From an optimization exercise on the open Yosys and OpenROAD flow, aimed at small area and a short achievable clock period; shortcuts taken in it are not production practice. Function was checked by simulation only, so behaviour that the tests miss may differ from the original. The series may have gaps, and a smaller design here may also do less where the tests do not look. Power is estimated from default activity; no workload was simulated.

### run.sh
#!/bin/bash
# synth_recipe.tcl (not shown) runs the flow's synth.tcl, then flattens the netlist and writes it again
# the make line also repeats each setting of config.mk as NAME=value (left out here)
make -C /OpenROAD-flow-scripts/flow DESIGN_CONFIG=/design/flow/config.mk WORK_HOME=/design/flow/orfs CLKGATE_MAP_FILE= SYNTH_SCRIPT=/design/flow/synth_recipe.tcl finish
### constraint.sdc
create_clock -name core_clock -period 18.0 [get_ports {Clk}]
set_input_delay 3.6000 -clock core_clock [delete_from_list [all_inputs] [get_ports {Clk}]]
set_output_delay 3.6000 -clock core_clock [all_outputs]
set_load 0.01 [all_outputs]
### config.mk
export PLATFORM = sky130hd
export DESIGN_NAME = SingleCycle
export DESIGN_NICKNAME = SingleCycle
export VERILOG_FILES = /design/flow/design.v
export SDC_FILE = /design/flow/constraint.sdc
export NUM_CORES = 4
export LEC_CHECK = 0
export CAP_MARGIN = 30
export CORE_MARGIN = 2
export CORE_UTILIZATION = 40
export PLACE_DENSITY = 0.6
export SETUP_SLACK_MARGIN = 0.3
export SLEW_MARGIN = 30
### design.v
module Control(OPCode, Reg2Loc, Branch, UncondBranch, MemRead, MemToReg, ALUOP, MemWrite, ALUSrc, RegWrite);
input [10:0] OPCode;                         
output [1:0] ALUOP;                          
reg    [1:0] ALUOP;
output Reg2Loc;
output Branch;
output UncondBranch;
output MemRead;
output MemToReg;
output MemWrite;
output ALUSrc;
output RegWrite;
reg Reg2Loc, Branch, UncondBranch, MemRead, MemToReg, MemWrite, ALUSrc, RegWrite;
always @ (*)
begin
    Reg2Loc      =  1'b0;
    ALUSrc       =  1'b0;
    MemToReg     =  1'b0;
    RegWrite     =  1'b0;
    MemRead      =  1'b0;
    MemWrite     =  1'b0;
    Branch       =  1'b0;
    UncondBranch =  1'b0;
    ALUOP        =  2'b00;
    casez(OPCode)
        11'b11111000010:                     
            begin
                ALUSrc      =  1'b1;
                MemToReg    =  1'b1;
                RegWrite    =  1'b1;
                MemRead     =  1'b1;
                ALUOP       =  2'b00;
            end
        11'b11111000000:                     
            begin
                Reg2Loc     =  1'b1;
                ALUSrc      =  1'b1;
                MemWrite    =  1'b1;
                ALUOP       =  2'b00;
            end
        11'b10110100???:                     
            begin
                Reg2Loc     =  1'b1;
                Branch      =  1'b1;
                ALUOP       =  2'b01;
            end
        11'b000101?????:                     
            begin
                UncondBranch =  1'b1;
            end
        11'b10001011000,                     
        11'b11001011000,                     
        11'b10001010000,                     
        11'b10101010000:                     
            begin
                RegWrite    =  1'b1;
                ALUOP       =  2'b10;
            end
        11'b11010011011,                     
        11'b11010011010:                     
            begin
                ALUSrc      =  1'b1;
                RegWrite    =  1'b1;
                ALUOP       =  2'b10;
            end
        11'b1011001000?:                     
            begin
                ALUSrc      =  1'b1;
                RegWrite    =  1'b1;
                ALUOP       =  2'b11;
            end
        default: ;
    endcase
end
endmodule
module ALUControl(Operation, ALUOP, OPCode);
input [1:0] ALUOP;                           
input [10:0] OPCode;                         
output reg [3:0] Operation;                  
always @ (*)
begin
	Operation = 4'b0111;                     
	if (ALUOP == 2'b00)                      
		Operation =  4'b0010;
	if (ALUOP == 2'b01)                      
		Operation =  4'b0111;
	if (ALUOP == 2'b11)                      
		Operation =  4'b0001;
	if (ALUOP == 2'b10)                      
	begin
		if (OPCode == 11'b10001011000)       
			Operation =  4'b0010;
		if (OPCode == 11'b11001011000)       
			Operation =  4'b0110;
		if (OPCode == 11'b10001010000)       
			Operation =  4'b0000;
		if (OPCode == 11'b10101010000)       
			Operation =  4'b0001;
		if (OPCode == 11'b11010011011)       
			Operation =  4'b0011;
		if (OPCode == 11'b11010011010)       
			Operation =  4'b0100;
	end
end
endmodule
 module ALU(Out, R1, R2, Mode, Zero);
    localparam [3:0] OP_ADD   = 4'b0010;
    localparam [3:0] OP_SUB   = 4'b0110;
    localparam [3:0] OP_AND   = 4'b0000;
    localparam [3:0] OP_OR    = 4'b0001;
    localparam [3:0] OP_LSL   = 4'b0011;
    localparam [3:0] OP_LSR   = 4'b0100;
    localparam [3:0] OP_PassB = 4'b0111;
    input   [63:0] R1, R2;   
    input   [3:0] Mode;      
    output  [63:0] Out;      
    reg     [63:0] Out;
    output  wire Zero;
    always @(*)
        begin
        case(Mode)
            OP_AND:   Out = R1 & R2;
            OP_OR:    Out = R1 | R2;
            OP_ADD:   Out = R1 + R2;
            OP_LSL:   Out = R1 << R2;
            OP_LSR:   Out = R1 >> R2;
            OP_SUB:   Out = R1 - R2;
            OP_PassB: Out = R2;
            default:  Out = 64'b0;
        endcase
    end
    assign Zero = (Out == 64'b0);
endmodule
module SignExtend(Instruction, extended);
input [31:0] Instruction;
output reg [63:0] extended;
always @ (*)
begin
if (Instruction[31:26] == 6'b000101)                                      
	extended = {{38{Instruction[25]}}, Instruction[25:0]};
else if(Instruction[31:24] == 8'b10110100)                                
	extended = {{45{Instruction[23]}}, Instruction[23:5]};
else if(Instruction[31:21] == 11'b11111000010 || Instruction[31:21] == 11'b11111000000)    
	extended = {{55{Instruction[20]}}, Instruction[20:12]};
else if(Instruction[31:21] == 11'b11010011011 || Instruction[31:21] == 11'b11010011010)    
	extended = {{58{1'b0}}, Instruction[15:10]};
else if(Instruction[31:22] == 10'b1011001000)                             
	extended = {{52{1'b0}}, Instruction[21:10]};
else
	extended = {{32{Instruction[31]}},Instruction};
end
endmodule
module RegisterFile(R1, R2, WReg, Data, WE, Out1, Out2, Clk, Rst);
	input Clk;						 
	input Rst;
	input [4:0] R1, R2;				 
	input [4:0] WReg;				 
	input [63:0] Data;				 
	input WE;						 
	output [63:0] Out1, Out2;		 
	reg [63:0] registers [30:0]; 	 
	integer i;
	assign Out1 = (R1 == 5'b11111) ? 64'b0 : registers[R1];
	assign Out2 = (R2 == 5'b11111) ? 64'b0 : registers[R2];
	always @ (posedge Clk)
	begin
		if(Rst)
		begin
			for(i = 0; i < 31; i=i+1)
				registers[i] <= 64'b0;
		end
		else
		begin
			if(WE && WReg != 5'b11111)
				registers[WReg] <= Data;
		end
	end
endmodule
module ProgramCounter (NextPC, CurrentPC, SignExt, Branch, UncondBranch, ALUZero);
input [63:0] CurrentPC;
input [63:0] SignExt;
input Branch;
input UncondBranch;
input ALUZero;
output reg [63:0] NextPC;
always @ (*)
begin
    if (UncondBranch || (Branch && ALUZero))   
        NextPC = CurrentPC + (SignExt << 2);
    else
        NextPC = CurrentPC + 4;
end
endmodule
module SingleCycle(Clk, Rst, startPC, currentPC, instruction,
                   dMemAddr, dMemWData, dMemRead, dMemWrite, dMemRData);
   input Clk;
   input Rst;
   input [63:0] startPC;
   output [63:0] currentPC;
   input [31:0] instruction;
   output [63:0] dMemAddr;
   output [63:0] dMemWData;
   output dMemRead;
   output dMemWrite;
   input [63:0] dMemRData;
   wire [63:0] 	 nextPC;
   reg [63:0] 	 currentPC;
   wire [31:0] 	 currentInstruction;
   wire [10:0] 	 OPCode;
   wire [4:0] 	 rm,rn,rd;
   wire [5:0] 	 shamt;
   assign currentInstruction = instruction;
   assign {OPCode, rm, shamt, rn, rd} = currentInstruction;
   wire [63:0] 	 Out1;
   wire [63:0] 	 Out2;
   wire [63:0] 	 Data;
   wire [4:0]	 Rb;
   wire Reg2Loc, Branch, UncondBranch, MemRead, MemToReg, MemWrite, ALUSrc, RegWrite;
   wire [1:0] 	 ALUOP;
   wire [3:0] 	 Operation;
   wire [63:0] 	 ALUIn1, ALUIn2;
   wire [63:0] 	 OutALU;
   wire 	 Zero;
   wire [63:0]    signextended;
   ProgramCounter next(
      .NextPC(nextPC),
      .CurrentPC(currentPC),
      .SignExt(signextended),
      .Branch(Branch),
      .UncondBranch(UncondBranch),
      .ALUZero(Zero)
   );
   always @ (posedge Clk)
   begin
      if(Rst)
         currentPC <= startPC;
      else
         currentPC <= nextPC;
   end
   Control control(
      .OPCode(OPCode),
      .Reg2Loc(Reg2Loc),
      .Branch(Branch),
      .UncondBranch(UncondBranch),
      .MemRead(MemRead),
      .MemToReg(MemToReg),
      .ALUOP(ALUOP),
      .MemWrite(MemWrite),
      .ALUSrc(ALUSrc),
      .RegWrite(RegWrite)
   );
   assign Rb = Reg2Loc ? rd : rm;
   RegisterFile registers(
      .R1(rn),
      .R2(Rb),
      .WReg(rd),
      .Data(Data),
      .WE(RegWrite),
      .Out1(Out1),
      .Out2(Out2),
      .Clk(Clk),
      .Rst(Rst)
   );
   SignExtend SignExt(
      .Instruction(currentInstruction),
      .extended(signextended)
   );
   ALUControl ALUCont(
      .Operation(Operation),
      .ALUOP(ALUOP),
      .OPCode(OPCode)
   );
   assign ALUIn2 = ALUSrc ? signextended : Out2;
   assign ALUIn1 = Out1;
   ALU mainALU(
      .Out(OutALU),
      .R1(ALUIn1),
      .R2(ALUIn2),
      .Mode(Operation),
      .Zero(Zero)
   );
   assign dMemAddr  = OutALU;
   assign dMemWData = Out2;
   assign dMemRead  = MemRead;
   assign dMemWrite = MemWrite;
   assign Data = MemToReg == 1 ? dMemRData : OutALU;
endmodule
Fig. 1: run 1, wiring by layer
Scale: 1 px per µm.
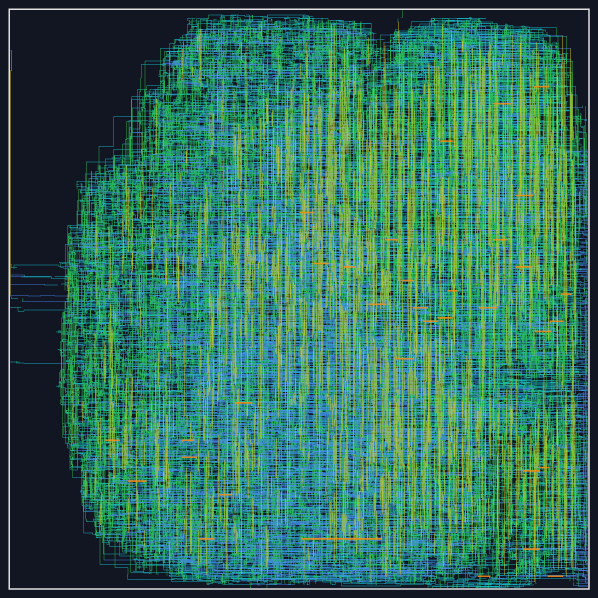
M3: drawn in blue, wire length 117 mm. M4: drawn in yellow, wire length 66.7 mm. M1: drawn in cyan, wire length 245 mm. M2: drawn in green, wire length 295 mm. M5: drawn in orange, wire length 523 µm.
vias: 126000
Post-Route WL: 724000 µm

Fig. 2: run 1, cell classes on the final placement
Scale: 1.5 px per µm.
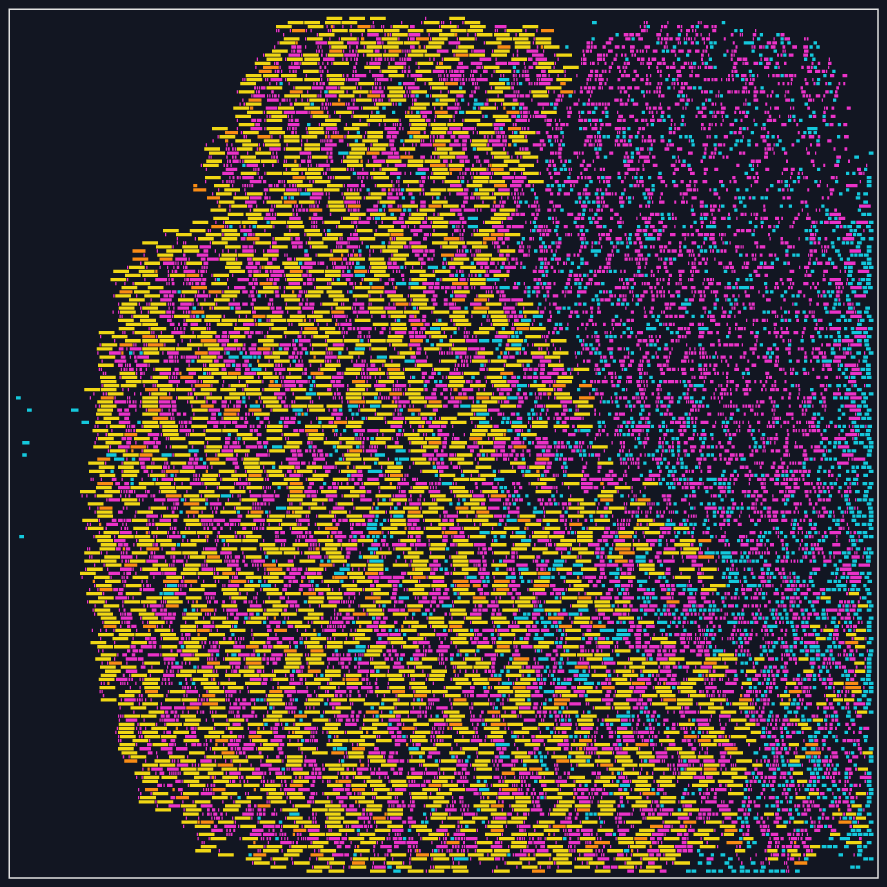
registers: drawn in yellow, cells 2112, share of their area 40%. remaining buffers and delay cells: drawn in cyan, cells 2307, share of their area 13%. remaining logic cells: drawn in magenta, cells 9241, share of their area 42%. clock drivers and dummy loads: drawn in orange, cells 417, share of their area 4.9%.
Core ar.: 328000 µm²
fraction of area in registers: 38.7%
Row Count: 210

Fig. 3: run 1, where the registers sit
Scale: 1 px per µm. Other cells in gray.
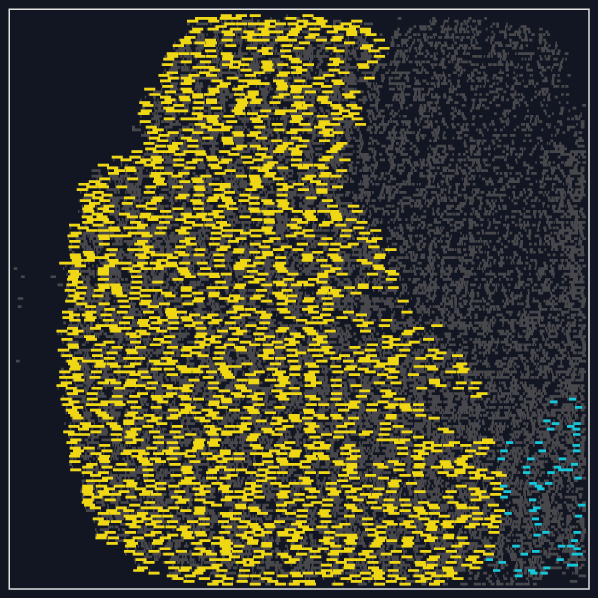
`currentPC`: drawn in cyan, sequential cells 64, where south-east. `registers.registers`: drawn in yellow, sequential cells 2048.
FF/Latch Area: 62800 µm²
sequential group power: 5760 µW

==> run notes, run 1 <==
- Clock sinks: around 2100
- RSZ-0062 raised after global routing: false
- Power density over the cells: 106 nW/µm²
- Pin count of the biggest net entering global routing: between 100 and 150
- Clock latency at the later pin of the worst-skew pair: 1000 ps
- Root buffer cell: clkbuf_16
- Initial DRC count: about 23000
- H-tree Lvls: 4
- Asr flop ratio synth: 0%
- Hold-critical path depth: 2
- Worst-margin pin slew: about 1200 ps
- Drt drc: 0
- Synth top area share: between 40% and 50%
- Starting Density: between 40 and 50%
- Place WS: -2020 ps
- Synth unique cells: between 100 and 150
- RR Endpoint: currentPC[59]
- Post-DR vias/cell: 6.82
- Tcrit/Tclk final: between 90 and 100%
- CTS tree: built
- First-pass GRT wire length: roughly 970000 µm
- Mapped cell area: between 100000 and 150000 µm²
- Area share of xor/xnor cells in the synthesized design: 1.06%
- Switching share of power: between 30% and 40%
- First-pass detailed-route iteration total: 7
- Synthesis-to-finish area growth: 22.9%
- Die Wd: just under 600 µm
- Mux cell area share after synthesis: 17.5%
- Initial antenna violation count: 75
- Synth top area cells: edfxtp_1, mux4_2, nor2_1
- Maximum VDD drop: just under 0.1 mV
- TNS Setup: 0 ps
- Crit path time final: ~17000 ps
- Worst Setup Start Kind: input pin
- Outcome: timing/DRC/antenna clean
- YS warnings: 7
- EDFF count, synth: about 2100
- Main combinational cell family by area after synthesis: multiplexers
- Crit end category: flip-flop
- Final Hold Viols: 0
- Compound-Gate Fraction of Synth Area: a little under an eighth
- CTS Hold Bufs: 0
- Worst clock skew: 143 ps
- Max stage delay on crit path: 660 ps
- Largest area contributor in the netlist: edfxtp_1
- Slew Limit Fails: 0
- Die Y: between 500 and 600 µm
- IO Port Bufs: about 360
- Fillcell total: a little under 30000
- Clock power share: 29.1%
- Max Fanout on Critical Path: 7
- Detail Placement HPWL: around 500000 µm
- Post-synthesis sequential area ratio: between 40% and 50%
- Leakage: roughly 0.064 µW
- Syn avg cell area: 10.5 µm²
- Cell Int Power: between 10000 and 15000 µW
- Worst Hold Path EP: currentPC[2]
- Arrival time at the worst endpoint: ~18000 ps
- Cell mode on critical path: buf_4
- Worst-path clk slew: ~60 ps
- Final setup margin: roughly 620 ps
- Synth Area in Simple Gates: ~16%
- Post-synthesis adder-cell area fraction: between 1.5 and 2%
- Antenna viol nets, final: 0
- Worst r2r src: registers.registers[16][8]
- Vias in the first global route: 117000
- Logic pwr share: 37.3%
- Reg2Reg Setup Slack: approximately 5200 ps
- All-Layer GR Usage: roughly two fifths
- Seq cells post-synth: around 2100
- Post-layout nets: approximately 14000
[run 1: placed cells by master, fill, tap and decap left out, types with 40 or more instances in the layout]
cell | netlist | final
a22oi_1 | 93 | 90
nor2_1 | 2489 | 2468
clkbuf_16 | 0 | 231
buf_12 | 0 | 130
o21ai_1 | 53 | 43
mux2i_1 | 660 | 611
nand2_1 | 1451 | 1416
a21o_1 | 76 | 76
a211oi_1 | 161 | 155
clkinv_1 | 2 | 55
nor3_1 | 111 | 97
and3_1 | 120 | 118
ha_1 | 130 | 128
conb_1 | 1 | 64
nand4_1 | 75 | 75
mux4_2 | 640 | 640
nand3_1 | 433 | 425
or3_1 | 50 | 49
o22ai_1 | 70 | 68
nand2b_1 | 77 | 45
a32oi_1 | 67 | 64
o21ai_0 | 363 | 338
a21oi_1 | 384 | 369
a211o_1 | 47 | 47
o211ai_1 | 127 | 127
a221oi_1 | 47 | 40
buf_4 | 78 | 1794
clkdlybuf4s50_1 | 0 | 347
inv_1 | 190 | 190
dfxtp_1 | 62 | 62
mux2_2 | 182 | 181
xnor2_1 | 89 | 87
edfxtp_1 | 2050 | 2050
maj3_1 | 60 | 60
a31oi_1 | 129 | 126
o2111ai_1 | 61 | 61
clkinv_2 | 1 | 45
xor2_1 | 71 | 71
o2111a_1 | 54 | 54
mux2i_4 | 0 | 43
[run 1: what timing repair did]
action,CTS,global route
resized for setup,41,118
setup endpoints to repair,30,16
pin swaps,12,52
gates cloned,1,4
setup buffers,13,22
[run 1: power by group through the flow]
stage	combinational [µW]	clock (µW)	sequential, µW
CTS	6030	4950	5750
global route	6450	5130	5770
floorplan	2640	0	5810
finish	6400	4980	5760
global placement	6000	0	5850
detailed placement	5990	0	5850
[run 1: worst max-delay path: cells and delay by family]
family	cells	cell delay, ps
compound gates	30	5710
xor+xnor	2	330
buf+inv	15	2680
fa+ha+maj	2	560
simple gates	20	5260
[run 1: cell type report]
class / count / area share [%]
Multi-Input combinational cell: 9047 / 40.2
Sequential cell: 2112 / 38.7
Timing Repair Buffer: 2307 / 12.4
Clock buffer: 260 / 3.58
Tap cell: 4346 / 3.35
Clock inverter: 157 / 1.12
Inverter: 194 / 0.450
Antenna cell: 38 / 0.0587
[run 1: cell families (layout without fill, tap and decap cells)]
kind of cell    count (synthesis)  in the layout
compound gates               2132           2132
simple gates                 5013           5013
xor+xnor                      160            160
other cells                     1            102
mux                          1486           1486
fa+ha+maj                     192            192
buf+inv                      1413           2918
flops                        2112           2112
[run 1: cells in the mapped netlist, drive strengths merged (35+ instances only)]
library cell and instances:
a311oi 39, buf 465, o211ai 130, o2111ai 61
a31oi 129, xnor2 89, clkbuf 754, nand2 1452
o21a 35, dfxtp 62, mux2i 661, a21oi 387
nand2b 77, inv 191, a21o 76, nor4 40
and3 120, a211o 47, o2111a 54, o21ai 418
mux4 640, mux2 185, maj3 60, a32oi 68
ha 130, edfxtp 2050, nand3 433, xor2 71
a211oi 162, a221oi 47, nor3 115, o22ai 71
a22oi 94, nor2 2492, or3 50, nand4 75
[run 1: how the worst max path moves through the flow]
stage | startpoint | slack, ps | endpoint | cells after the start
after floorplan | instruction[24] | 340 | currentPC[63] | 70
after global placement | instruction[30] | -1980 | currentPC[60] | 69
after detailed placement | instruction[30] | -2020 | currentPC[60] | 68
after CTS | instruction[23] | 320 | currentPC[60] | 69
after global routing | instruction[24] | 200 | currentPC[63] | 70
final | instruction[24] | 620 | currentPC[59] | 69
[run 1: flip-flops by register name, indices dropped and copies added, names as in the netlist]
name / flops
registers.registers: 2048
currentPC: 64
[run 1: metal layers]
layer	track usage [%]	vias up	routed length (µm)
li1	-	49300	-
met1	50.9	61800	245000
met2	59.3	11800	295000
met3	17.5	3110	117000
met4	31.7	69	66700
met5	0	-	522
[run 1: metrics by stage]
stage	cells	hold WS (ps)	cell area (µm²)	util, %	total power [µW]
CTS	18400	660	161000	49.2	16700
global route	18400	696	162000	49.4	17400
floorplan	12600	648	132000	-	8450
finish	18500	684	162000	49.5	17100
detailed placement	18000	641	153000	46.8	11800
global placement	18000	636	153000	46.7	11800
==> run 2: a larger rewrite; changed files in full <==
==> design.v <==
module Control(OPCode, IsLDUR, IsSTUR, IsCBZ, IsB, RegWrite);
input  [10:0] OPCode;
output IsLDUR, IsSTUR, IsCBZ, IsB, RegWrite;
wire IsADD  = (OPCode == 11'b10001011000);
wire IsSUB  = (OPCode == 11'b11001011000);
wire IsAND  = (OPCode == 11'b10001010000);
wire IsORR  = (OPCode == 11'b10101010000);
wire IsLSL  = (OPCode == 11'b11010011011);
wire IsLSR  = (OPCode == 11'b11010011010);
wire IsORRI = (OPCode[10:1] == 10'b1011001000);
assign IsLDUR = (OPCode == 11'b11111000010);
assign IsSTUR = (OPCode == 11'b11111000000);
assign IsCBZ  = (OPCode[10:3] == 8'b10110100);
assign IsB    = (OPCode[10:5] == 6'b000101);
assign RegWrite = IsLDUR | IsADD | IsSUB | IsAND | IsORR | IsLSL | IsLSR | IsORRI;
endmodule
module ALUControl(Instr, SelMem, SelShift, SelOr, SelAnd, SelAdd, Sub, ShLeft, OrImm);
input  [31:0] Instr;
output SelMem, SelShift, SelOr, SelAnd, SelAdd, Sub, ShLeft, OrImm;
wire i30 = Instr[30], i29 = Instr[29], i28 = Instr[28], i27 = Instr[27], i24 = Instr[24];
assign SelMem   =  i28 &  i27;
assign SelShift =  i28 & ~i27 &  i30;
assign OrImm    =  i28 & ~i27 & ~i30;
assign SelOr    =  OrImm | (~i28 & ~i24 & i29);
assign SelAnd   = ~i28 & ~i24 & ~i29;
assign SelAdd   = ~i28 &  i24;
assign Sub      =  i30;
assign ShLeft   =  Instr[21];
endmodule
module ALU(Out, R1, R2, Instr, MemData, SelMem, SelShift, SelOr, SelAnd, SelAdd, Sub, ShLeft, OrImm);
input  [63:0] R1, R2, MemData;
input  [31:0] Instr;
input  SelMem, SelShift, SelOr, SelAnd, SelAdd, Sub, ShLeft, OrImm;
output [63:0] Out;
wire [63:0] b = R2 ^ {64{Sub}};
wire [63:0] sum;
BKAdd add(.A(R1), .B(b), .Ci(Sub), .S(sum));
wire [63:0] orb = OrImm ? {52'b0, Instr[21:10]} : R2;
function [63:0] rev;
	input [63:0] x;
	integer k;
	begin
		for (k = 0; k < 64; k = k + 1) rev[k] = x[63-k];
	end
endfunction
wire [63:0] shin  = ShLeft ? rev(R1) : R1;
wire [63:0] shout = shin >> Instr[15:10];
wire [63:0] shres = ShLeft ? rev(shout) : shout;
assign Out = ({64{SelMem}}   & MemData)
           | ({64{SelAdd}}   & sum)
           | ({64{SelAnd}}   & (R1 & R2))
           | ({64{SelOr}}    & (R1 | orb))
           | ({64{SelShift}} & shres);
endmodule
module BKAdd(A, B, Ci, S);
input  [63:0] A, B;
input  Ci;
output [63:0] S;
wire [63:0] g0 = A & B;
wire [63:0] p0 = A ^ B;
wire [63:0] g [0:12];
wire [63:0] p [0:12];
assign g[0] = {g0[63:1], g0[0] | (p0[0] & Ci)};
assign p[0] = p0;
genvar k, j;
generate
   for (k = 0; k < 6; k = k + 1) begin : up
      for (j = 0; j < 64; j = j + 1) begin : b
         if ((j % (1 << (k+1))) == ((1 << (k+1)) - 1)) begin
            assign g[k+1][j] = g[k][j] | (p[k][j] & g[k][j - (1 << k)]);
            assign p[k+1][j] = p[k][j] & p[k][j - (1 << k)];
         end else begin
            assign g[k+1][j] = g[k][j];
            assign p[k+1][j] = p[k][j];
         end
      end
   end
   for (k = 0; k < 5; k = k + 1) begin : dn
      for (j = 0; j < 64; j = j + 1) begin : b
         if ((j % (1 << (5-k))) == ((1 << (4-k)) - 1) && j >= (1 << (5-k))) begin
            assign g[7+k][j] = g[6+k][j] | (p[6+k][j] & g[6+k][j - (1 << (4-k))]);
            assign p[7+k][j] = p[6+k][j] & p[6+k][j - (1 << (4-k))];
         end else begin
            assign g[7+k][j] = g[6+k][j];
            assign p[7+k][j] = p[6+k][j];
         end
      end
   end
endgenerate
wire [63:0] c = {g[11][62:0], Ci};
assign S = p0 ^ c;
endmodule
module SignExtend(A, B, S);
parameter W = 64;
parameter N = 9;
localparam H = W - N;
input  [W-1:0] A;
input  [N-1:0] B;
output [W-1:0] S;
wire [N-1:0] lo;
wire c;
SkAdd #(.N(N)) low(.A(A[N-1:0]), .B(B), .Ci(1'b0), .S(lo), .Co(c));
wire s = B[N-1];
wire inc = c & ~s;
wire dec = ~c & s;
wire [H-1:0] hi = A[W-1:N];
wire [H-1:0] po, pz;
PrefixAnd #(.H(H)) pao(.X(hi),  .P(po));
PrefixAnd #(.H(H)) paz(.X(~hi), .P(pz));
wire [H-1:0] eo = {po[H-2:0], 1'b1};
wire [H-1:0] ez = {pz[H-2:0], 1'b1};
assign S = {hi ^ (({H{inc}} & eo) | ({H{dec}} & ez)), lo};
endmodule
module PrefixAnd(X, P);
parameter H = 55;
localparam L = 6;    
input  [H-1:0] X;
output [H-1:0] P;
wire [H-1:0] lv [0:L];
assign lv[0] = X;
genvar k, j;
generate
   for (k = 0; k < L; k = k + 1) begin : lvl
      for (j = 0; j < H; j = j + 1) begin : b
         if (((j >> k) & 1) == 1)
            assign lv[k+1][j] = lv[k][j] & lv[k][((j >> k) << k) - 1];
         else
            assign lv[k+1][j] = lv[k][j];
      end
   end
endgenerate
assign P = lv[L];
endmodule
module SkAdd(A, B, Ci, S, Co);
parameter N = 9;
localparam L = 6;    
input  [N-1:0] A, B;
input  Ci;
output [N-1:0] S;
output Co;
wire [N-1:0] p0 = A ^ B;
wire [N-1:0] g [0:L];
wire [N-1:0] p [0:L];
assign g[0] = {A[N-1:1] & B[N-1:1], (A[0] & B[0]) | (p0[0] & Ci)};
assign p[0] = p0;
genvar k, j;
generate
   for (k = 0; k < L; k = k + 1) begin : lvl
      for (j = 0; j < N; j = j + 1) begin : b
         if (((j >> k) & 1) == 1) begin
            assign g[k+1][j] = g[k][j] | (p[k][j] & g[k][((j >> k) << k) - 1]);
            assign p[k+1][j] = p[k][j] & p[k][((j >> k) << k) - 1];
         end else begin
            assign g[k+1][j] = g[k][j];
            assign p[k+1][j] = p[k][j];
         end
      end
   end
endgenerate
assign S  = p0 ^ {g[L][N-2:0], Ci};
assign Co = g[L][N-1];
endmodule
module RegisterFile(SelA, SelB, WE, Data, Out1, Out2, Clk, Rst);
	input Clk;
	input Rst;
	input [30:0] SelA, SelB;	 
	input [30:0] WE;		 
	input [63:0] Data;
	output reg [63:0] Out1, Out2;
	reg [64*31-1:0] rf;
	integer i;
	always @(*)
	begin
		Out1 = 64'b0;
		Out2 = 64'b0;
		for (i = 0; i < 31; i = i + 1)
		begin
			Out1 = Out1 | ({64{SelA[i]}} & rf[64*i +: 64]);
			Out2 = Out2 | ({64{SelB[i]}} & rf[64*i +: 64]);
		end
	end
	wire [63:0] wd = Data & {64{~Rst}};
	always @(posedge Clk)
	begin
		for (i = 0; i < 31; i = i + 1)
			if (Rst | WE[i])
				rf[64*i +: 64] <= wd;
	end
endmodule
module ProgramCounter (NextPC, CurrentPC, Instr, IsCBZ, IsB, Zero);
input  [63:0] CurrentPC;
input  [31:0] Instr;
input  IsCBZ, IsB, Zero;
output [63:0] NextPC;
wire [25:0] boff = IsB ? Instr[25:0] : {{7{Instr[23]}}, Instr[23:5]};
wire taken = IsB | (IsCBZ & Zero);
wire [25:0] off = taken ? boff : 26'd1;
wire [61:0] npc;
SignExtend #(.W(62), .N(26)) add(.A(CurrentPC[63:2]), .B(off), .S(npc));
assign NextPC = {npc, CurrentPC[1:0]};
endmodule
module SingleCycle(Clk, Rst, startPC, currentPC, instruction,
                   dMemAddr, dMemWData, dMemRead, dMemWrite, dMemRData);
   input Clk;
   input Rst;
   input [63:0] startPC;
   output [63:0] currentPC;
   input [31:0] instruction;
   output [63:0] dMemAddr;
   output [63:0] dMemWData;
   output dMemRead;
   output dMemWrite;
   input [63:0] dMemRData;
   reg [63:0] currentPC;
   wire [63:0] nextPC;
   wire [4:0] rd = instruction[4:0];
   wire [4:0] rn = instruction[9:5];
   wire [4:0] rm = instruction[20:16];
   wire IsLDUR, IsSTUR, IsCBZ, IsB, RegWrite;
   Control control(
      .OPCode(instruction[31:21]),
      .IsLDUR(IsLDUR), .IsSTUR(IsSTUR), .IsCBZ(IsCBZ), .IsB(IsB),
      .RegWrite(RegWrite)
   );
   wire SelMem, SelShift, SelOr, SelAnd, SelAdd, Sub, ShLeft, OrImm;
   ALUControl aluctl(
      .Instr(instruction),
      .SelMem(SelMem), .SelShift(SelShift), .SelOr(SelOr), .SelAnd(SelAnd),
      .SelAdd(SelAdd), .Sub(Sub), .ShLeft(ShLeft), .OrImm(OrImm)
   );
   wire [30:0] selA, selB, we;
   genvar r;
   generate
      for (r = 0; r < 31; r = r + 1) begin : dec
         assign selA[r] = (rn == r);
         assign selB[r] = instruction[28] ? (rd == r) : (rm == r);
         assign we[r]   = RegWrite & (rd == r);
      end
   endgenerate
   wire [63:0] Out1, Out2, Data;
   RegisterFile registers(
      .SelA(selA), .SelB(selB), .WE(we), .Data(Data),
      .Out1(Out1), .Out2(Out2), .Clk(Clk), .Rst(Rst)
   );
   ALU mainALU(
      .Out(Data), .R1(Out1), .R2(Out2), .Instr(instruction), .MemData(dMemRData),
      .SelMem(SelMem), .SelShift(SelShift), .SelOr(SelOr), .SelAnd(SelAnd),
      .SelAdd(SelAdd), .Sub(Sub), .ShLeft(ShLeft), .OrImm(OrImm)
   );
   SignExtend #(.W(64), .N(9)) addr(.A(Out1), .B(instruction[20:12]), .S(dMemAddr));
   wire Zero = ~|Out2;
   ProgramCounter next(
      .NextPC(nextPC), .CurrentPC(currentPC), .Instr(instruction),
      .IsCBZ(IsCBZ), .IsB(IsB), .Zero(Zero)
   );
   always @ (posedge Clk)
   begin
      if (Rst)
         currentPC <= startPC;
      else
         currentPC <= nextPC;
   end
   assign dMemWData = Out2;
   assign dMemRead  = IsLDUR;
   assign dMemWrite = IsSTUR;
endmodule
==> config.mk <==
export PLATFORM = sky130hd
export DESIGN_NAME = SingleCycle
export DESIGN_NICKNAME = SingleCycle
export VERILOG_FILES = /design/flow/design.v
export SDC_FILE = /design/flow/constraint.sdc
export NUM_CORES = 4
export LEC_CHECK = 0
export CAP_MARGIN = 30
export CORE_MARGIN = 2
export CORE_UTILIZATION = 55
export PLACE_DENSITY = 0.7
export SETUP_SLACK_MARGIN = 5
export SLEW_MARGIN = 30
export SYNTH_HIERARCHICAL = 1
==> run notes, run 2 <==
- FF/Latch Area: 60900 µm²
- GRT Max-Usage Layer: met2
- Hold slack: 485 ps
- Cell Int Power: 9670 µW
- Post-Syn Instances: 7745
- Hold Crit Class: flip-flop to flip-flop
- Logic pwr share: a little under a quarter
- Post-layout nets: about 8300
- Crit end category: primary output
- Final Hold Viols: 0
- Clock sinks: 2048
- Crit path time final: 13020 ps
- CTS Hold Bufs: 0
- Met1 GRT Util: around 56%
- RSZ-0062 raised after global routing: false
- Reg2Reg Setup Slack: between 9000 and 10000 ps
- Antenna viol nets, final: 0
- Initial antenna violation count: just under 50
- Outcome: timing/DRC/antenna clean
- Fraction of layout cells with a size suffix above 1: around 16%
- TNS Setup: 0 ps
- Die area: roughly 190000 µm²
- Setup violators final: 0
- Worst clock skew: approximately 120 ps
- Slew Limit Fails: 0
- Top Registers: registers.rf x1984, currentPC x64
- H-tree Lvls: 4
- CTS tree: built
- Leakage: 0.0410 µW
- Root buffer cell: clkbuf_16
- Max Fanout on Critical Path: 39
- P_sw: about 4500 µW
- Commonest non-fill, non-tap cell in the layout: edfxtp_1
- Detail Placement HPWL: approximately 290000 µm
- Most flops, register: registers.rf
- Worst-path clk slew: around 60 ps
- Clock latency at the later pin of the worst-skew pair: a little over 900 ps
- Fillcell total: 13600
- First-pass GRT wire length: approximately 620000 µm
- Pin count of the biggest net entering global routing: 65
- Max Cap Viol: 0
- Commonest cells after routing, fill and taps aside: edfxtp_1, a22oi_1, nand3_1
- YS warnings: 14
- Worst Setup Start Kind: input pin
- Setup CP Type: input pin to primary output
- Clock power share: 31.5%
- First-pass detailed-route iteration total: 13
- Die Wd: 437 µm
- FMAX: a little under 80 MHz
- Arrival time at the worst endpoint: approximately 9400 ps
- Vias in the first global route: between 80000 and 90000
- Switching share of power: between 30% and 40%
- Reg power frac: 45.9%
- Worst-margin pin slew: 1180 ps
- # IOs: between 300 and 400
- CTS Buf Count: around 200
- Die Y: roughly 440 µm
- Largest buffer count on any clock path: 3
- Synthesis-to-finish area growth: 14.2%
- Met3 Usage GRT: a little under a quarter
- Multi-input gate area: 39200 µm²
- Power density over the cells: 120 nW/µm²
- Met2 usage: between 60% and 70%
- Placed cell area: between 100000 and 150000 µm²
- DR WL/cell: approximately 43 µm
- Mapped cell area: ~100000 µm²
- Post-DR vias/cell: 8.01
- IO Port Bufs: between 300 and 400
- Tcrit/Tclk final: 72.3%
- Initial DRC count: between 15000 and 20000
- Vias: about 86000
- Total grt overflow: 0
- Drt drc: 0
- Required @ worst endpoint: between 10000 and 15000 ps
- Largest register FFs: 1984
- Syn avg cell area: 13.3 µm²
- Max-slew headroom: between 20% and 30%
- Maximum VDD drop: approximately 0.090 mV
- Placer congestion estimate: around 1.1
## run 2: per-stage QoR
step                      utilization [%]  total power [µW]  std cells  setup slack, ps
after floorplan                         -              8010       7745             6760
after global placement               59.2              9450      10300             3390
after detailed placement             59.3              9530      10300             3280
after CTS                            63.2             13900      10700             5040
after global routing                 63.3             14400      10700             5010
final                                63.3             14200      10700             4980
## run 2: per-layer routing
layer	vias up	part of all wire [%]
li1	32900	-
met3	2117	18
met4	40	8.5
met1	41900	33
met2	8777	41
met5	-	0.12
## run 2: worst paths after layout
check | to | startpoint | depth (start not counted)
max | dMemAddr[59] | instruction[8] | 16
min | currentPC[1] | currentPC[1] | 1
max reg2reg | currentPC[30] | registers.rf[931] | 23
min reg2reg | currentPC[1] | currentPC[1] | 1
## run 2: power by group through the flow
stage               combinational [µW]  clock [µW]  sequential (µW)
floorplan                         1530           0             6480
global placement                  2920           0             6530
detailed placement                2970           0             6570
CTS                               3000        4450             6470
global route                      3230        4610             6550
finish                            3200        4460             6500
## run 2: worst max-delay path, stage by stage
cell and delay (ps):
buf_2 360, nand2b_4 110, buf_4 210, nor2_4 730, buf_4 730, a222oi_1 190, nand3_1 320, or4_1 360
buf_4 380, nand4_2 310, nor4_1 630, nand4_1 330, nor2_1 210, a22oi_2 100, xnor2_1 190, clkdlybuf4s50_1 570
## run 2: layout make-up
cell class              count  share of cell area (%)
flip-flops and latches   2048                    51.8
clock inverters           138                    1.45
clock buffers             240                    4.43
well taps                2480                    2.64
repair buffers            703                    5.54
multi-input cells        4837                    33.4
inverters                 232                   0.741
diodes                     23                  0.0490
## run 2: repair_timing
item | CTS | global route
resized for setup | 49 | 14
gates cloned | 3 | 0
pin swaps | 10 | 2
setup buffers | 19 | 4
setup endpoints to repair | 57 | 49
hold endpoints to repair | 0 | 0
Fig. 4: run 2, wiring by layer
Scale: 1 px per µm.
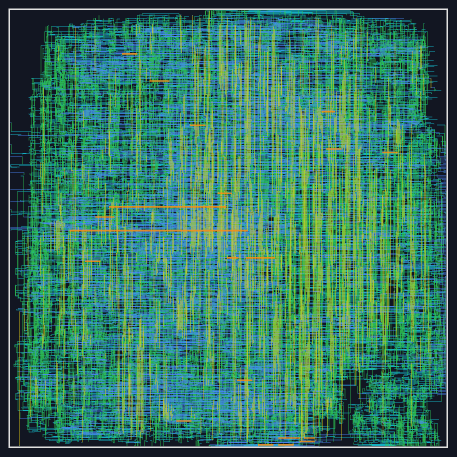
M2: drawn in green, wire length 188 mm. M5: drawn in orange, wire length 558 µm. M1: drawn in cyan, wire length 149 mm. M3: drawn in blue, wire length 81.4 mm. M4: drawn in yellow, wire length 39.0 mm.
All-Layer GR Usage: 46.4%
Post-Route WL: 458000 µm

Fig. 5: run 2, cell classes on the final placement
Scale: 2 px per µm.
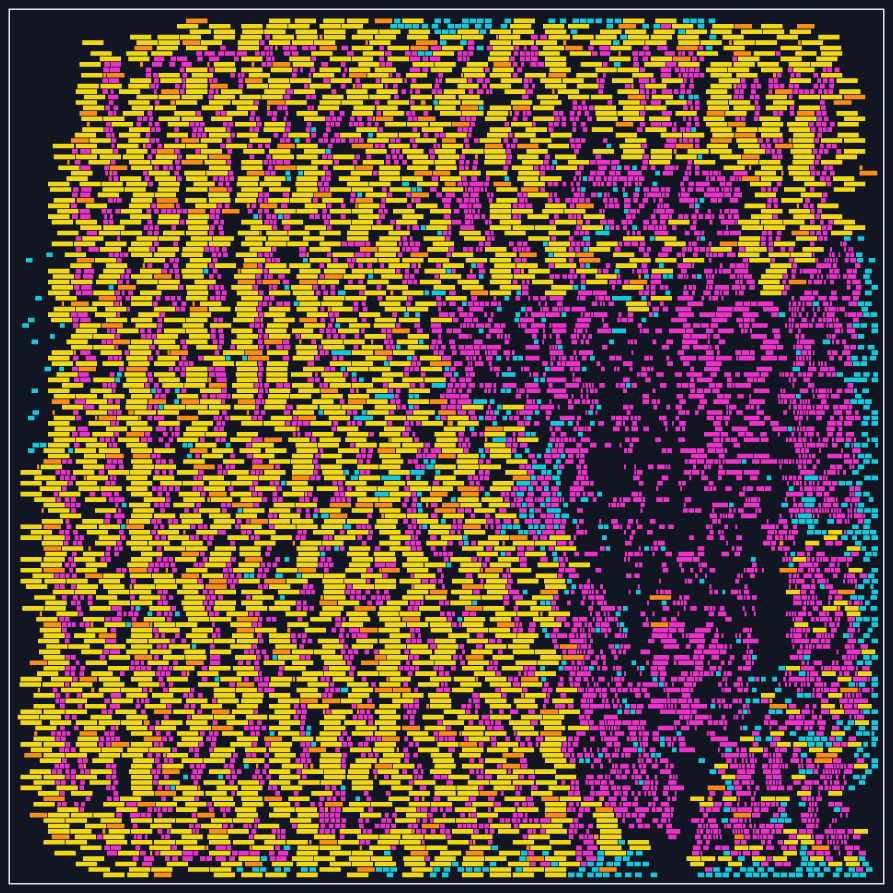
remaining logic cells: drawn in magenta, cells 5069, share of their area 35%. clock drivers and dummy loads: drawn in orange, cells 378, share of their area 6.0%. registers: drawn in yellow, cells 2048, share of their area 53%. remaining buffers and delay cells: drawn in cyan, cells 703, share of their area 5.7%.
Design Area, Final: 118000 µm²
Row Count: 158
fraction of area in registers: 51.8%
fin util: 63.3%

Fig. 6: run 2, placement density heat map
22 x 22 tiles, from dark purple (low) to yellow (high), 0 to 100% covered.
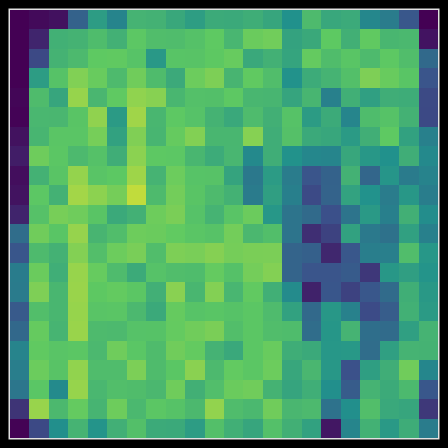
1.7% of the tiles are nearly empty. 20% of the tiles are over 75% full. The emptiest ninth of the die: east. The fullest tile reaches 91%. The mean over all tiles is 60%.
Core ar.: 186000 µm²
Starting Density: 55.4%

--- run 3: outline of the changes from run 2 ---
design.v: 266 -> 1841 lines; modules unchanged: 3
  ALU: edited, 25 -> 27 lines
  ShiftUnit: new, 25 lines
  MUX2I: new, 5 lines
  BKAdd: edited, 38 -> 15 lines
  BKCarry: new, 35 lines
  SignExtend: edited, 21 -> 29 lines
  PrefixAnd: edited, 20 -> 20 lines
  SkAdd: edited, 29 -> 18 lines
  SkCarry: new, 26 lines
  XOR2: new, 5 lines
  AddrAdd: new, 1399 lines
  INV: new, 5 lines
  NAND2: new, 5 lines
  NOR2: new, 5 lines
  XNOR2: new, 5 lines
  AOI21: new, 5 lines
  OAI21: new, 5 lines
  AOI22: new, 5 lines
  OAI22: new, 5 lines
  RegisterFile: edited, 27 -> 37 lines
  ReadAOI: new, 12 lines
  NAND11P: new, 5 lines
  NOR3: new, 5 lines
  OR3: new, 5 lines
  AOI222: new, 5 lines
  SingleCycle: edited, 65 -> 71 lines
  Dec5: new, 10 lines
  DecB: new, 6 lines
==> module MUX2I as of run 3 <==
module MUX2I(A0, A1, S, Y);
input A0, A1, S;
output Y;
assign Y = ~(S ? A1 : A0);
endmodule
==> module OR3 as of run 3 <==
module OR3(A, Y);
	input [2:0] A;
	output Y;
	assign Y = |A;
endmodule
==> module PrefixAnd as of run 3 <==
module PrefixAnd(X, P);
parameter H = 55;
localparam L = 6;    
input  [H-1:0] X;
output [H-1:0] P;
wire [H-1:0] lv [0:L];
assign lv[0] = X;
genvar k, j;
generate
   for (k = 0; k < L; k = k + 1) begin : lvl
      for (j = 0; j < H; j = j + 1) begin : b
         if (j >= (1 << k))
            assign lv[k+1][j] = lv[k][j] & lv[k][j - (1 << k)];
         else
            assign lv[k+1][j] = lv[k][j];
      end
   end
endgenerate
assign P = lv[L];
endmodule
==> module NAND2 as of run 3 <==
module NAND2(A, B, Y);
input A, B;
output Y;
assign Y = ~(A & B);
endmodule
==> module NOR3 as of run 3 <==
module NOR3(A, Y);
	input [2:0] A;
	output Y;
	assign Y = ~|A;
endmodule
==> module BKCarry as of run 3 <==
module BKCarry(G, P, Ci, C);
input  [63:0] G, P;
input  Ci;
output [64:0] C;
wire [63:0] g [0:11];
wire [63:0] p [0:11];
assign g[0] = {G[63:1], G[0] | (P[0] & Ci)};
assign p[0] = P;
genvar k, j;
generate
   for (k = 0; k < 6; k = k + 1) begin : up
      for (j = 0; j < 64; j = j + 1) begin : b
         if ((j % (1 << (k+1))) == ((1 << (k+1)) - 1)) begin
            assign g[k+1][j] = g[k][j] | (p[k][j] & g[k][j - (1 << k)]);
            assign p[k+1][j] = p[k][j] & p[k][j - (1 << k)];
         end else begin
            assign g[k+1][j] = g[k][j];
            assign p[k+1][j] = p[k][j];
         end
      end
   end
   for (k = 0; k < 5; k = k + 1) begin : dn
      for (j = 0; j < 64; j = j + 1) begin : b
         if ((j % (1 << (5-k))) == ((1 << (4-k)) - 1) && j >= (1 << (5-k))) begin
            assign g[7+k][j] = g[6+k][j] | (p[6+k][j] & g[6+k][j - (1 << (4-k))]);
            assign p[7+k][j] = p[6+k][j] & p[6+k][j - (1 << (4-k))];
         end else begin
            assign g[7+k][j] = g[6+k][j];
            assign p[7+k][j] = p[6+k][j];
         end
      end
   end
endgenerate
assign C = {g[11], Ci};
endmodule
==> module ReadAOI as of run 3 <==
module ReadAOI(D, S, Y);
	input [30:0] D, S;
	output [10:0] Y;
	genvar i;
	generate
		for (i = 0; i < 10; i = i + 1) begin : g
			AOI222 u(.A(D[3*i]), .B(S[3*i]), .C(D[3*i+1]), .D(S[3*i+1]),
			         .E(D[3*i+2]), .F(S[3*i+2]), .Y(Y[i]));
		end
	endgenerate
	assign Y[10] = ~(D[30] & S[30]);
endmodule
==> module DecB as of run 3 <==
module DecB(Rd, Rm, UseRd, Y);
   input [4:0] Rd, Rm;
   input UseRd;
   output [30:0] Y;
   Dec5 d(.A(UseRd ? Rd : Rm), .Y(Y));
endmodule
==> module SignExtend as of run 3 <==
module SignExtend(A, B, S);
parameter W = 64;
parameter N = 9;
localparam H = W - N;
input  [W-1:0] A;
input  [N-1:0] B;
output [W-1:0] S;
wire [N-1:0] lo;
wire c;
SkAdd #(.N(N)) low(.A(A[N-1:0]), .B(B), .Ci(1'b0), .S(lo), .Co(c));
wire s = B[N-1];
wire inc = c & ~s;
wire dec = ~c & s;
wire [H-1:0] hi = A[W-1:N];
wire [H-1:0] po, pz;
PrefixAnd #(.H(H)) pao(.X(hi),  .P(po));
PrefixAnd #(.H(H)) paz(.X(~hi), .P(pz));
wire [H-1:0] eo = {po[H-2:0], 1'b1};
wire [H-1:0] ez = {pz[H-2:0], 1'b1};
wire [H-1:0] t = ({H{inc}} & eo) | ({H{dec}} & ez);
wire [H-1:0] sh;
genvar x;
generate
   for (x = 0; x < H; x = x + 1) begin : hx
      XOR2 u(.A(hi[x]), .B(t[x]), .Y(sh[x]));
   end
endgenerate
assign S = {sh, lo};
endmodule
==> module OAI22 as of run 3 <==
module OAI22(A1, A2, B1, B2, Y);
input A1, A2, B1, B2;
output Y;
assign Y = ~((A1 | A2) & (B1 | B2));
endmodule
==> module NAND11P as of run 3 <==
module NAND11P(A, Z);
	input [10:0] A;
	output [2:0] Z;
	assign Z = {~&A[10:8], ~&A[7:4], ~&A[3:0]};
endmodule
==> module AOI21 as of run 3 <==
module AOI21(A1, A2, B1, Y);
input A1, A2, B1;
output Y;
assign Y = ~((A1 & A2) | B1);
endmodule
==> module INV as of run 3 <==
module INV(A, Y);
input A;
output Y;
assign Y = ~A;
endmodule
==> module AOI222 as of run 3 <==
module AOI222(A, B, C, D, E, F, Y);
	input A, B, C, D, E, F;
	output Y;
	assign Y = ~((A & B) | (C & D) | (E & F));
endmodule
==> module OAI21 as of run 3 <==
module OAI21(A1, A2, B1, Y);
input A1, A2, B1;
output Y;
assign Y = ~((A1 | A2) & B1);
endmodule
==> module BKAdd as of run 3 <==
module BKAdd(A, B, Ci, S);
input  [63:0] A, B;
input  Ci;
output [63:0] S;
wire [63:0] p;
wire [64:0] c;
genvar j;
generate
   for (j = 0; j < 64; j = j + 1) begin : px
      XOR2 up(.A(A[j]), .B(B[j]), .Y(p[j]));
      XOR2 us(.A(p[j]), .B(c[j]), .Y(S[j]));
   end
endgenerate
BKCarry cy(.G(A & B), .P(p), .Ci(Ci), .C(c));
endmodule
==> module ALU as of run 3 <==
module ALU(Out, R1, R2, Instr, MemData, SelMem, SelShift, SelOr, SelAnd, SelAdd, Sub, ShLeft, OrImm);
input  [63:0] R1, R2, MemData;
input  [31:0] Instr;
input  SelMem, SelShift, SelOr, SelAnd, SelAdd, Sub, ShLeft, OrImm;
output [63:0] Out;
wire [63:0] b = R2 ^ {64{Sub}};
wire [63:0] sum;
BKAdd add(.A(R1), .B(b), .Ci(Sub), .S(sum));
wire [63:0] orb = OrImm ? {52'b0, Instr[21:10]} : R2;
wire [63:0] shout;
ShiftUnit shu(.X(R1), .Sh(Instr[15:10]), .Left(ShLeft), .Y(shout));
wire SelShL = SelShift &  ShLeft;
wire SelShR = SelShift & ~ShLeft;
function [63:0] rev;
	input [63:0] x;
	integer k;
	begin
		for (k = 0; k < 64; k = k + 1) rev[k] = x[63-k];
	end
endfunction
assign Out = ({64{SelMem}}   & MemData)
           | ({64{SelAdd}}   & sum)
           | ({64{SelAnd}}   & (R1 & R2))
           | ({64{SelOr}}    & (R1 | orb))
           | ({64{SelShR}}   & shout)
           | ({64{SelShL}}   & rev(shout));
endmodule
==> module ShiftUnit as of run 3 <==
module ShiftUnit(X, Sh, Left, Y);
input  [63:0] X;
input  [5:0] Sh;
input  Left;
output [63:0] Y;
wire [63:0] st [0:6];
genvar k, i;
generate
	for (i = 0; i < 64; i = i + 1) begin : rv
		assign st[0][i] = Left ? X[63-i] : X[i];
	end
	for (k = 0; k < 6; k = k + 1) begin : stg
		for (i = 0; i < 64; i = i + 1) begin : b
			if (i + (1 << k) < 64) begin : m
				MUX2I u(.A0(st[k][i]), .A1(st[k][i + (1 << k)]), .S(Sh[k]), .Y(st[k+1][i]));
			end else if (k % 2 == 0) begin : z0
				assign st[k+1][i] = ~(~Sh[k] & st[k][i]);
			end else begin : z1
				assign st[k+1][i] = ~(Sh[k] | st[k][i]);
			end
		end
	end
endgenerate
assign Y = st[6];
endmodule
==> module RegisterFile as of run 3 <==
module RegisterFile(SelA, SelB, WE, Data, Out1, Out1A, Out1An, Out2, Clk, Rst);
	input Clk;
	input Rst;
	input [4*31-1:0] SelA;	 
	input [2*31-1:0] SelB;	 
	input [30:0] WE;		 
	input [63:0] Data;
	output [63:0] Out1, Out1A, Out1An, Out2;	 
	reg [64*31-1:0] rf;
	integer i;
	genvar b, r;
	generate
		for (b = 0; b < 64; b = b + 1) begin : col
			wire [30:0] d;
			for (r = 0; r < 31; r = r + 1) begin : row
				assign d[r] = rf[64*r + b];
			end
			wire [10:0] ya, yb;
			wire [2:0] za, zb;
			ReadAOI ra(.D(d), .S(SelA[(b / 16) * 31 +: 31]), .Y(ya));
			ReadAOI rb(.D(d), .S(SelB[(b / 32) * 31 +: 31]), .Y(yb));
			NAND11P na(.A(ya), .Z(za));
			NAND11P nb(.A(yb), .Z(zb));
			OR3 oa(.A(za), .Y(Out1[b]));
			OR3 ob(.A(za), .Y(Out1A[b]));
			NOR3 obn(.A(za), .Y(Out1An[b]));
			OR3 o2(.A(zb), .Y(Out2[b]));
		end
	endgenerate
	wire [63:0] wd = Data & {64{~Rst}};
	always @(posedge Clk)
	begin
		for (i = 0; i < 31; i = i + 1)
			if (Rst | WE[i])
				rf[64*i +: 64] <= wd;
	end
endmodule
==> module NOR2 as of run 3 <==
module NOR2(A, B, Y);
input A, B;
output Y;
assign Y = ~(A | B);
endmodule
==> module Dec5 as of run 3 <==
module Dec5(A, Y);
   input [4:0] A;
   output [30:0] Y;
   genvar r;
   generate
      for (r = 0; r < 31; r = r + 1) begin : d
         assign Y[r] = (A == r);
      end
   endgenerate
endmodule
==> module SingleCycle as of run 3 <==
module SingleCycle(Clk, Rst, startPC, currentPC, instruction,
                   dMemAddr, dMemWData, dMemRead, dMemWrite, dMemRData);
   input Clk;
   input Rst;
   input [63:0] startPC;
   output [63:0] currentPC;
   input [31:0] instruction;
   output [63:0] dMemAddr;
   output [63:0] dMemWData;
   output dMemRead;
   output dMemWrite;
   input [63:0] dMemRData;
   reg [63:0] currentPC;
   wire [63:0] nextPC;
   wire [4:0] rd = instruction[4:0];
   wire [4:0] rn = instruction[9:5];
   wire [4:0] rm = instruction[20:16];
   wire IsLDUR, IsSTUR, IsCBZ, IsB, RegWrite;
   Control control(
      .OPCode(instruction[31:21]),
      .IsLDUR(IsLDUR), .IsSTUR(IsSTUR), .IsCBZ(IsCBZ), .IsB(IsB),
      .RegWrite(RegWrite)
   );
   wire SelMem, SelShift, SelOr, SelAnd, SelAdd, Sub, ShLeft, OrImm;
   ALUControl aluctl(
      .Instr(instruction),
      .SelMem(SelMem), .SelShift(SelShift), .SelOr(SelOr), .SelAnd(SelAnd),
      .SelAdd(SelAdd), .Sub(Sub), .ShLeft(ShLeft), .OrImm(OrImm)
   );
   wire [4*31-1:0] selA;
   wire [2*31-1:0] selB;
   wire [30:0] we;
   genvar r;
   generate
      for (r = 0; r < 4; r = r + 1) begin : deca
         Dec5 d(.A(rn), .Y(selA[31*r +: 31]));
      end
      for (r = 0; r < 2; r = r + 1) begin : decb
         DecB d(.Rd(rd), .Rm(rm), .UseRd(instruction[28]), .Y(selB[31*r +: 31]));
      end
      for (r = 0; r < 31; r = r + 1) begin : decw
         assign we[r]   = RegWrite & (rd == r);
      end
   endgenerate
   wire [63:0] Out1, Out1A, Out1An, Out2, Data;
   RegisterFile registers(
      .SelA(selA), .SelB(selB), .WE(we), .Data(Data),
      .Out1(Out1), .Out1A(Out1A), .Out1An(Out1An), .Out2(Out2), .Clk(Clk), .Rst(Rst)
   );
   ALU mainALU(
      .Out(Data), .R1(Out1), .R2(Out2), .Instr(instruction), .MemData(dMemRData),
      .SelMem(SelMem), .SelShift(SelShift), .SelOr(SelOr), .SelAnd(SelAnd),
      .SelAdd(SelAdd), .Sub(Sub), .ShLeft(ShLeft), .OrImm(OrImm)
   );
   AddrAdd addr(.A(Out1A), .An(Out1An), .B(instruction[20:12]), .S(dMemAddr));
   wire Zero = ~|Out2;
   ProgramCounter next(
      .NextPC(nextPC), .CurrentPC(currentPC), .Instr(instruction),
      .IsCBZ(IsCBZ), .IsB(IsB), .Zero(Zero)
   );
   always @ (posedge Clk)
   begin
      if (Rst)
         currentPC <= startPC;
      else
         currentPC <= nextPC;
   end
   assign dMemWData = Out2;
   assign dMemRead  = IsLDUR;
   assign dMemWrite = IsSTUR;
endmodule
==> module XOR2 as of run 3 <==
module XOR2(A, B, Y);
input A, B;
output Y;
assign Y = A ^ B;
endmodule
==> module XNOR2 as of run 3 <==
module XNOR2(A, B, Y);
input A, B;
output Y;
assign Y = ~(A ^ B);
endmodule
==> module SkCarry as of run 3 <==
module SkCarry(G, P, Ci, C);
parameter N = 9;
localparam L = 6;    
input  [N-1:0] G, P;
input  Ci;
output [N:0] C;
wire [N-1:0] g [0:L];
wire [N-1:0] p [0:L];
assign g[0] = {G[N-1:1], G[0] | (P[0] & Ci)};
assign p[0] = P;
genvar k, j;
generate
   for (k = 0; k < L; k = k + 1) begin : lvl
      for (j = 0; j < N; j = j + 1) begin : b
         if (((j >> k) & 1) == 1) begin
            assign g[k+1][j] = g[k][j] | (p[k][j] & g[k][((j >> k) << k) - 1]);
            assign p[k+1][j] = p[k][j] & p[k][((j >> k) << k) - 1];
         end else begin
            assign g[k+1][j] = g[k][j];
            assign p[k+1][j] = p[k][j];
         end
      end
   end
endgenerate
assign C = {g[L], Ci};
endmodule
==> module SkAdd as of run 3 <==
module SkAdd(A, B, Ci, S, Co);
parameter N = 9;
input  [N-1:0] A, B;
input  Ci;
output [N-1:0] S;
output Co;
wire [N-1:0] p;
wire [N:0] c;
genvar j;
generate
   for (j = 0; j < N; j = j + 1) begin : px
      XOR2 up(.A(A[j]), .B(B[j]), .Y(p[j]));
      XOR2 us(.A(p[j]), .B(c[j]), .Y(S[j]));
   end
endgenerate
SkCarry #(.N(N)) cy(.G(A & B), .P(p), .Ci(Ci), .C(c));
assign Co = c[N];
endmodule
==> module AOI22 as of run 3 <==
module AOI22(A1, A2, B1, B2, Y);
input A1, A2, B1, B2;
output Y;
assign Y = ~((A1 & A2) | (B1 & B2));
endmodule
==> flow/run.sh (new file) <==
#!/bin/bash
# Own flow: the standard layout (standard.sh: unchanged synthesis and
# steps, the standard flow's SDC and clock period) with two changes to how the layout is
# optimised:
#  - timing repair aims for a larger setup margin, so it keeps improving the
#    paths past the design's clock period;
#  - the port buffers are buf_2 instead of the delay cell buffer_ports picks
#    by default (every port still gets its buffer).
# The make output goes to layout.log; ORFS keeps each step's log under orfs/logs.
set -euo pipefail
cd "$(dirname "$0")/.."
MARGIN=${OWN_SETUP_MARGIN:-8}
sed -e "s/SETUP_SLACK_MARGIN=[^ ]*/SETUP_SLACK_MARGIN=${MARGIN}/" \
    -e "s/CLKGATE_MAP_FILE= /CLKGATE_MAP_FILE= 'BUFFER_PORTS_ARGS=-buffer_cell sky130_fd_sc_hd__buf_2' /" \
    standard.sh > own_standard.sh
grep -q "SETUP_SLACK_MARGIN=${MARGIN}" own_standard.sh
grep -q "BUFFER_PORTS_ARGS" own_standard.sh
bash own_standard.sh finish > layout.log 2>&1
test -s out/final.def
==> standard.sh (new file) <==
#!/bin/bash
# synth_recipe.tcl (not shown) runs the flow's synth.tcl, then flattens the netlist and writes it again
# the make line also repeats each setting of config.mk as NAME=value (left out here)
make -C /OpenROAD-flow-scripts/flow DESIGN_CONFIG=/design/flow/config.mk WORK_HOME=/design/flow/orfs CLKGATE_MAP_FILE= SYNTH_SCRIPT=/design/flow/synth_recipe.tcl "${@:-finish}"
--- a/config.mk
+++ b/config.mk
@@ -9,6 +9,8 @@
 export CORE_MARGIN = 2
 export CORE_UTILIZATION = 55
+export CTS_BUF_LIST = sky130_fd_sc_hd__clkbuf_8
 export PLACE_DENSITY = 0.7
 export SETUP_SLACK_MARGIN = 5
 export SLEW_MARGIN = 30
 export SYNTH_HIERARCHICAL = 1
+export TNS_END_PERCENT = 0
removed: run.sh
==> run notes, run 3 <==
- Outcome: timing/DRC/antenna clean
- Die area: around 180000 µm²
- Crit-path leading delay family: simple AND/OR/NAND/NOR gates
- Worst r2r src: registers.rf[774]
- Post-layout nets: 8416
- Max stage delay on crit path: between 300 and 400 ps
- Clock sinks: 2048
- Largest buffer count on any clock path: 4
- Total grt overflow: 0
- First-pass GRT wire length: 591000 µm
- First-pass detailed-route iteration total: 21
- # IOs: between 300 and 400
- Hold path startpoint: currentPC[0]
- Setup violators final: 0
- Vias in the first global route: 80400
- Most flops, register: registers.rf
- Maximum VDD drop: between 0.06 and 0.07 mV
- Top Registers: registers.rf x1984, currentPC x64
- Commonest non-fill, non-tap cell in the layout: edfxtp_1
- Hold slack: approximately 480 ps
- Worst Setup Start Kind: input pin
- Initial antenna violation count: 24
- Die Wd: 429 µm
- Max-slew headroom: 30.6%
- Tcrit/Tclk final: 62.9%
- Overall Power: about 14000 µW
- Slew Limit Fails: 0
- Worst-path clk slew: around 60 ps
- Synthesis-to-finish area growth: 16.4%
- RSZ-0062 raised after global routing: true
- Drt drc: 0
- Largest register FFs: roughly 2000
- Commonest cells after routing, fill and taps aside: edfxtp_1, a222oi_1, nand2_1
- Post-Syn Instances: between 7000 and 8000
- RR Endpoint: currentPC[61]
- Fin util: between 60% and 70%
- IO Port Bufs: approximately 360
- Antenna viol nets, final: 0
- Max Cap Viol: 0
- Pin count of the biggest net entering global routing: 86
- Crit-path slowest cell: nor2_2
- Mapped cell area: ~100000 µm²
- Post-DR vias/cell: a little under 8
- Worst path bufs/invs: 7
- Reg2Reg Setup Slack: between 10000 and 15000 ps
- CTS Buf Count: between 300 and 400
- TNS Setup: 0 ps
- YS warnings: 13
- Crit end category: primary output
- Power density over the cells: 119 nW/µm²
- H-tree Lvls: 5
- Detail Placement HPWL: about 280000 µm
- Final Hold Viols: 0
- Required @ worst endpoint: between 10000 and 15000 ps
- Cell Chain, Critical Path: buf_12 > or2_4 > buf_4 > nor2_4 > buf_12 > buf_4 > buf_4 > a222oi_1 > nand4_1 > buf_4 > or3_4 > nand2_1 > nor2_2 > nand2_1 > nor2_1 > nand2_1 > o22ai_1 > xor2_1 > buf_2
- FMAX: roughly 88 MHz
- Placer congestion estimate: around 1.1
- Cell mode on critical path: buf_4
- Clock latency at the later pin of the worst-skew pair: 1170 ps
- Arrival time at the worst endpoint: a little under 8000 ps
- Root buffer cell: clkbuf_8
- Hold Crit Class: flip-flop to flip-flop
- Die Y: about 430 µm
- Worst clock skew: 68.9 ps
- Fraction of layout cells with a size suffix above 1: between 20% and 30%
- Reg2reg path depth: 20
- Max Fanout on Critical Path: 18
- Syn avg cell area: between 10 and 15 µm²
- Initial DRC count: around 25000
- Crit path time final: between 10000 and 15000 ps
- Worst-margin pin slew: between 1000 and 1500 ps
- Starting Density: 55.2%
- CTS tree: built
- Setup CP Type: input pin to primary output
- Leakage: approximately 0.042 µW
- Hold-critical path depth: 1
- Worst Hold Path EP: currentPC[0]
==> run 3: layout make-up <==
| class | count | area (µm²) |
|---|---|---|
| fillers | 13200 | 64500 |
| repair buffers | 727 | 5550 |
| inverters | 103 | 398 |
| clock inverters | 227 | 1180 |
| diodes | 26 | 65.1 |
| flip-flops and latches | 2048 | 60900 |
| multi-input cells | 5026 | 39700 |
| well taps | 2370 | 2970 |
| clock buffers | 357 | 4910 |
==> run 3: worst max-delay path by stage <==
| stage | from | end | slack [ps] | cells after the start |
|---|---|---|---|---|
| after floorplan | instruction[6] | dMemAddr[10] | 7590 | 15 |
| after global placement | instruction[6] | dMemAddr[56] | 4900 | 18 |
| after detailed placement | instruction[6] | dMemAddr[22] | 5100 | 19 |
| after CTS | instruction[8] | dMemAddr[52] | 7050 | 22 |
| after global routing | instruction[8] | dMemAddr[11] | 6660 | 21 |
| final | instruction[7] | dMemAddr[41] | 6670 | 19 |
==> run 3: repair_timing <==
| item | 4_1_cts | 5_1_grt |
|---|---|---|
| pin swaps | 102 | 20 |
| hold buffers | 0 | 0 |
| gates cloned | 9 | 0 |
| setup buffers | 161 | 18 |
| gates resized for setup | 212 | 26 |
| endpoints found under the setup margin | 196 | 723 |
==> run 3: report_power, final <==
part           internal (µW)  switching, µW
combinational            956           2330
clock                   1970           1900
sequential              6190            396
total                   9110           4630
==> run 3: layer usage <==
layer | up-vias | routed length [µm] | global-route usage (%)
li1 | 33700 | - | -
met1 | 41100 | 140000 | 57.1
met2 | 9621 | 174000 | 62.0
met3 | 1968 | 76400 | 17.5
met4 | 14 | 40600 | 34.2
met5 | - | 103 | 0
==> run 3: worst register-to-register path: stages (launching register included) <==
cell      delay [ps]
edfxtp_1         400
a222oi_1         440
nand4_1          260
or3_1            720
nor4_1           670
nand4_1          420
nor4_4           390
buf_4            360
nand3_1          290
o21ai_1          300
xor2_1           330
nand4_1          220
a21o_2           280
a21oi_2          240
o21ai_0          250
a31oi_1          290
ha_2             400
buf_4            320
a22o_1           230
xor2_1            80
mux2_2           260
==> run 3: through the flow <==
stage	cells	setup slack (ps)	instance area [µm²]
global placement	10100	4900	106000
CTS	10800	7050	115000
finish	10900	6670	116000
detailed placement	10100	5100	106000
global route	10900	6660	116000
floorplan	7312	7590	99700
Fig. 7: run 3, cell classes on the final placement
Scale: 2 px per µm.
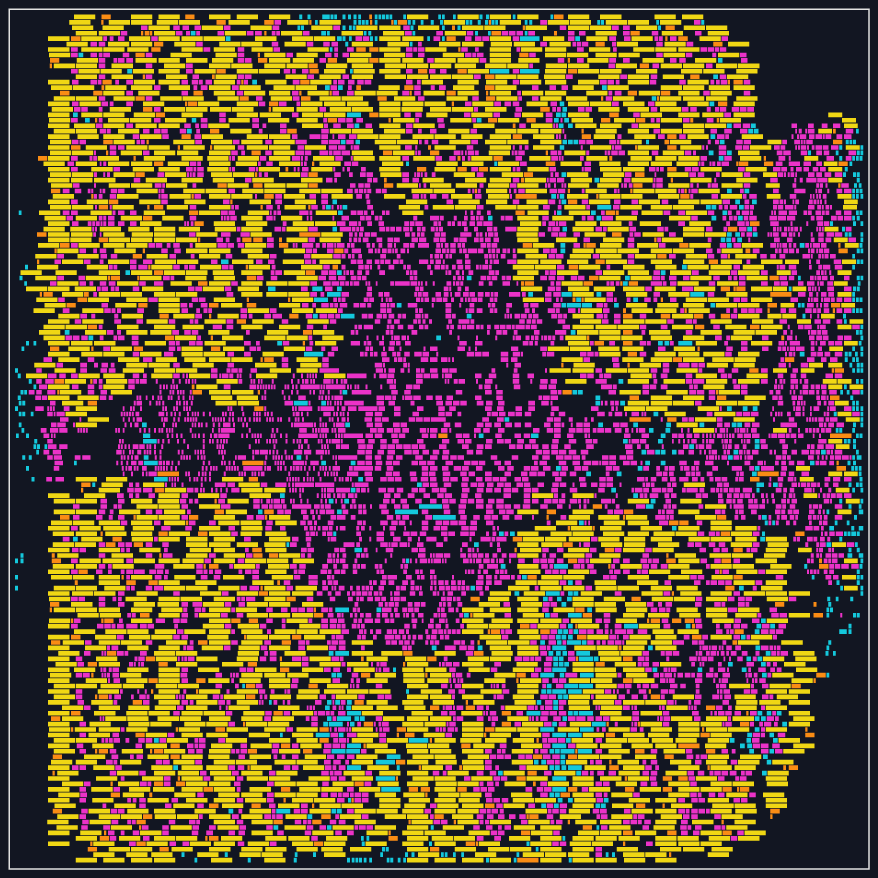
clock drivers and dummy loads: drawn in orange, cells 584, share of their area 5.4%. remaining logic cells: drawn in magenta, cells 5129, share of their area 36%. registers: drawn in yellow, cells 2048, share of their area 54%. remaining buffers and delay cells: drawn in cyan, cells 727, share of their area 4.9%.
Row Count: 156
fraction of area in registers: 52.6%

Fig. 8: run 3, wiring by layer
Scale: 1.5 px per µm.
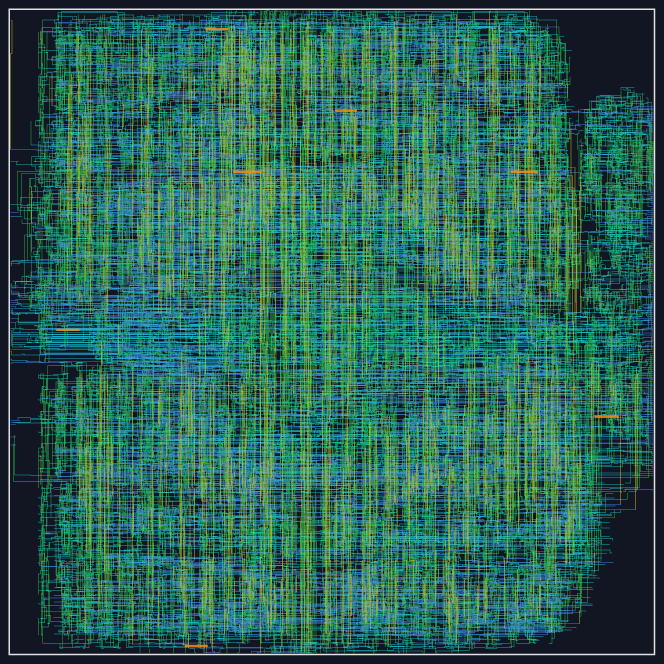
M5: drawn in orange, wire length 103 µm. M4: drawn in yellow, wire length 40.6 mm. M3: drawn in blue, wire length 76.4 mm. M2: drawn in green, wire length 174 mm. M1: drawn in cyan, wire length 140 mm.
All-Layer GR Usage: 45.0%
Post-Route WL: 431000 µm
DR WL/cell: 39.6 µm
vias: 86400

Fig. 9: run 3, placed standard cells
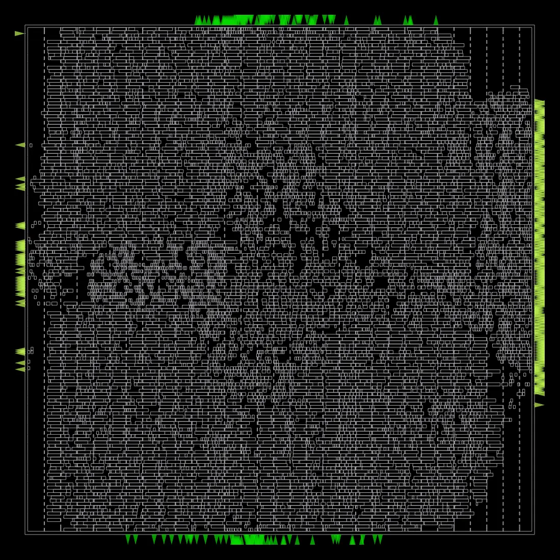
Core ar.: 180000 µm²
FFs & Latches: 2048

## Run 4: what changed since run 3
--- a/design.v
+++ b/design.v
@@ -32,10 +32,10 @@
 input  [31:0] Instr;
 input  SelMem, SelShift, SelOr, SelAnd, SelAdd, Sub, ShLeft, OrImm;
 output [63:0] Out;
-wire [63:0] b = R2 ^ {64{Sub}};
-wire [63:0] sum;
-BKAdd add(.A(R1), .B(b), .Ci(Sub), .S(sum));
 wire [63:0] orb = OrImm ? {52'b0, Instr[21:10]} : R2;
+wire [63:0] b = orb ^ {64{Sub}};
+wire [63:0] sum, g, p;
+BKAdd add(.A(R1), .B(b), .Ci(Sub), .S(sum), .G(g), .P(p));
 wire [63:0] shout;
 ShiftUnit shu(.X(R1), .Sh(Instr[15:10]), .Left(ShLeft), .Y(shout));
 wire SelShL = SelShift &  ShLeft;
@@ -49,8 +49,8 @@
 endfunction
 assign Out = ({64{SelMem}}   & MemData)
            | ({64{SelAdd}}   & sum)
-           | ({64{SelAnd}}   & (R1 & R2))
-           | ({64{SelOr}}    & (R1 | orb))
+           | ({64{SelAnd}}   & g)
+           | ({64{SelOr}}    & (g | p))
            | ({64{SelShR}}   & shout)
            | ({64{SelShL}}   & rev(shout));
 endmodule
@@ -84,11 +84,14 @@
 output Y;
 assign Y = ~(S ? A1 : A0);
 endmodule
-module BKAdd(A, B, Ci, S);
+module BKAdd(A, B, Ci, S, G, P);
 input  [63:0] A, B;
 input  Ci;
 output [63:0] S;
+output [63:0] G, P;	 
 wire [63:0] p;
+assign G = A & B;
+assign P = p;
 wire [64:0] c;
 genvar j;
 generate
@@ -97,7 +100,7 @@
       XOR2 us(.A(p[j]), .B(c[j]), .Y(S[j]));
    end
 endgenerate
-BKCarry cy(.G(A & B), .P(p), .Ci(Ci), .C(c));
+BKCarry cy(.G(G), .P(p), .Ci(Ci), .C(c));
 endmodule
 module BKCarry(G, P, Ci, C);
 input  [63:0] G, P;
==> flow/run.sh (replaced) <==
#!/bin/bash
# Own flow: the standard layout (standard.sh: unchanged synthesis and
# steps, the standard flow's SDC and clock period) with two changes to how the layout is
# optimised:
#  - timing repair aims for a larger setup margin, so it keeps improving the
#    paths past the design's clock period;
#  - the port buffers are buf_1 instead of the delay cell buffer_ports picks
#    by default (every port still gets its buffer).
# The make output goes to layout.log; ORFS keeps each step's log under orfs/logs.
set -euo pipefail
cd "$(dirname "$0")/.."
MARGIN=${OWN_SETUP_MARGIN:-8}
sed -e "s/SETUP_SLACK_MARGIN=[^ ]*/SETUP_SLACK_MARGIN=${MARGIN}/" \
    -e "s/CLKGATE_MAP_FILE= /CLKGATE_MAP_FILE= 'BUFFER_PORTS_ARGS=-buffer_cell sky130_fd_sc_hd__buf_1' /" \
    standard.sh > own_standard.sh
grep -q "SETUP_SLACK_MARGIN=${MARGIN}" own_standard.sh
grep -q "BUFFER_PORTS_ARGS" own_standard.sh
bash own_standard.sh finish > layout.log 2>&1
test -s out/final.def
--- a/config.mk
+++ b/config.mk
@@ -8,7 +8,9 @@
 export CAP_MARGIN = 30
 export CORE_MARGIN = 2
 export CORE_UTILIZATION = 55
-export CTS_BUF_LIST = sky130_fd_sc_hd__clkbuf_8
+export CTS_BUF_LIST = sky130_fd_sc_hd__clkbuf_16
+export CTS_CLUSTER_DIAMETER = 85
+export CTS_CLUSTER_SIZE = 22
 export PLACE_DENSITY = 0.7
 export SETUP_SLACK_MARGIN = 5
 export SLEW_MARGIN = 30
==> run notes, run 4 <==
- Outcome: timing/DRC/antenna clean
- Hold path startpoint: currentPC[1]
- Worst clock skew: slightly below 40 ps
- Final setup margin: between 6000 and 7000 ps
- Reg2reg path depth: 21
- Crit-path slowest cell: or3_4
- Largest register FFs: between 1500 and 2000
- Post-DR vias/cell: between 8 and 9
- RSZ-0062 raised after global routing: true
- Most flops, register: registers.rf
- Crit end category: primary output
- Slew Limit Fails: 0
- Worst Setup Start Kind: input pin
- Hold-critical path depth: 1
- Cell Chain, Critical Path: clkbuf_8 > nand3b_1 > buf_6 > nor2_4 > buf_12 > buf_12 > a222oi_1 > nand4_1 > or3_4 > nor2_4 > nor2_4 > a21oi_4 > o21ai_4 > inv_2 > o21ai_4 > buf_12 > clkinvlp_4 > nand2_8 > buf_4 > o22ai_4 > xor2_4 > buf_6
- Root buffer cell: clkbuf_16
- Commonest non-fill, non-tap cell in the layout: edfxtp_1
- Final Hold Viols: 0
- Mapped cell area: slightly below 100000 µm²
- Worst path bufs/invs: 9
- Tcrit/Tclk final: 62.6%
- Power density over the cells: between 100 and 150 nW/µm²
- Crit-path leading delay family: buffers and inverters
- RR Endpoint: currentPC[49]
- Setup CP Type: input pin to primary output
- Die Wd: ~430 µm
- Max stage delay on crit path: about 480 ps
- First-pass GRT wire length: roughly 620000 µm
- Top Registers: registers.rf x1984, currentPC x64
- Max Cap Viol: 0
- FMAX: about 89 MHz
- TNS Setup: 0 ps
- First-pass detailed-route iteration total: 22
- CTS Hold Bufs: 0
- H-tree Lvls: 3
- Met1 GRT Util: around three fifths
- Hold Crit Class: flip-flop to flip-flop
- Placer congestion estimate: 1.07
- Met2 usage: between 60% and 70%
- Required @ worst endpoint: roughly 14000 ps
- Largest buffer count on any clock path: 3
- Synthesis-to-finish area growth: 15.5%
- Place WS: around 4900 ps
- Worst r2r src: registers.rf[1173]
- Max Fanout on Critical Path: 17
- Reg2Reg Setup Slack: between 10000 and 15000 ps
- Worst-path clk slew: 80 ps
- GRT Max-Usage Layer: met2
- Total grt overflow: 0
- Clock sinks: 2048
- Met3 Usage GRT: between 20% and 30%
- Pin count of the biggest net entering global routing: between 70 and 80
- Vias in the first global route: about 80000
- CTS tree: built
- Arrival time at the worst endpoint: 7670 ps
- Die Y: 428 µm
- Drt drc: 0
- Overall Power: around 13000 µW
- Commonest cells after routing, fill and taps aside: edfxtp_1, a222oi_1, nand2_1
- Fraction of layout cells with a size suffix above 1: 18.3%
- Clock latency at the later pin of the worst-skew pair: approximately 860 ps
- Detail Placement HPWL: a little under 300000 µm
- Leakage: a little over 0.04 µW
- Max-slew headroom: about 23%
- Setup violators final: 0
- Initial antenna violation count: 32
-- run 4: final cells by class --
cell class                      count  area (µm²)  area share (%)
Clock inverter                     53         559           0.489
Inverter                          110         424           0.371
Timing Repair Buffer              938        7060            6.17
Tap cell                         2355        2950            2.58
Antenna cell                        9        22.5          0.0197
Clock buffer                      118        2950            2.58
Multi-Input combinational cell   4959       39500            34.6
Sequential cell                  2048       60900            53.2
-- run 4: power breakdown --
part           switching (µW)  leakage, µW  internal, µW  total [µW]
clock                    1650      0.00176          1250        2900
combinational            2520       0.0181           992        3510
sequential                432       0.0209          6260        6690
total                    4600       0.0407          8500       13100
-- run 4: layer usage --
layer | up-vias | share of wire (%)
met5 | - | 0.11
met2 | 9923 | 40
met4 | 44 | 10
met1 | 41500 | 31
met3 | 2254 | 19
li1 | 33300 | -
-- run 4: metrics by stage --
stage	hold WS [ps]	area, µm²	utilization [%]	std cells
final	487	114000	64.0	10600
after global routing	508	114000	64.0	10600
after CTS	491	114000	63.7	10500
after detailed placement	472	105000	58.9	10000
after global placement	469	105000	58.7	9997
after floorplan	615	99300	-	7242
-- run 4: how the worst max path moves through the flow --
stage	from	endpoint	slack (ps)	cells after the start
after floorplan	instruction[6]	dMemAddr[10]	7590	15
after global placement	instruction[6]	dMemAddr[13]	4610	18
after detailed placement	instruction[6]	dMemAddr[13]	4870	19
after CTS	instruction[9]	dMemAddr[13]	7100	21
after global routing	instruction[8]	dMemAddr[13]	6850	22
final	instruction[5]	dMemAddr[16]	6730	22
-- run 4: repair_timing --
action                                  4_1_cts  5_1_grt
pin swaps                                   178       66
buffers inserted                            329       50
endpoints found under the setup margin      606     1314
cloned                                       28        1
resized for setup                           271       37
hold endpoints to repair                      0        0
Fig. 10: run 4, where the registers sit
Scale: 1 px per µm. Other cells in gray.
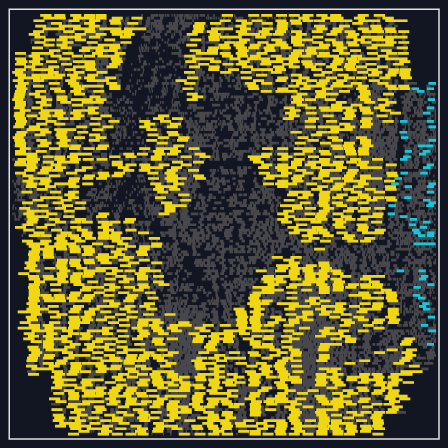
`currentPC`: drawn in cyan, sequential cells 64. `registers.rf`: drawn in yellow, sequential cells 1984, where spread over the die.
fin util: 64.0%
FF/Latch Area: 60900 µm²

Fig. 11: run 4, wiring by layer
Scale: 1.5 px per µm.
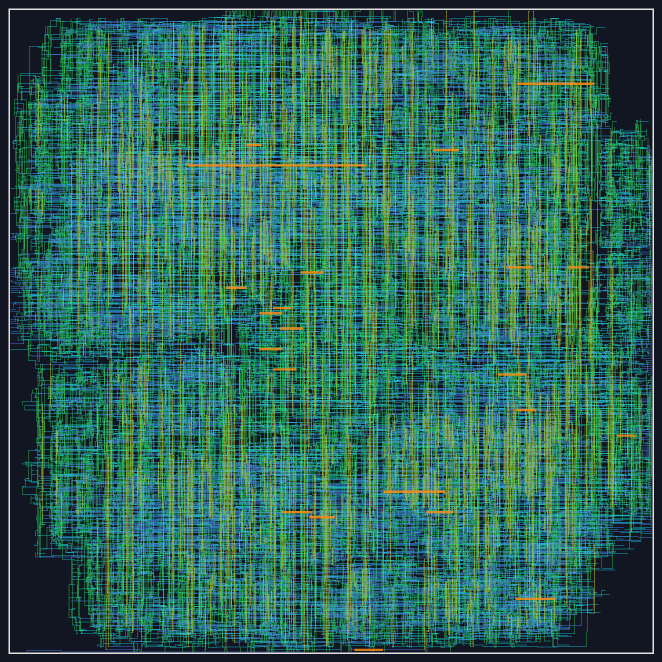
M1: drawn in cyan, wire length 143 mm. M2: drawn in green, wire length 182 mm. M3: drawn in blue, wire length 85.2 mm. M4: drawn in yellow, wire length 46.4 mm. M5: drawn in orange, wire length 485 µm.
vias: 87100
Post-Route WL: 457000 µm
All-Layer GR Usage: 47.8%
DR WL/cell: 43.1 µm

Fig. 12: run 4, placement density heat map
21 x 21 tiles, from dark purple (low) to yellow (high), 0 to 100% covered.
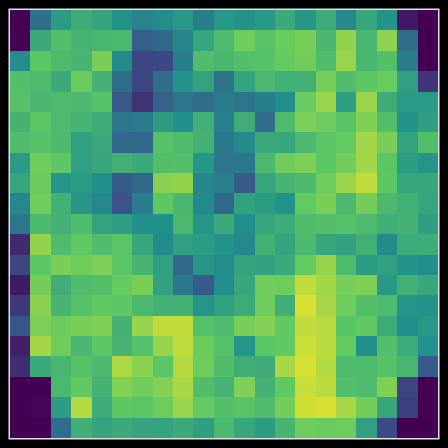
3.4% of the tiles are nearly empty. The fullest tile reaches 94%. 25% of the tiles are over 75% full. The mean over all tiles is 61%.
Core ar.: 179000 µm²
Starting Density: 55.4%

## Run 5: what changed since run 4
--- a/config.mk
+++ b/config.mk
@@ -7,11 +7,11 @@
 export LEC_CHECK = 0
 export CAP_MARGIN = 30
 export CORE_MARGIN = 2
-export CORE_UTILIZATION = 55
+export CORE_UTILIZATION = 60
 export CTS_BUF_LIST = sky130_fd_sc_hd__clkbuf_16
 export CTS_CLUSTER_DIAMETER = 85
 export CTS_CLUSTER_SIZE = 22
-export PLACE_DENSITY = 0.7
+export PLACE_DENSITY = 0.74
 export SETUP_SLACK_MARGIN = 5
 export SLEW_MARGIN = 30
 export SYNTH_HIERARCHICAL = 1
==> run notes, run 5 <==
- Initial antenna violation count: 26
- Max stage delay on crit path: 570 ps
- Max Fanout on Critical Path: 17
- Post-DR vias/cell: about 8.3
- Detail Placement HPWL: around 270000 µm
- RSZ-0062 raised after global routing: true
- Slew Limit Fails: 0
- Largest buffer count on any clock path: 3
- Maximum VDD drop: 0.0877 mV
- YS warnings: 13
- Max Cap Viol: 0
- Cell Chain, Critical Path: buf_6 > or3b_4 > nor2_4 > a222oi_1 > nand4_1 > or3_1 > nand2_1 > nor2_1 > nand2_1 > nor2_1 > nand2_1 > nor2_1 > a22oi_2 > xnor2_1 > buf_1
- CTS tree: built
- H-tree Lvls: 3
- P_sw: between 4000 and 5000 µW
- Vias: approximately 85000
- Top Registers: registers.rf x1984, currentPC x64
- Leakage: approximately 0.040 µW
- Die Wd: 410 µm
- Logic pwr share: 26.2%
- Hold Crit Class: flip-flop to flip-flop
- Fraction of layout cells with a size suffix above 1: between 15 and 20%
- Placed cell area: ~100000 µm²
- Outcome: timing/DRC/antenna clean
- # placed instances: between 9000 and 10000
- Switching share of power: 34.0%
- Mapped cell area: 99000 µm²
- Syn avg cell area: between 10 and 15 µm²
- Cell Int Power: roughly 8300 µW
- CTS Buf Count: ~110
- Worst-margin pin slew: 1090 ps
- Crit-path slowest cell: or3_1
- Multi-input gate area: approximately 40000 µm²
- Most flops, register: registers.rf
- Pin count of the biggest net entering global routing: 77
- Clock latency at the later pin of the worst-skew pair: 830 ps
- Max-slew headroom: ~25%
- Crit path time final: about 11000 ps
- Largest register FFs: between 1500 and 2000
- Required @ worst endpoint: 14400 ps
- Reg2Reg Setup Slack: approximately 11000 ps
- Vias in the first global route: roughly 77000
- FMAX: between 80 and 90 MHz
- Arrival time at the worst endpoint: approximately 7600 ps
- Reg power frac: ~53%
- Synthesis-to-finish area growth: 13.1%
- Setup violators final: 0
- Crit end category: primary output
- First-pass GRT wire length: 572000 µm
- Drt drc: 0
- Post-Route WL: ~420000 µm
- Tcrit/Tclk final: around 62%
- TNS Setup: 0 ps
- Commonest non-fill, non-tap cell in the layout: edfxtp_1
- Hold slack: ~490 ps
- # IOs: about 360
- Placer congestion estimate: 1.08
- All-Layer GR Usage: a little under half
- Clock sinks: between 2000 and 2500
- Die Y: 410 µm
- Worst-path clk slew: about 90 ps
- Worst clock skew: about 55 ps
- Commonest cells after routing, fill and taps aside: edfxtp_1, a222oi_1, nand2_1
- Final Hold Viols: 0
- Root buffer cell: clkbuf_16
- First-pass detailed-route iteration total: 17
- Post-layout nets: 8183
- DR WL/cell: between 40 and 50 µm
- Total grt overflow: 0
- FF/Latch Area: just over 60000 µm²
- Clock power share: a little over a fifth
- Post-Syn Instances: 7241
- Die area: around 170000 µm²
- Worst Setup Start Kind: input pin
- Initial DRC count: 26100
- Antenna viol nets, final: 0
- Power density over the cells: about 110 nW/µm²
- Setup CP Type: input pin to primary output
- IO Port Bufs: around 360
-- run 5: power groups by stage --
stage	sequential, µW	clock [µW]	combinational (µW)
floorplan	6630	0	1710
global route	6730	2780	3380
CTS	6640	2630	3070
finish	6680	2650	3310
global placement	6700	0	2870
detailed placement	6740	0	2930
-- run 5: critical path, delay by kind of cell --
kind	cells	cell delay [ps]
AO/OA/AOI/OAI	2	360
XOR/XNOR	1	190
buffers and inverters	2	450
AND/OR/NAND/NOR	10	2940
-- run 5: area by class of cell --
cell class	count	share of cell area, %
Sequential cell	2048	54.4
Multi-Input combinational cell	4952	34.9
Antenna cell	21	0.0469
Timing Repair Buffer	797	5.14
Tap cell	2189	2.45
Clock inverter	57	0.313
Inverter	110	0.379
Clock buffer	110	2.46
Timing Repair inverter	2	0.0134
-- run 5: final timing paths --
path	endpoint	cells past startpoint	startpoint
max	dMemAddr[42]	15	instruction[8]
min reg2reg	currentPC[1]	1	currentPC[1]
min	currentPC[1]	1	currentPC[1]
max reg2reg	currentPC[63]	22	registers.rf[791]
-- run 5: per-stage QoR --
stage / power, µW / setup slack (ps)
floorplan: 8340 / 7590
global placement: 9570 / 4450
finish: 12600 / 6820
CTS: 12300 / 7140
global route: 12900 / 6930
detailed placement: 9680 / 4970
-- run 5: repair_timing --
action / in CTS / in global routing
pin swaps: 106 / 62
gates resized for setup: 147 / 83
setup endpoints to repair: 1499 / 1373
cloned: 12 / 2
hold buffers: 0 / 0
buffers inserted: 207 / 56
-- run 5: routing by layer --
| metal | track usage (%) | share of wire [%] | up-vias |
|---|---|---|---|
| li1 | - | - | 33000 |
| met1 | 64.0 | 33 | 40600 |
| met2 | 63.9 | 39 | 9800 |
| met3 | 20.6 | 20 | 1798 |
| met4 | 29.0 | 8.0 | 28 |
| met5 | 0.776 | 0.055 | - |
Fig. 13: run 5, placement density heat map
Scale: 1 px per µm. 21 x 21 tiles, from dark purple (low) to yellow (high), 0 to 100% covered.
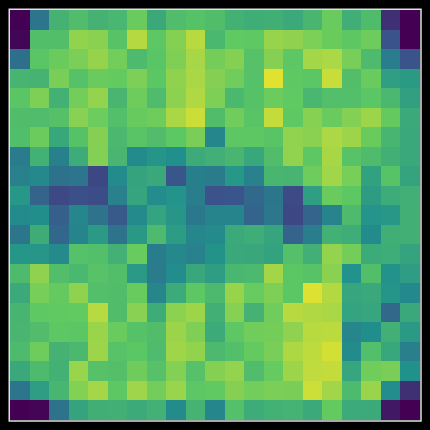
32% of the tiles are over 75% full. 1.6% of the tiles are nearly empty. The fullest tile reaches 96%.
Core ar.: 164000 µm²
Starting Density: 60.2%
fin util: 68.1%

Fig. 14: run 5, placed standard cells
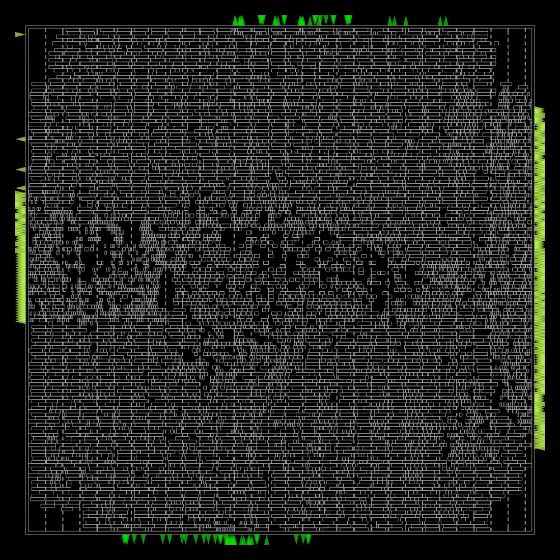
fraction of area in registers: 54.4%
fillcell total: 11600
fin cells: 10300
n_taps: 2189
Row Count: 149

Fig. 15: run 5, cell classes on the final placement
Scale: 2 px per µm.
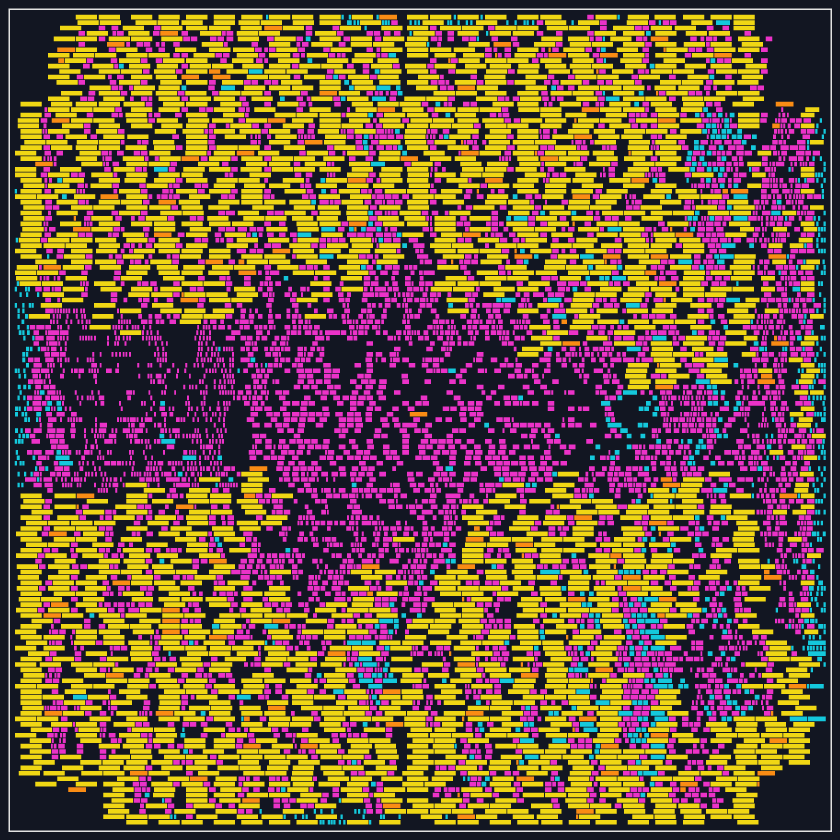
registers: drawn in yellow, cells 2048, share of their area 56%. remaining buffers and delay cells: drawn in cyan, cells 797, share of their area 5.3%. remaining logic cells: drawn in magenta, cells 5064, share of their area 36%. clock drivers and dummy loads: drawn in orange, cells 167, share of their area 2.8%.
Design Area, Final: 112000 µm²

## Run 6: what changed since run 5
==> config.mk (replaced) <==
export PLATFORM = sky130hd
export DESIGN_NAME = SingleCycle
export DESIGN_NICKNAME = SingleCycle
export VERILOG_FILES = /design/flow/design.v
export SDC_FILE = /design/flow/constraint.sdc
export NUM_CORES = 4
export LEC_CHECK = 0
export CAP_MARGIN = 20
export CORE_MARGIN = 2
export CORE_UTILIZATION = 58
export CTS_BUF_LIST = sky130_fd_sc_hd__clkbuf_16
export CTS_CLUSTER_DIAMETER = 85
export CTS_CLUSTER_SIZE = 22
export PLACE_DENSITY = 0.72
export SETUP_SLACK_MARGIN = 5
export SLEW_MARGIN = 20
export SYNTH_HIERARCHICAL = 1
export TNS_END_PERCENT = 0
==> run notes, run 6 <==
- Outcome: timing/DRC/antenna clean
- Crit-path leading delay family: simple AND/OR/NAND/NOR gates
- Worst-margin pin slew: about 1300 ps
- Arrival time at the worst endpoint: 7630 ps
- Die Wd: roughly 420 µm
- Synthesis-to-finish area growth: 14.7%
- Vias: approximately 86000
- Commonest non-fill, non-tap cell in the layout: edfxtp_1
- Leakage: between 0.04 and 0.05 µW
- # IOs: ~360
- Levels on crit path: 15
- Clock sinks: between 2000 and 2500
- FMAX: between 80 and 90 MHz
- P_sw: approximately 4500 µW
- CTS tree: built
- Worst-path clk slew: 80 ps
- Switching share of power: a little over a third
- Total grt overflow: 0
- Initial DRC count: 26700
- Max Fanout on Critical Path: 17
- Routed length on met2: roughly 180000 µm
- Detail Placement HPWL: approximately 290000 µm
- Post-Syn Instances: between 7000 and 8000
- Worst clock skew: roughly 48 ps
- Reg power frac: roughly half
- Hold slack: approximately 500 ps
- Cell Chain, Critical Path: clkbuf_16 > or3b_4 > nor2_4 > a222oi_1 > nand4_1 > or3_1 > nand2_2 > nor2_1 > nand2_1 > nor2_1 > inv_1 > nor2_1 > a22oi_2 > xnor2_1 > buf_1
- Commonest cells after routing, fill and taps aside: edfxtp_1, a222oi_1, nand2_1
- Vias in the first global route: slightly below 80000
- Overall Power: approximately 13000 µW
- All-Layer GR Usage: 49.6%
- Crit path time final: 11230 ps
- Worst Setup Start Kind: input pin
- Crit-path slowest cell: nor2_4
- YS warnings: 13
- Placed cell area: approximately 100000 µm²
- Required @ worst endpoint: between 10000 and 15000 ps
- Mapped cell area: roughly 99000 µm²
- Post-layout nets: just over 8000
- Antenna viol nets, final: 0
- Logic pwr share: between 20 and 30%
- IO Port Bufs: about 360
- Max-slew headroom: approximately 14%
- Maximum VDD drop: roughly 0.10 mV
- CTS Buf Count: roughly 110
- Top Registers: registers.rf x1984, currentPC x64
- Max Cap Viol: 0
- Largest register FFs: roughly 2000
- Met1 WL: between 100000 and 150000 µm
- Syn avg cell area: approximately 14 µm²
- Power density over the cells: 114 nW/µm²
- Slew Limit Fails: 0
- Tcrit/Tclk final: between 60% and 70%
- Most flops, register: registers.rf
- Cell mode on critical path: nor2_1
- Die area: 174000 µm²
- Crit end category: primary output
- Reg2reg path depth: 22
- H-tree Lvls: 3
- Clock latency at the later pin of the worst-skew pair: 840 ps
- TNS Setup: 0 ps
- Post-Route WL: 448000 µm
- Die Y: 417 µm
- Pin count of the biggest net entering global routing: 78
- RSZ-0062 raised after global routing: true
- Final Hold Viols: 0
- First-pass detailed-route iteration total: 28
- Setup CP Type: input pin to primary output
- Largest buffer count on any clock path: 3
- First-pass GRT wire length: about 610000 µm
- Root buffer cell: clkbuf_16
- Setup violators final: 0
- DR WL/cell: ~43 µm
- Drt drc: 0
- CTS Hold Bufs: 0
- Fraction of layout cells with a size suffix above 1: ~18%
- Final setup margin: just under 7000 ps
- Placer congestion estimate: roughly 1.1
- Max stage delay on crit path: 520 ps
- Met3 WL post-DR: 82300 µm
- Place WS: approximately 4300 ps
- Hold-critical path depth: 1
- Cell Int Power: about 8400 µW
- Worst path bufs/invs: 3
- Uppermost routed layer: met5
- Hold Crit Class: flip-flop to flip-flop
- Clock power share: 21.6%
- Initial antenna violation count: 28
- Post-DR vias/cell: 8.31
[run 6: changes by cell type in the layout (fill, tap and decap cells not counted), moves of 14 or more]
cell     delta
buf_4      +88
inv_1      -18
nor2_1     -22
nor2_2     -20
nor2_4     +44
nor2b_4    -14
or3_1      -15
or3_4      +15
xor2_1     -14
[run 6: final cells by class]
| type | count | area [µm²] |
|---|---|---|
| sequential | 2048 | 60900 |
| fill | 12100 | 55900 |
| multi-input combinational | 4953 | 39500 |
| timing repair buffer | 895 | 6590 |
| clock buffer | 116 | 2900 |
| tap | 2218 | 2780 |
| clock inverter | 43 | 434 |
| inverter | 110 | 424 |
| antenna | 21 | 52.6 |
| timing repair inverter | 2 | 15.0 |
[run 6: timing repair]
item / 4_1_cts / 5_1_grt
buffers inserted: 285 / 60
gates resized for setup: 269 / 52
endpoints found under the setup margin: 1264 / 1595
gates cloned: 23 / 0
pin swaps: 122 / 53
[run 6: path summary, 6_finish.rpt]
kind                          start       endpoint  slack, ps
setup / recovery     instruction[6]   dMemAddr[56]       6770
hold / removal         currentPC[1]   currentPC[1]        490
setup reg to reg  registers.rf[596]  currentPC[62]      10930
hold reg to reg        currentPC[1]   currentPC[1]        490
[run 6: power by group through the flow]
stage,Clock (µW),Sequential (µW),Combinational [µW]
final,2800,6690,3490
after global routing,2930,6740,3530
after CTS,2770,6650,3200
after detailed placement,0,6750,3040
after global placement,0,6710,2990
after floorplan,0,6630,1710
[run 6: stage by stage]
step	util [%]	std cells
finish	67.0	10400
global route	67.0	10400
CTS	66.4	10300
detailed placement	61.8	9858
global placement	61.8	9857
floorplan	-	7242
[run 6: metal layers]
layer | track usage [%] | vias to the layer above
li1 | - | 33200
met1 | 61.0 | 41100
met2 | 69.2 | 9846
met3 | 21.5 | 2211
met4 | 36.7 | 30
met5 | 1.39 | -
Fig. 16: run 6, cell classes on the final placement
Scale: 2 px per µm.
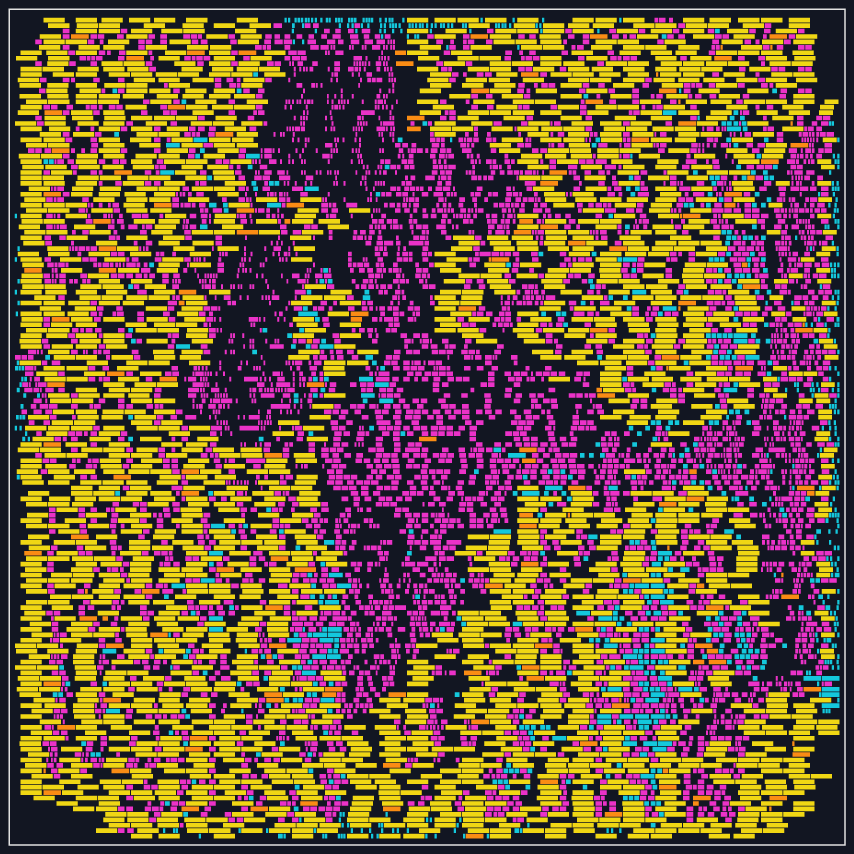
clock drivers and dummy loads: drawn in orange, cells 159, share of their area 3.0%. registers: drawn in yellow, cells 2048, share of their area 55%. remaining buffers and delay cells: drawn in cyan, cells 895, share of their area 5.9%. remaining logic cells: drawn in magenta, cells 5065, share of their area 36%.
Row Count: 151
Design Area, Final: 114000 µm²

Fig. 17: run 6, where the registers sit
Scale: 1 px per µm. Other cells in gray.
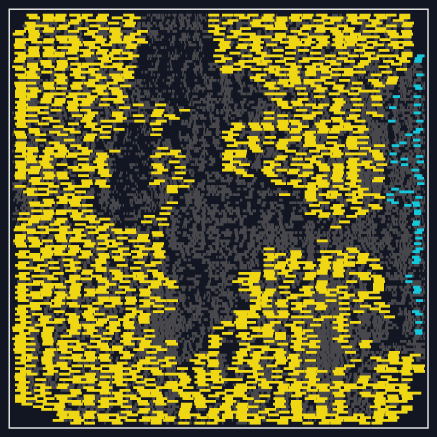
`currentPC`: drawn in cyan, sequential cells 64. `registers.rf`: drawn in yellow, sequential cells 1984, where spread over the die.
fraction of area in registers: 53.6%
sequential group power: 6690 µW
fin util: 67.0%

Fig. 18: run 6, placement density heat map
Scale: 1 px per µm. 21 x 21 tiles, from dark purple (low) to yellow (high), 0 to 100% covered.
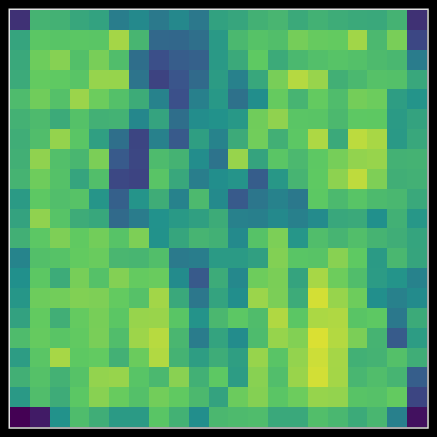
The mean over all tiles is 64%. 0.20% of the tiles are nearly empty. 26% of the tiles are over 75% full. The fullest tile reaches 94%.
Core ar.: 169000 µm²
Starting Density: 58.4%

## Run 7: what changed since run 6
==> run.sh (new file) <==
#!/bin/bash
# synth_recipe.tcl (not shown) runs the flow's synth.tcl, then flattens the netlist and writes it again
# the make line also repeats each setting of config.mk as NAME=value (left out here)
make -C /OpenROAD-flow-scripts/flow DESIGN_CONFIG=/design/flow/config.mk WORK_HOME=/design/flow/orfs CLKGATE_MAP_FILE= SYNTH_SCRIPT=/design/flow/synth_recipe.tcl finish
==> config.mk (replaced) <==
export PLATFORM = sky130hd
export DESIGN_NAME = SingleCycle
export DESIGN_NICKNAME = SingleCycle
export VERILOG_FILES = /design/flow/design.v
export SDC_FILE = /design/flow/constraint.sdc
export NUM_CORES = 4
export LEC_CHECK = 0
export CAP_MARGIN = 30
export CORE_MARGIN = 2
export CORE_UTILIZATION = 55
export CTS_BUF_LIST = sky130_fd_sc_hd__clkbuf_16
export CTS_CLUSTER_DIAMETER = 85
export CTS_CLUSTER_SIZE = 22
export PLACE_DENSITY = 0.7
export SETUP_SLACK_MARGIN = 5
export SLEW_MARGIN = 30
export SYNTH_HIERARCHICAL = 1
export TNS_END_PERCENT = 0
removed: flow/run.sh
removed: standard.sh
==> run notes, run 7 <==
- Top Registers: registers.rf x1984, currentPC x64
- H-tree Lvls: 3
- Worst-margin pin slew: around 1200 ps
- Commonest cells after routing, fill and taps aside: edfxtp_1, a222oi_1, nand2_1
- Mapped cell area: approximately 99000 µm²
- Leakage: 0.0391 µW
- Largest buffer count on any clock path: 3
- Setup CP Type: input pin to primary output
- Met3 WL post-DR: about 73000 µm
- Clock latency at the later pin of the worst-skew pair: 840 ps
- FMAX: about 77 MHz
- Crit end category: primary output
- Post-Syn Instances: 7241
- CTS Hold Bufs: 0
- Root buffer cell: clkbuf_16
- Largest register FFs: about 2000
- Crit path time final: 13010 ps
- Final Hold Viols: 0
- P_sw: 4460 µW
- Max Fanout on Critical Path: 33
- Pin count of the biggest net entering global routing: 71
- Required @ worst endpoint: approximately 14000 ps
- Commonest non-fill, non-tap cell in the layout: edfxtp_1
- Arrival time at the worst endpoint: around 9400 ps
- Clock sinks: slightly above 2000
- CP startpoint: instruction[9]
- Cell Int Power: 8490 µW
- Synthesis-to-finish area growth: 12.1%
- # IOs: between 300 and 400
- RSZ-0062 raised after global routing: false
- Routed length on met2: about 180000 µm
- Syn avg cell area: between 10 and 15 µm²
- Hold Crit Class: flip-flop to flip-flop
- Hold path startpoint: currentPC[1]
- Reg power frac: between 50% and 60%
- Met1 WL: ~150000 µm
- CTS Buf Count: around 120
- Clock power share: 22.0%
- First-pass GRT wire length: just under 600000 µm
- Detail Placement HPWL: ~290000 µm
- Switching share of power: 34.5%
- Die area: about 180000 µm²
- Final setup margin: between 4000 and 5000 ps
- TNS Setup: 0 ps
- Uppermost routed layer: met5
- Initial DRC count: 23900
- Max-slew headroom: 21.9%
- Tcrit/Tclk final: just over 70%
- Post-DR vias/cell: about 8.1
- Outcome: timing/DRC/antenna clean
- Drt drc: 0
- Fraction of layout cells with a size suffix above 1: a little under an eighth
- Max Cap Viol: 0
- First-pass detailed-route iteration total: 17
- Logic pwr share: 26.6%
- Post-layout nets: roughly 8000
- IO Port Bufs: ~360
- Slew Limit Fails: 0
- YS warnings: 13
- Placer congestion estimate: 1.06
- Maximum VDD drop: between 0.1 and 0.15 mV
- Antenna viol nets, final: 0
- Die Y: 428 µm
- Die Wd: 428 µm
- Place WS: between 3000 and 4000 ps
- CTS tree: built
==> run 7: worst max-delay path: stages <==
cell and delay, ps:
buf_2 500, nand2b_1 390, nor2_1 90, buf_4 240, a222oi_1 390, nand4_1 230, or3_1 540, nor2_1 130
o21ai_1 120, a21oi_2 340, o21ai_1 190, inv_1 220, o21ai_4 190, nand2_1 120, buf_4 460, inv_6 330
a22oi_2 430, xnor2_4 230, clkdlybuf4s50_1 620
==> run 7: repair_timing <==
item | 4_1_cts | 5_1_grt
gates resized for setup | 9 | 8
setup buffers | 0 | 0
endpoints found under the setup margin | 55 | 35
endpoints found under the hold margin | 0 | 0
==> run 7: metrics by stage <==
stage | cells | hold slack (ps) | cell area (µm²) | power, µW | utilization (%)
2_1_floorplan | 7242 | 615 | 99000 | 8330 | -
3_3_place_gp | 10000 | 466 | 107000 | 9880 | 59.9
3_5_place_dp | 10000 | 478 | 107000 | 9970 | 60.0
4_1_cts | 10200 | 498 | 111000 | 12700 | 62.0
5_1_grt | 10200 | 520 | 111000 | 13200 | 62.1
6_report | 10200 | 494 | 111000 | 13000 | 62.1
==> run 7: layout make-up <==
| type | instances | area, µm² |
|---|---|---|
| fillers | 13600 | 67700 |
| flip-flops and latches | 2048 | 60900 |
| multi-input cells | 4943 | 38000 |
| repair buffers | 581 | 5270 |
| well taps | 2355 | 2950 |
| clock buffers | 117 | 2930 |
| clock inverters | 43 | 507 |
| inverters | 110 | 423 |
| diodes | 16 | 40.0 |
==> run 7: metal layers <==
| layer | vias to the layer above | global-route usage (%) |
|---|---|---|
| met4 | 16 | 30.3 |
| li1 | 32500 | - |
| met5 | - | 0.442 |
| met1 | 40200 | 59.0 |
| met2 | 8728 | 65.7 |
| met3 | 1661 | 15.6 |
==> run 7: final timing paths <==
path	endpoint	cells after the start
setup / recovery	dMemAddr[13]	19
hold reg to reg	currentPC[1]	1
hold / removal	currentPC[1]	1
setup reg to reg	currentPC[63]	21
==> run 7: power groups by stage <==
stage                     registers (µW)  clock network (µW)  logic, µW
after floorplan                     6630                   0       1700
final                               6670                2850       3440
after CTS                           6640                2830       3250
after detailed placement            6740                   0       3230
after global routing                6730                2990       3500
after global placement              6700                   0       3180
Fig. 19: run 7, placement density heat map
21 x 21 tiles, from dark purple (low) to yellow (high), 0 to 100% covered.
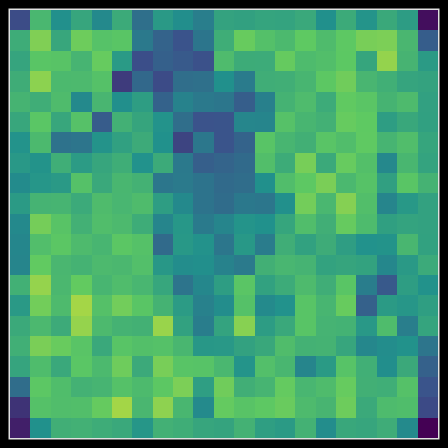
The mean over all tiles is 59%. 0.20% of the tiles are nearly empty. 10% of the tiles are over 75% full. The fullest tile reaches 86%.
fin util: 62.1%
Core ar.: 179000 µm²
Starting Density: 55.4%

Fig. 20: run 7, placed standard cells
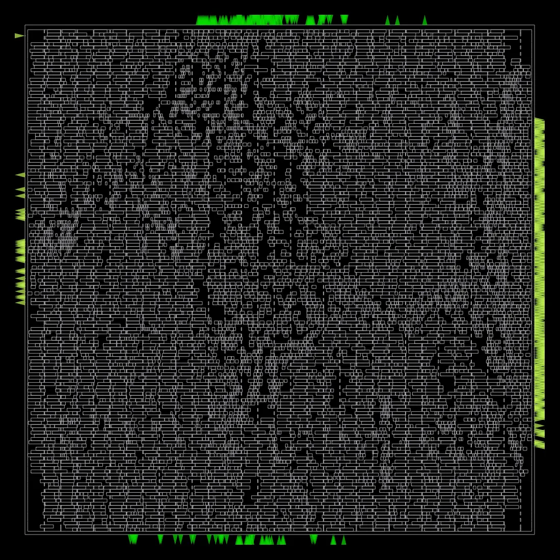
Row Count: 155
fraction of area in registers: 54.9%
n_taps: 2355
fillcell total: 13600
fin cells: 10200

Fig. 21: run 7, wiring by layer
Scale: 1.5 px per µm.
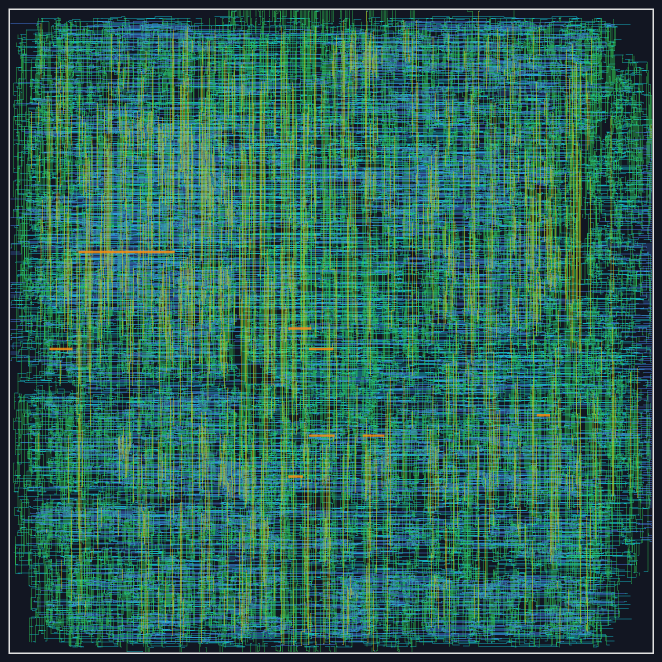
M3: drawn in blue, wire length 73.2 mm. M5: drawn in orange, wire length 149 µm. M2: drawn in green, wire length 181 mm. M1: drawn in cyan, wire length 145 mm. M4: drawn in yellow, wire length 36.7 mm.
Post-Route WL: 437000 µm
All-Layer GR Usage: 45.8%
DR WL/cell: 42.8 µm
vias: 83100

## afterwards: timing with drivers on the ports
The flow's constraints put no driver on any port. The routed layouts listed below were extracted and timed again, unchanged, in two steps. Step 1 sets driving cells, clkbuf_16 on the clock port and buf_2 on the other inputs (assumed; they add their load-dependent delay and slew). Step 2 times the ports against the registers' clock, not the clock port: input delays grow and output delays shrink by t, the midpoint of the rising clock arrivals with the driver on. a / b / c = no drivers / after step 1 / after step 2; a / b = the first two.
| run | t, ns | setup WS [ns] | latest minus earliest clock arrival (ns) | worst register clock-pin slew, ns |
|---|---|---|---|---|
| run 1 | 1.033 | 0.621 / 0.674 / -0.356 | 0.143 / 0.142 | 0.07 / 0.07 |
| run 2 | 0.949 | 4.981 / 4.952 / 4.192 | 0.124 / 0.124 | 0.07 / 0.07 |
| run 3 | 1.223 | 6.669 / 6.458 / 5.659 | 0.069 / 0.068 | 0.07 / 0.07 |
| run 4 | 0.923 | 6.733 / 6.399 / 6.095 | 0.038 / 0.039 | 0.10 / 0.10 |
| run 5 | 0.903 | 6.818 / 6.532 / 6.096 | 0.055 / 0.055 | 0.10 / 0.10 |
| run 6 | 0.918 | 6.774 / 6.331 / 6.087 | 0.047 / 0.047 | 0.11 / 0.11 |
| run 7 | 0.909 | 4.989 / 4.946 / 4.625 | 0.065 / 0.064 | 0.10 / 0.10 |
With both steps, setup timing fails in run 1, where it was met with ideal ports. The setup slack of run 3, which loses most, moves by -0.211 ns with the drivers and by -1.010 ns with both steps.
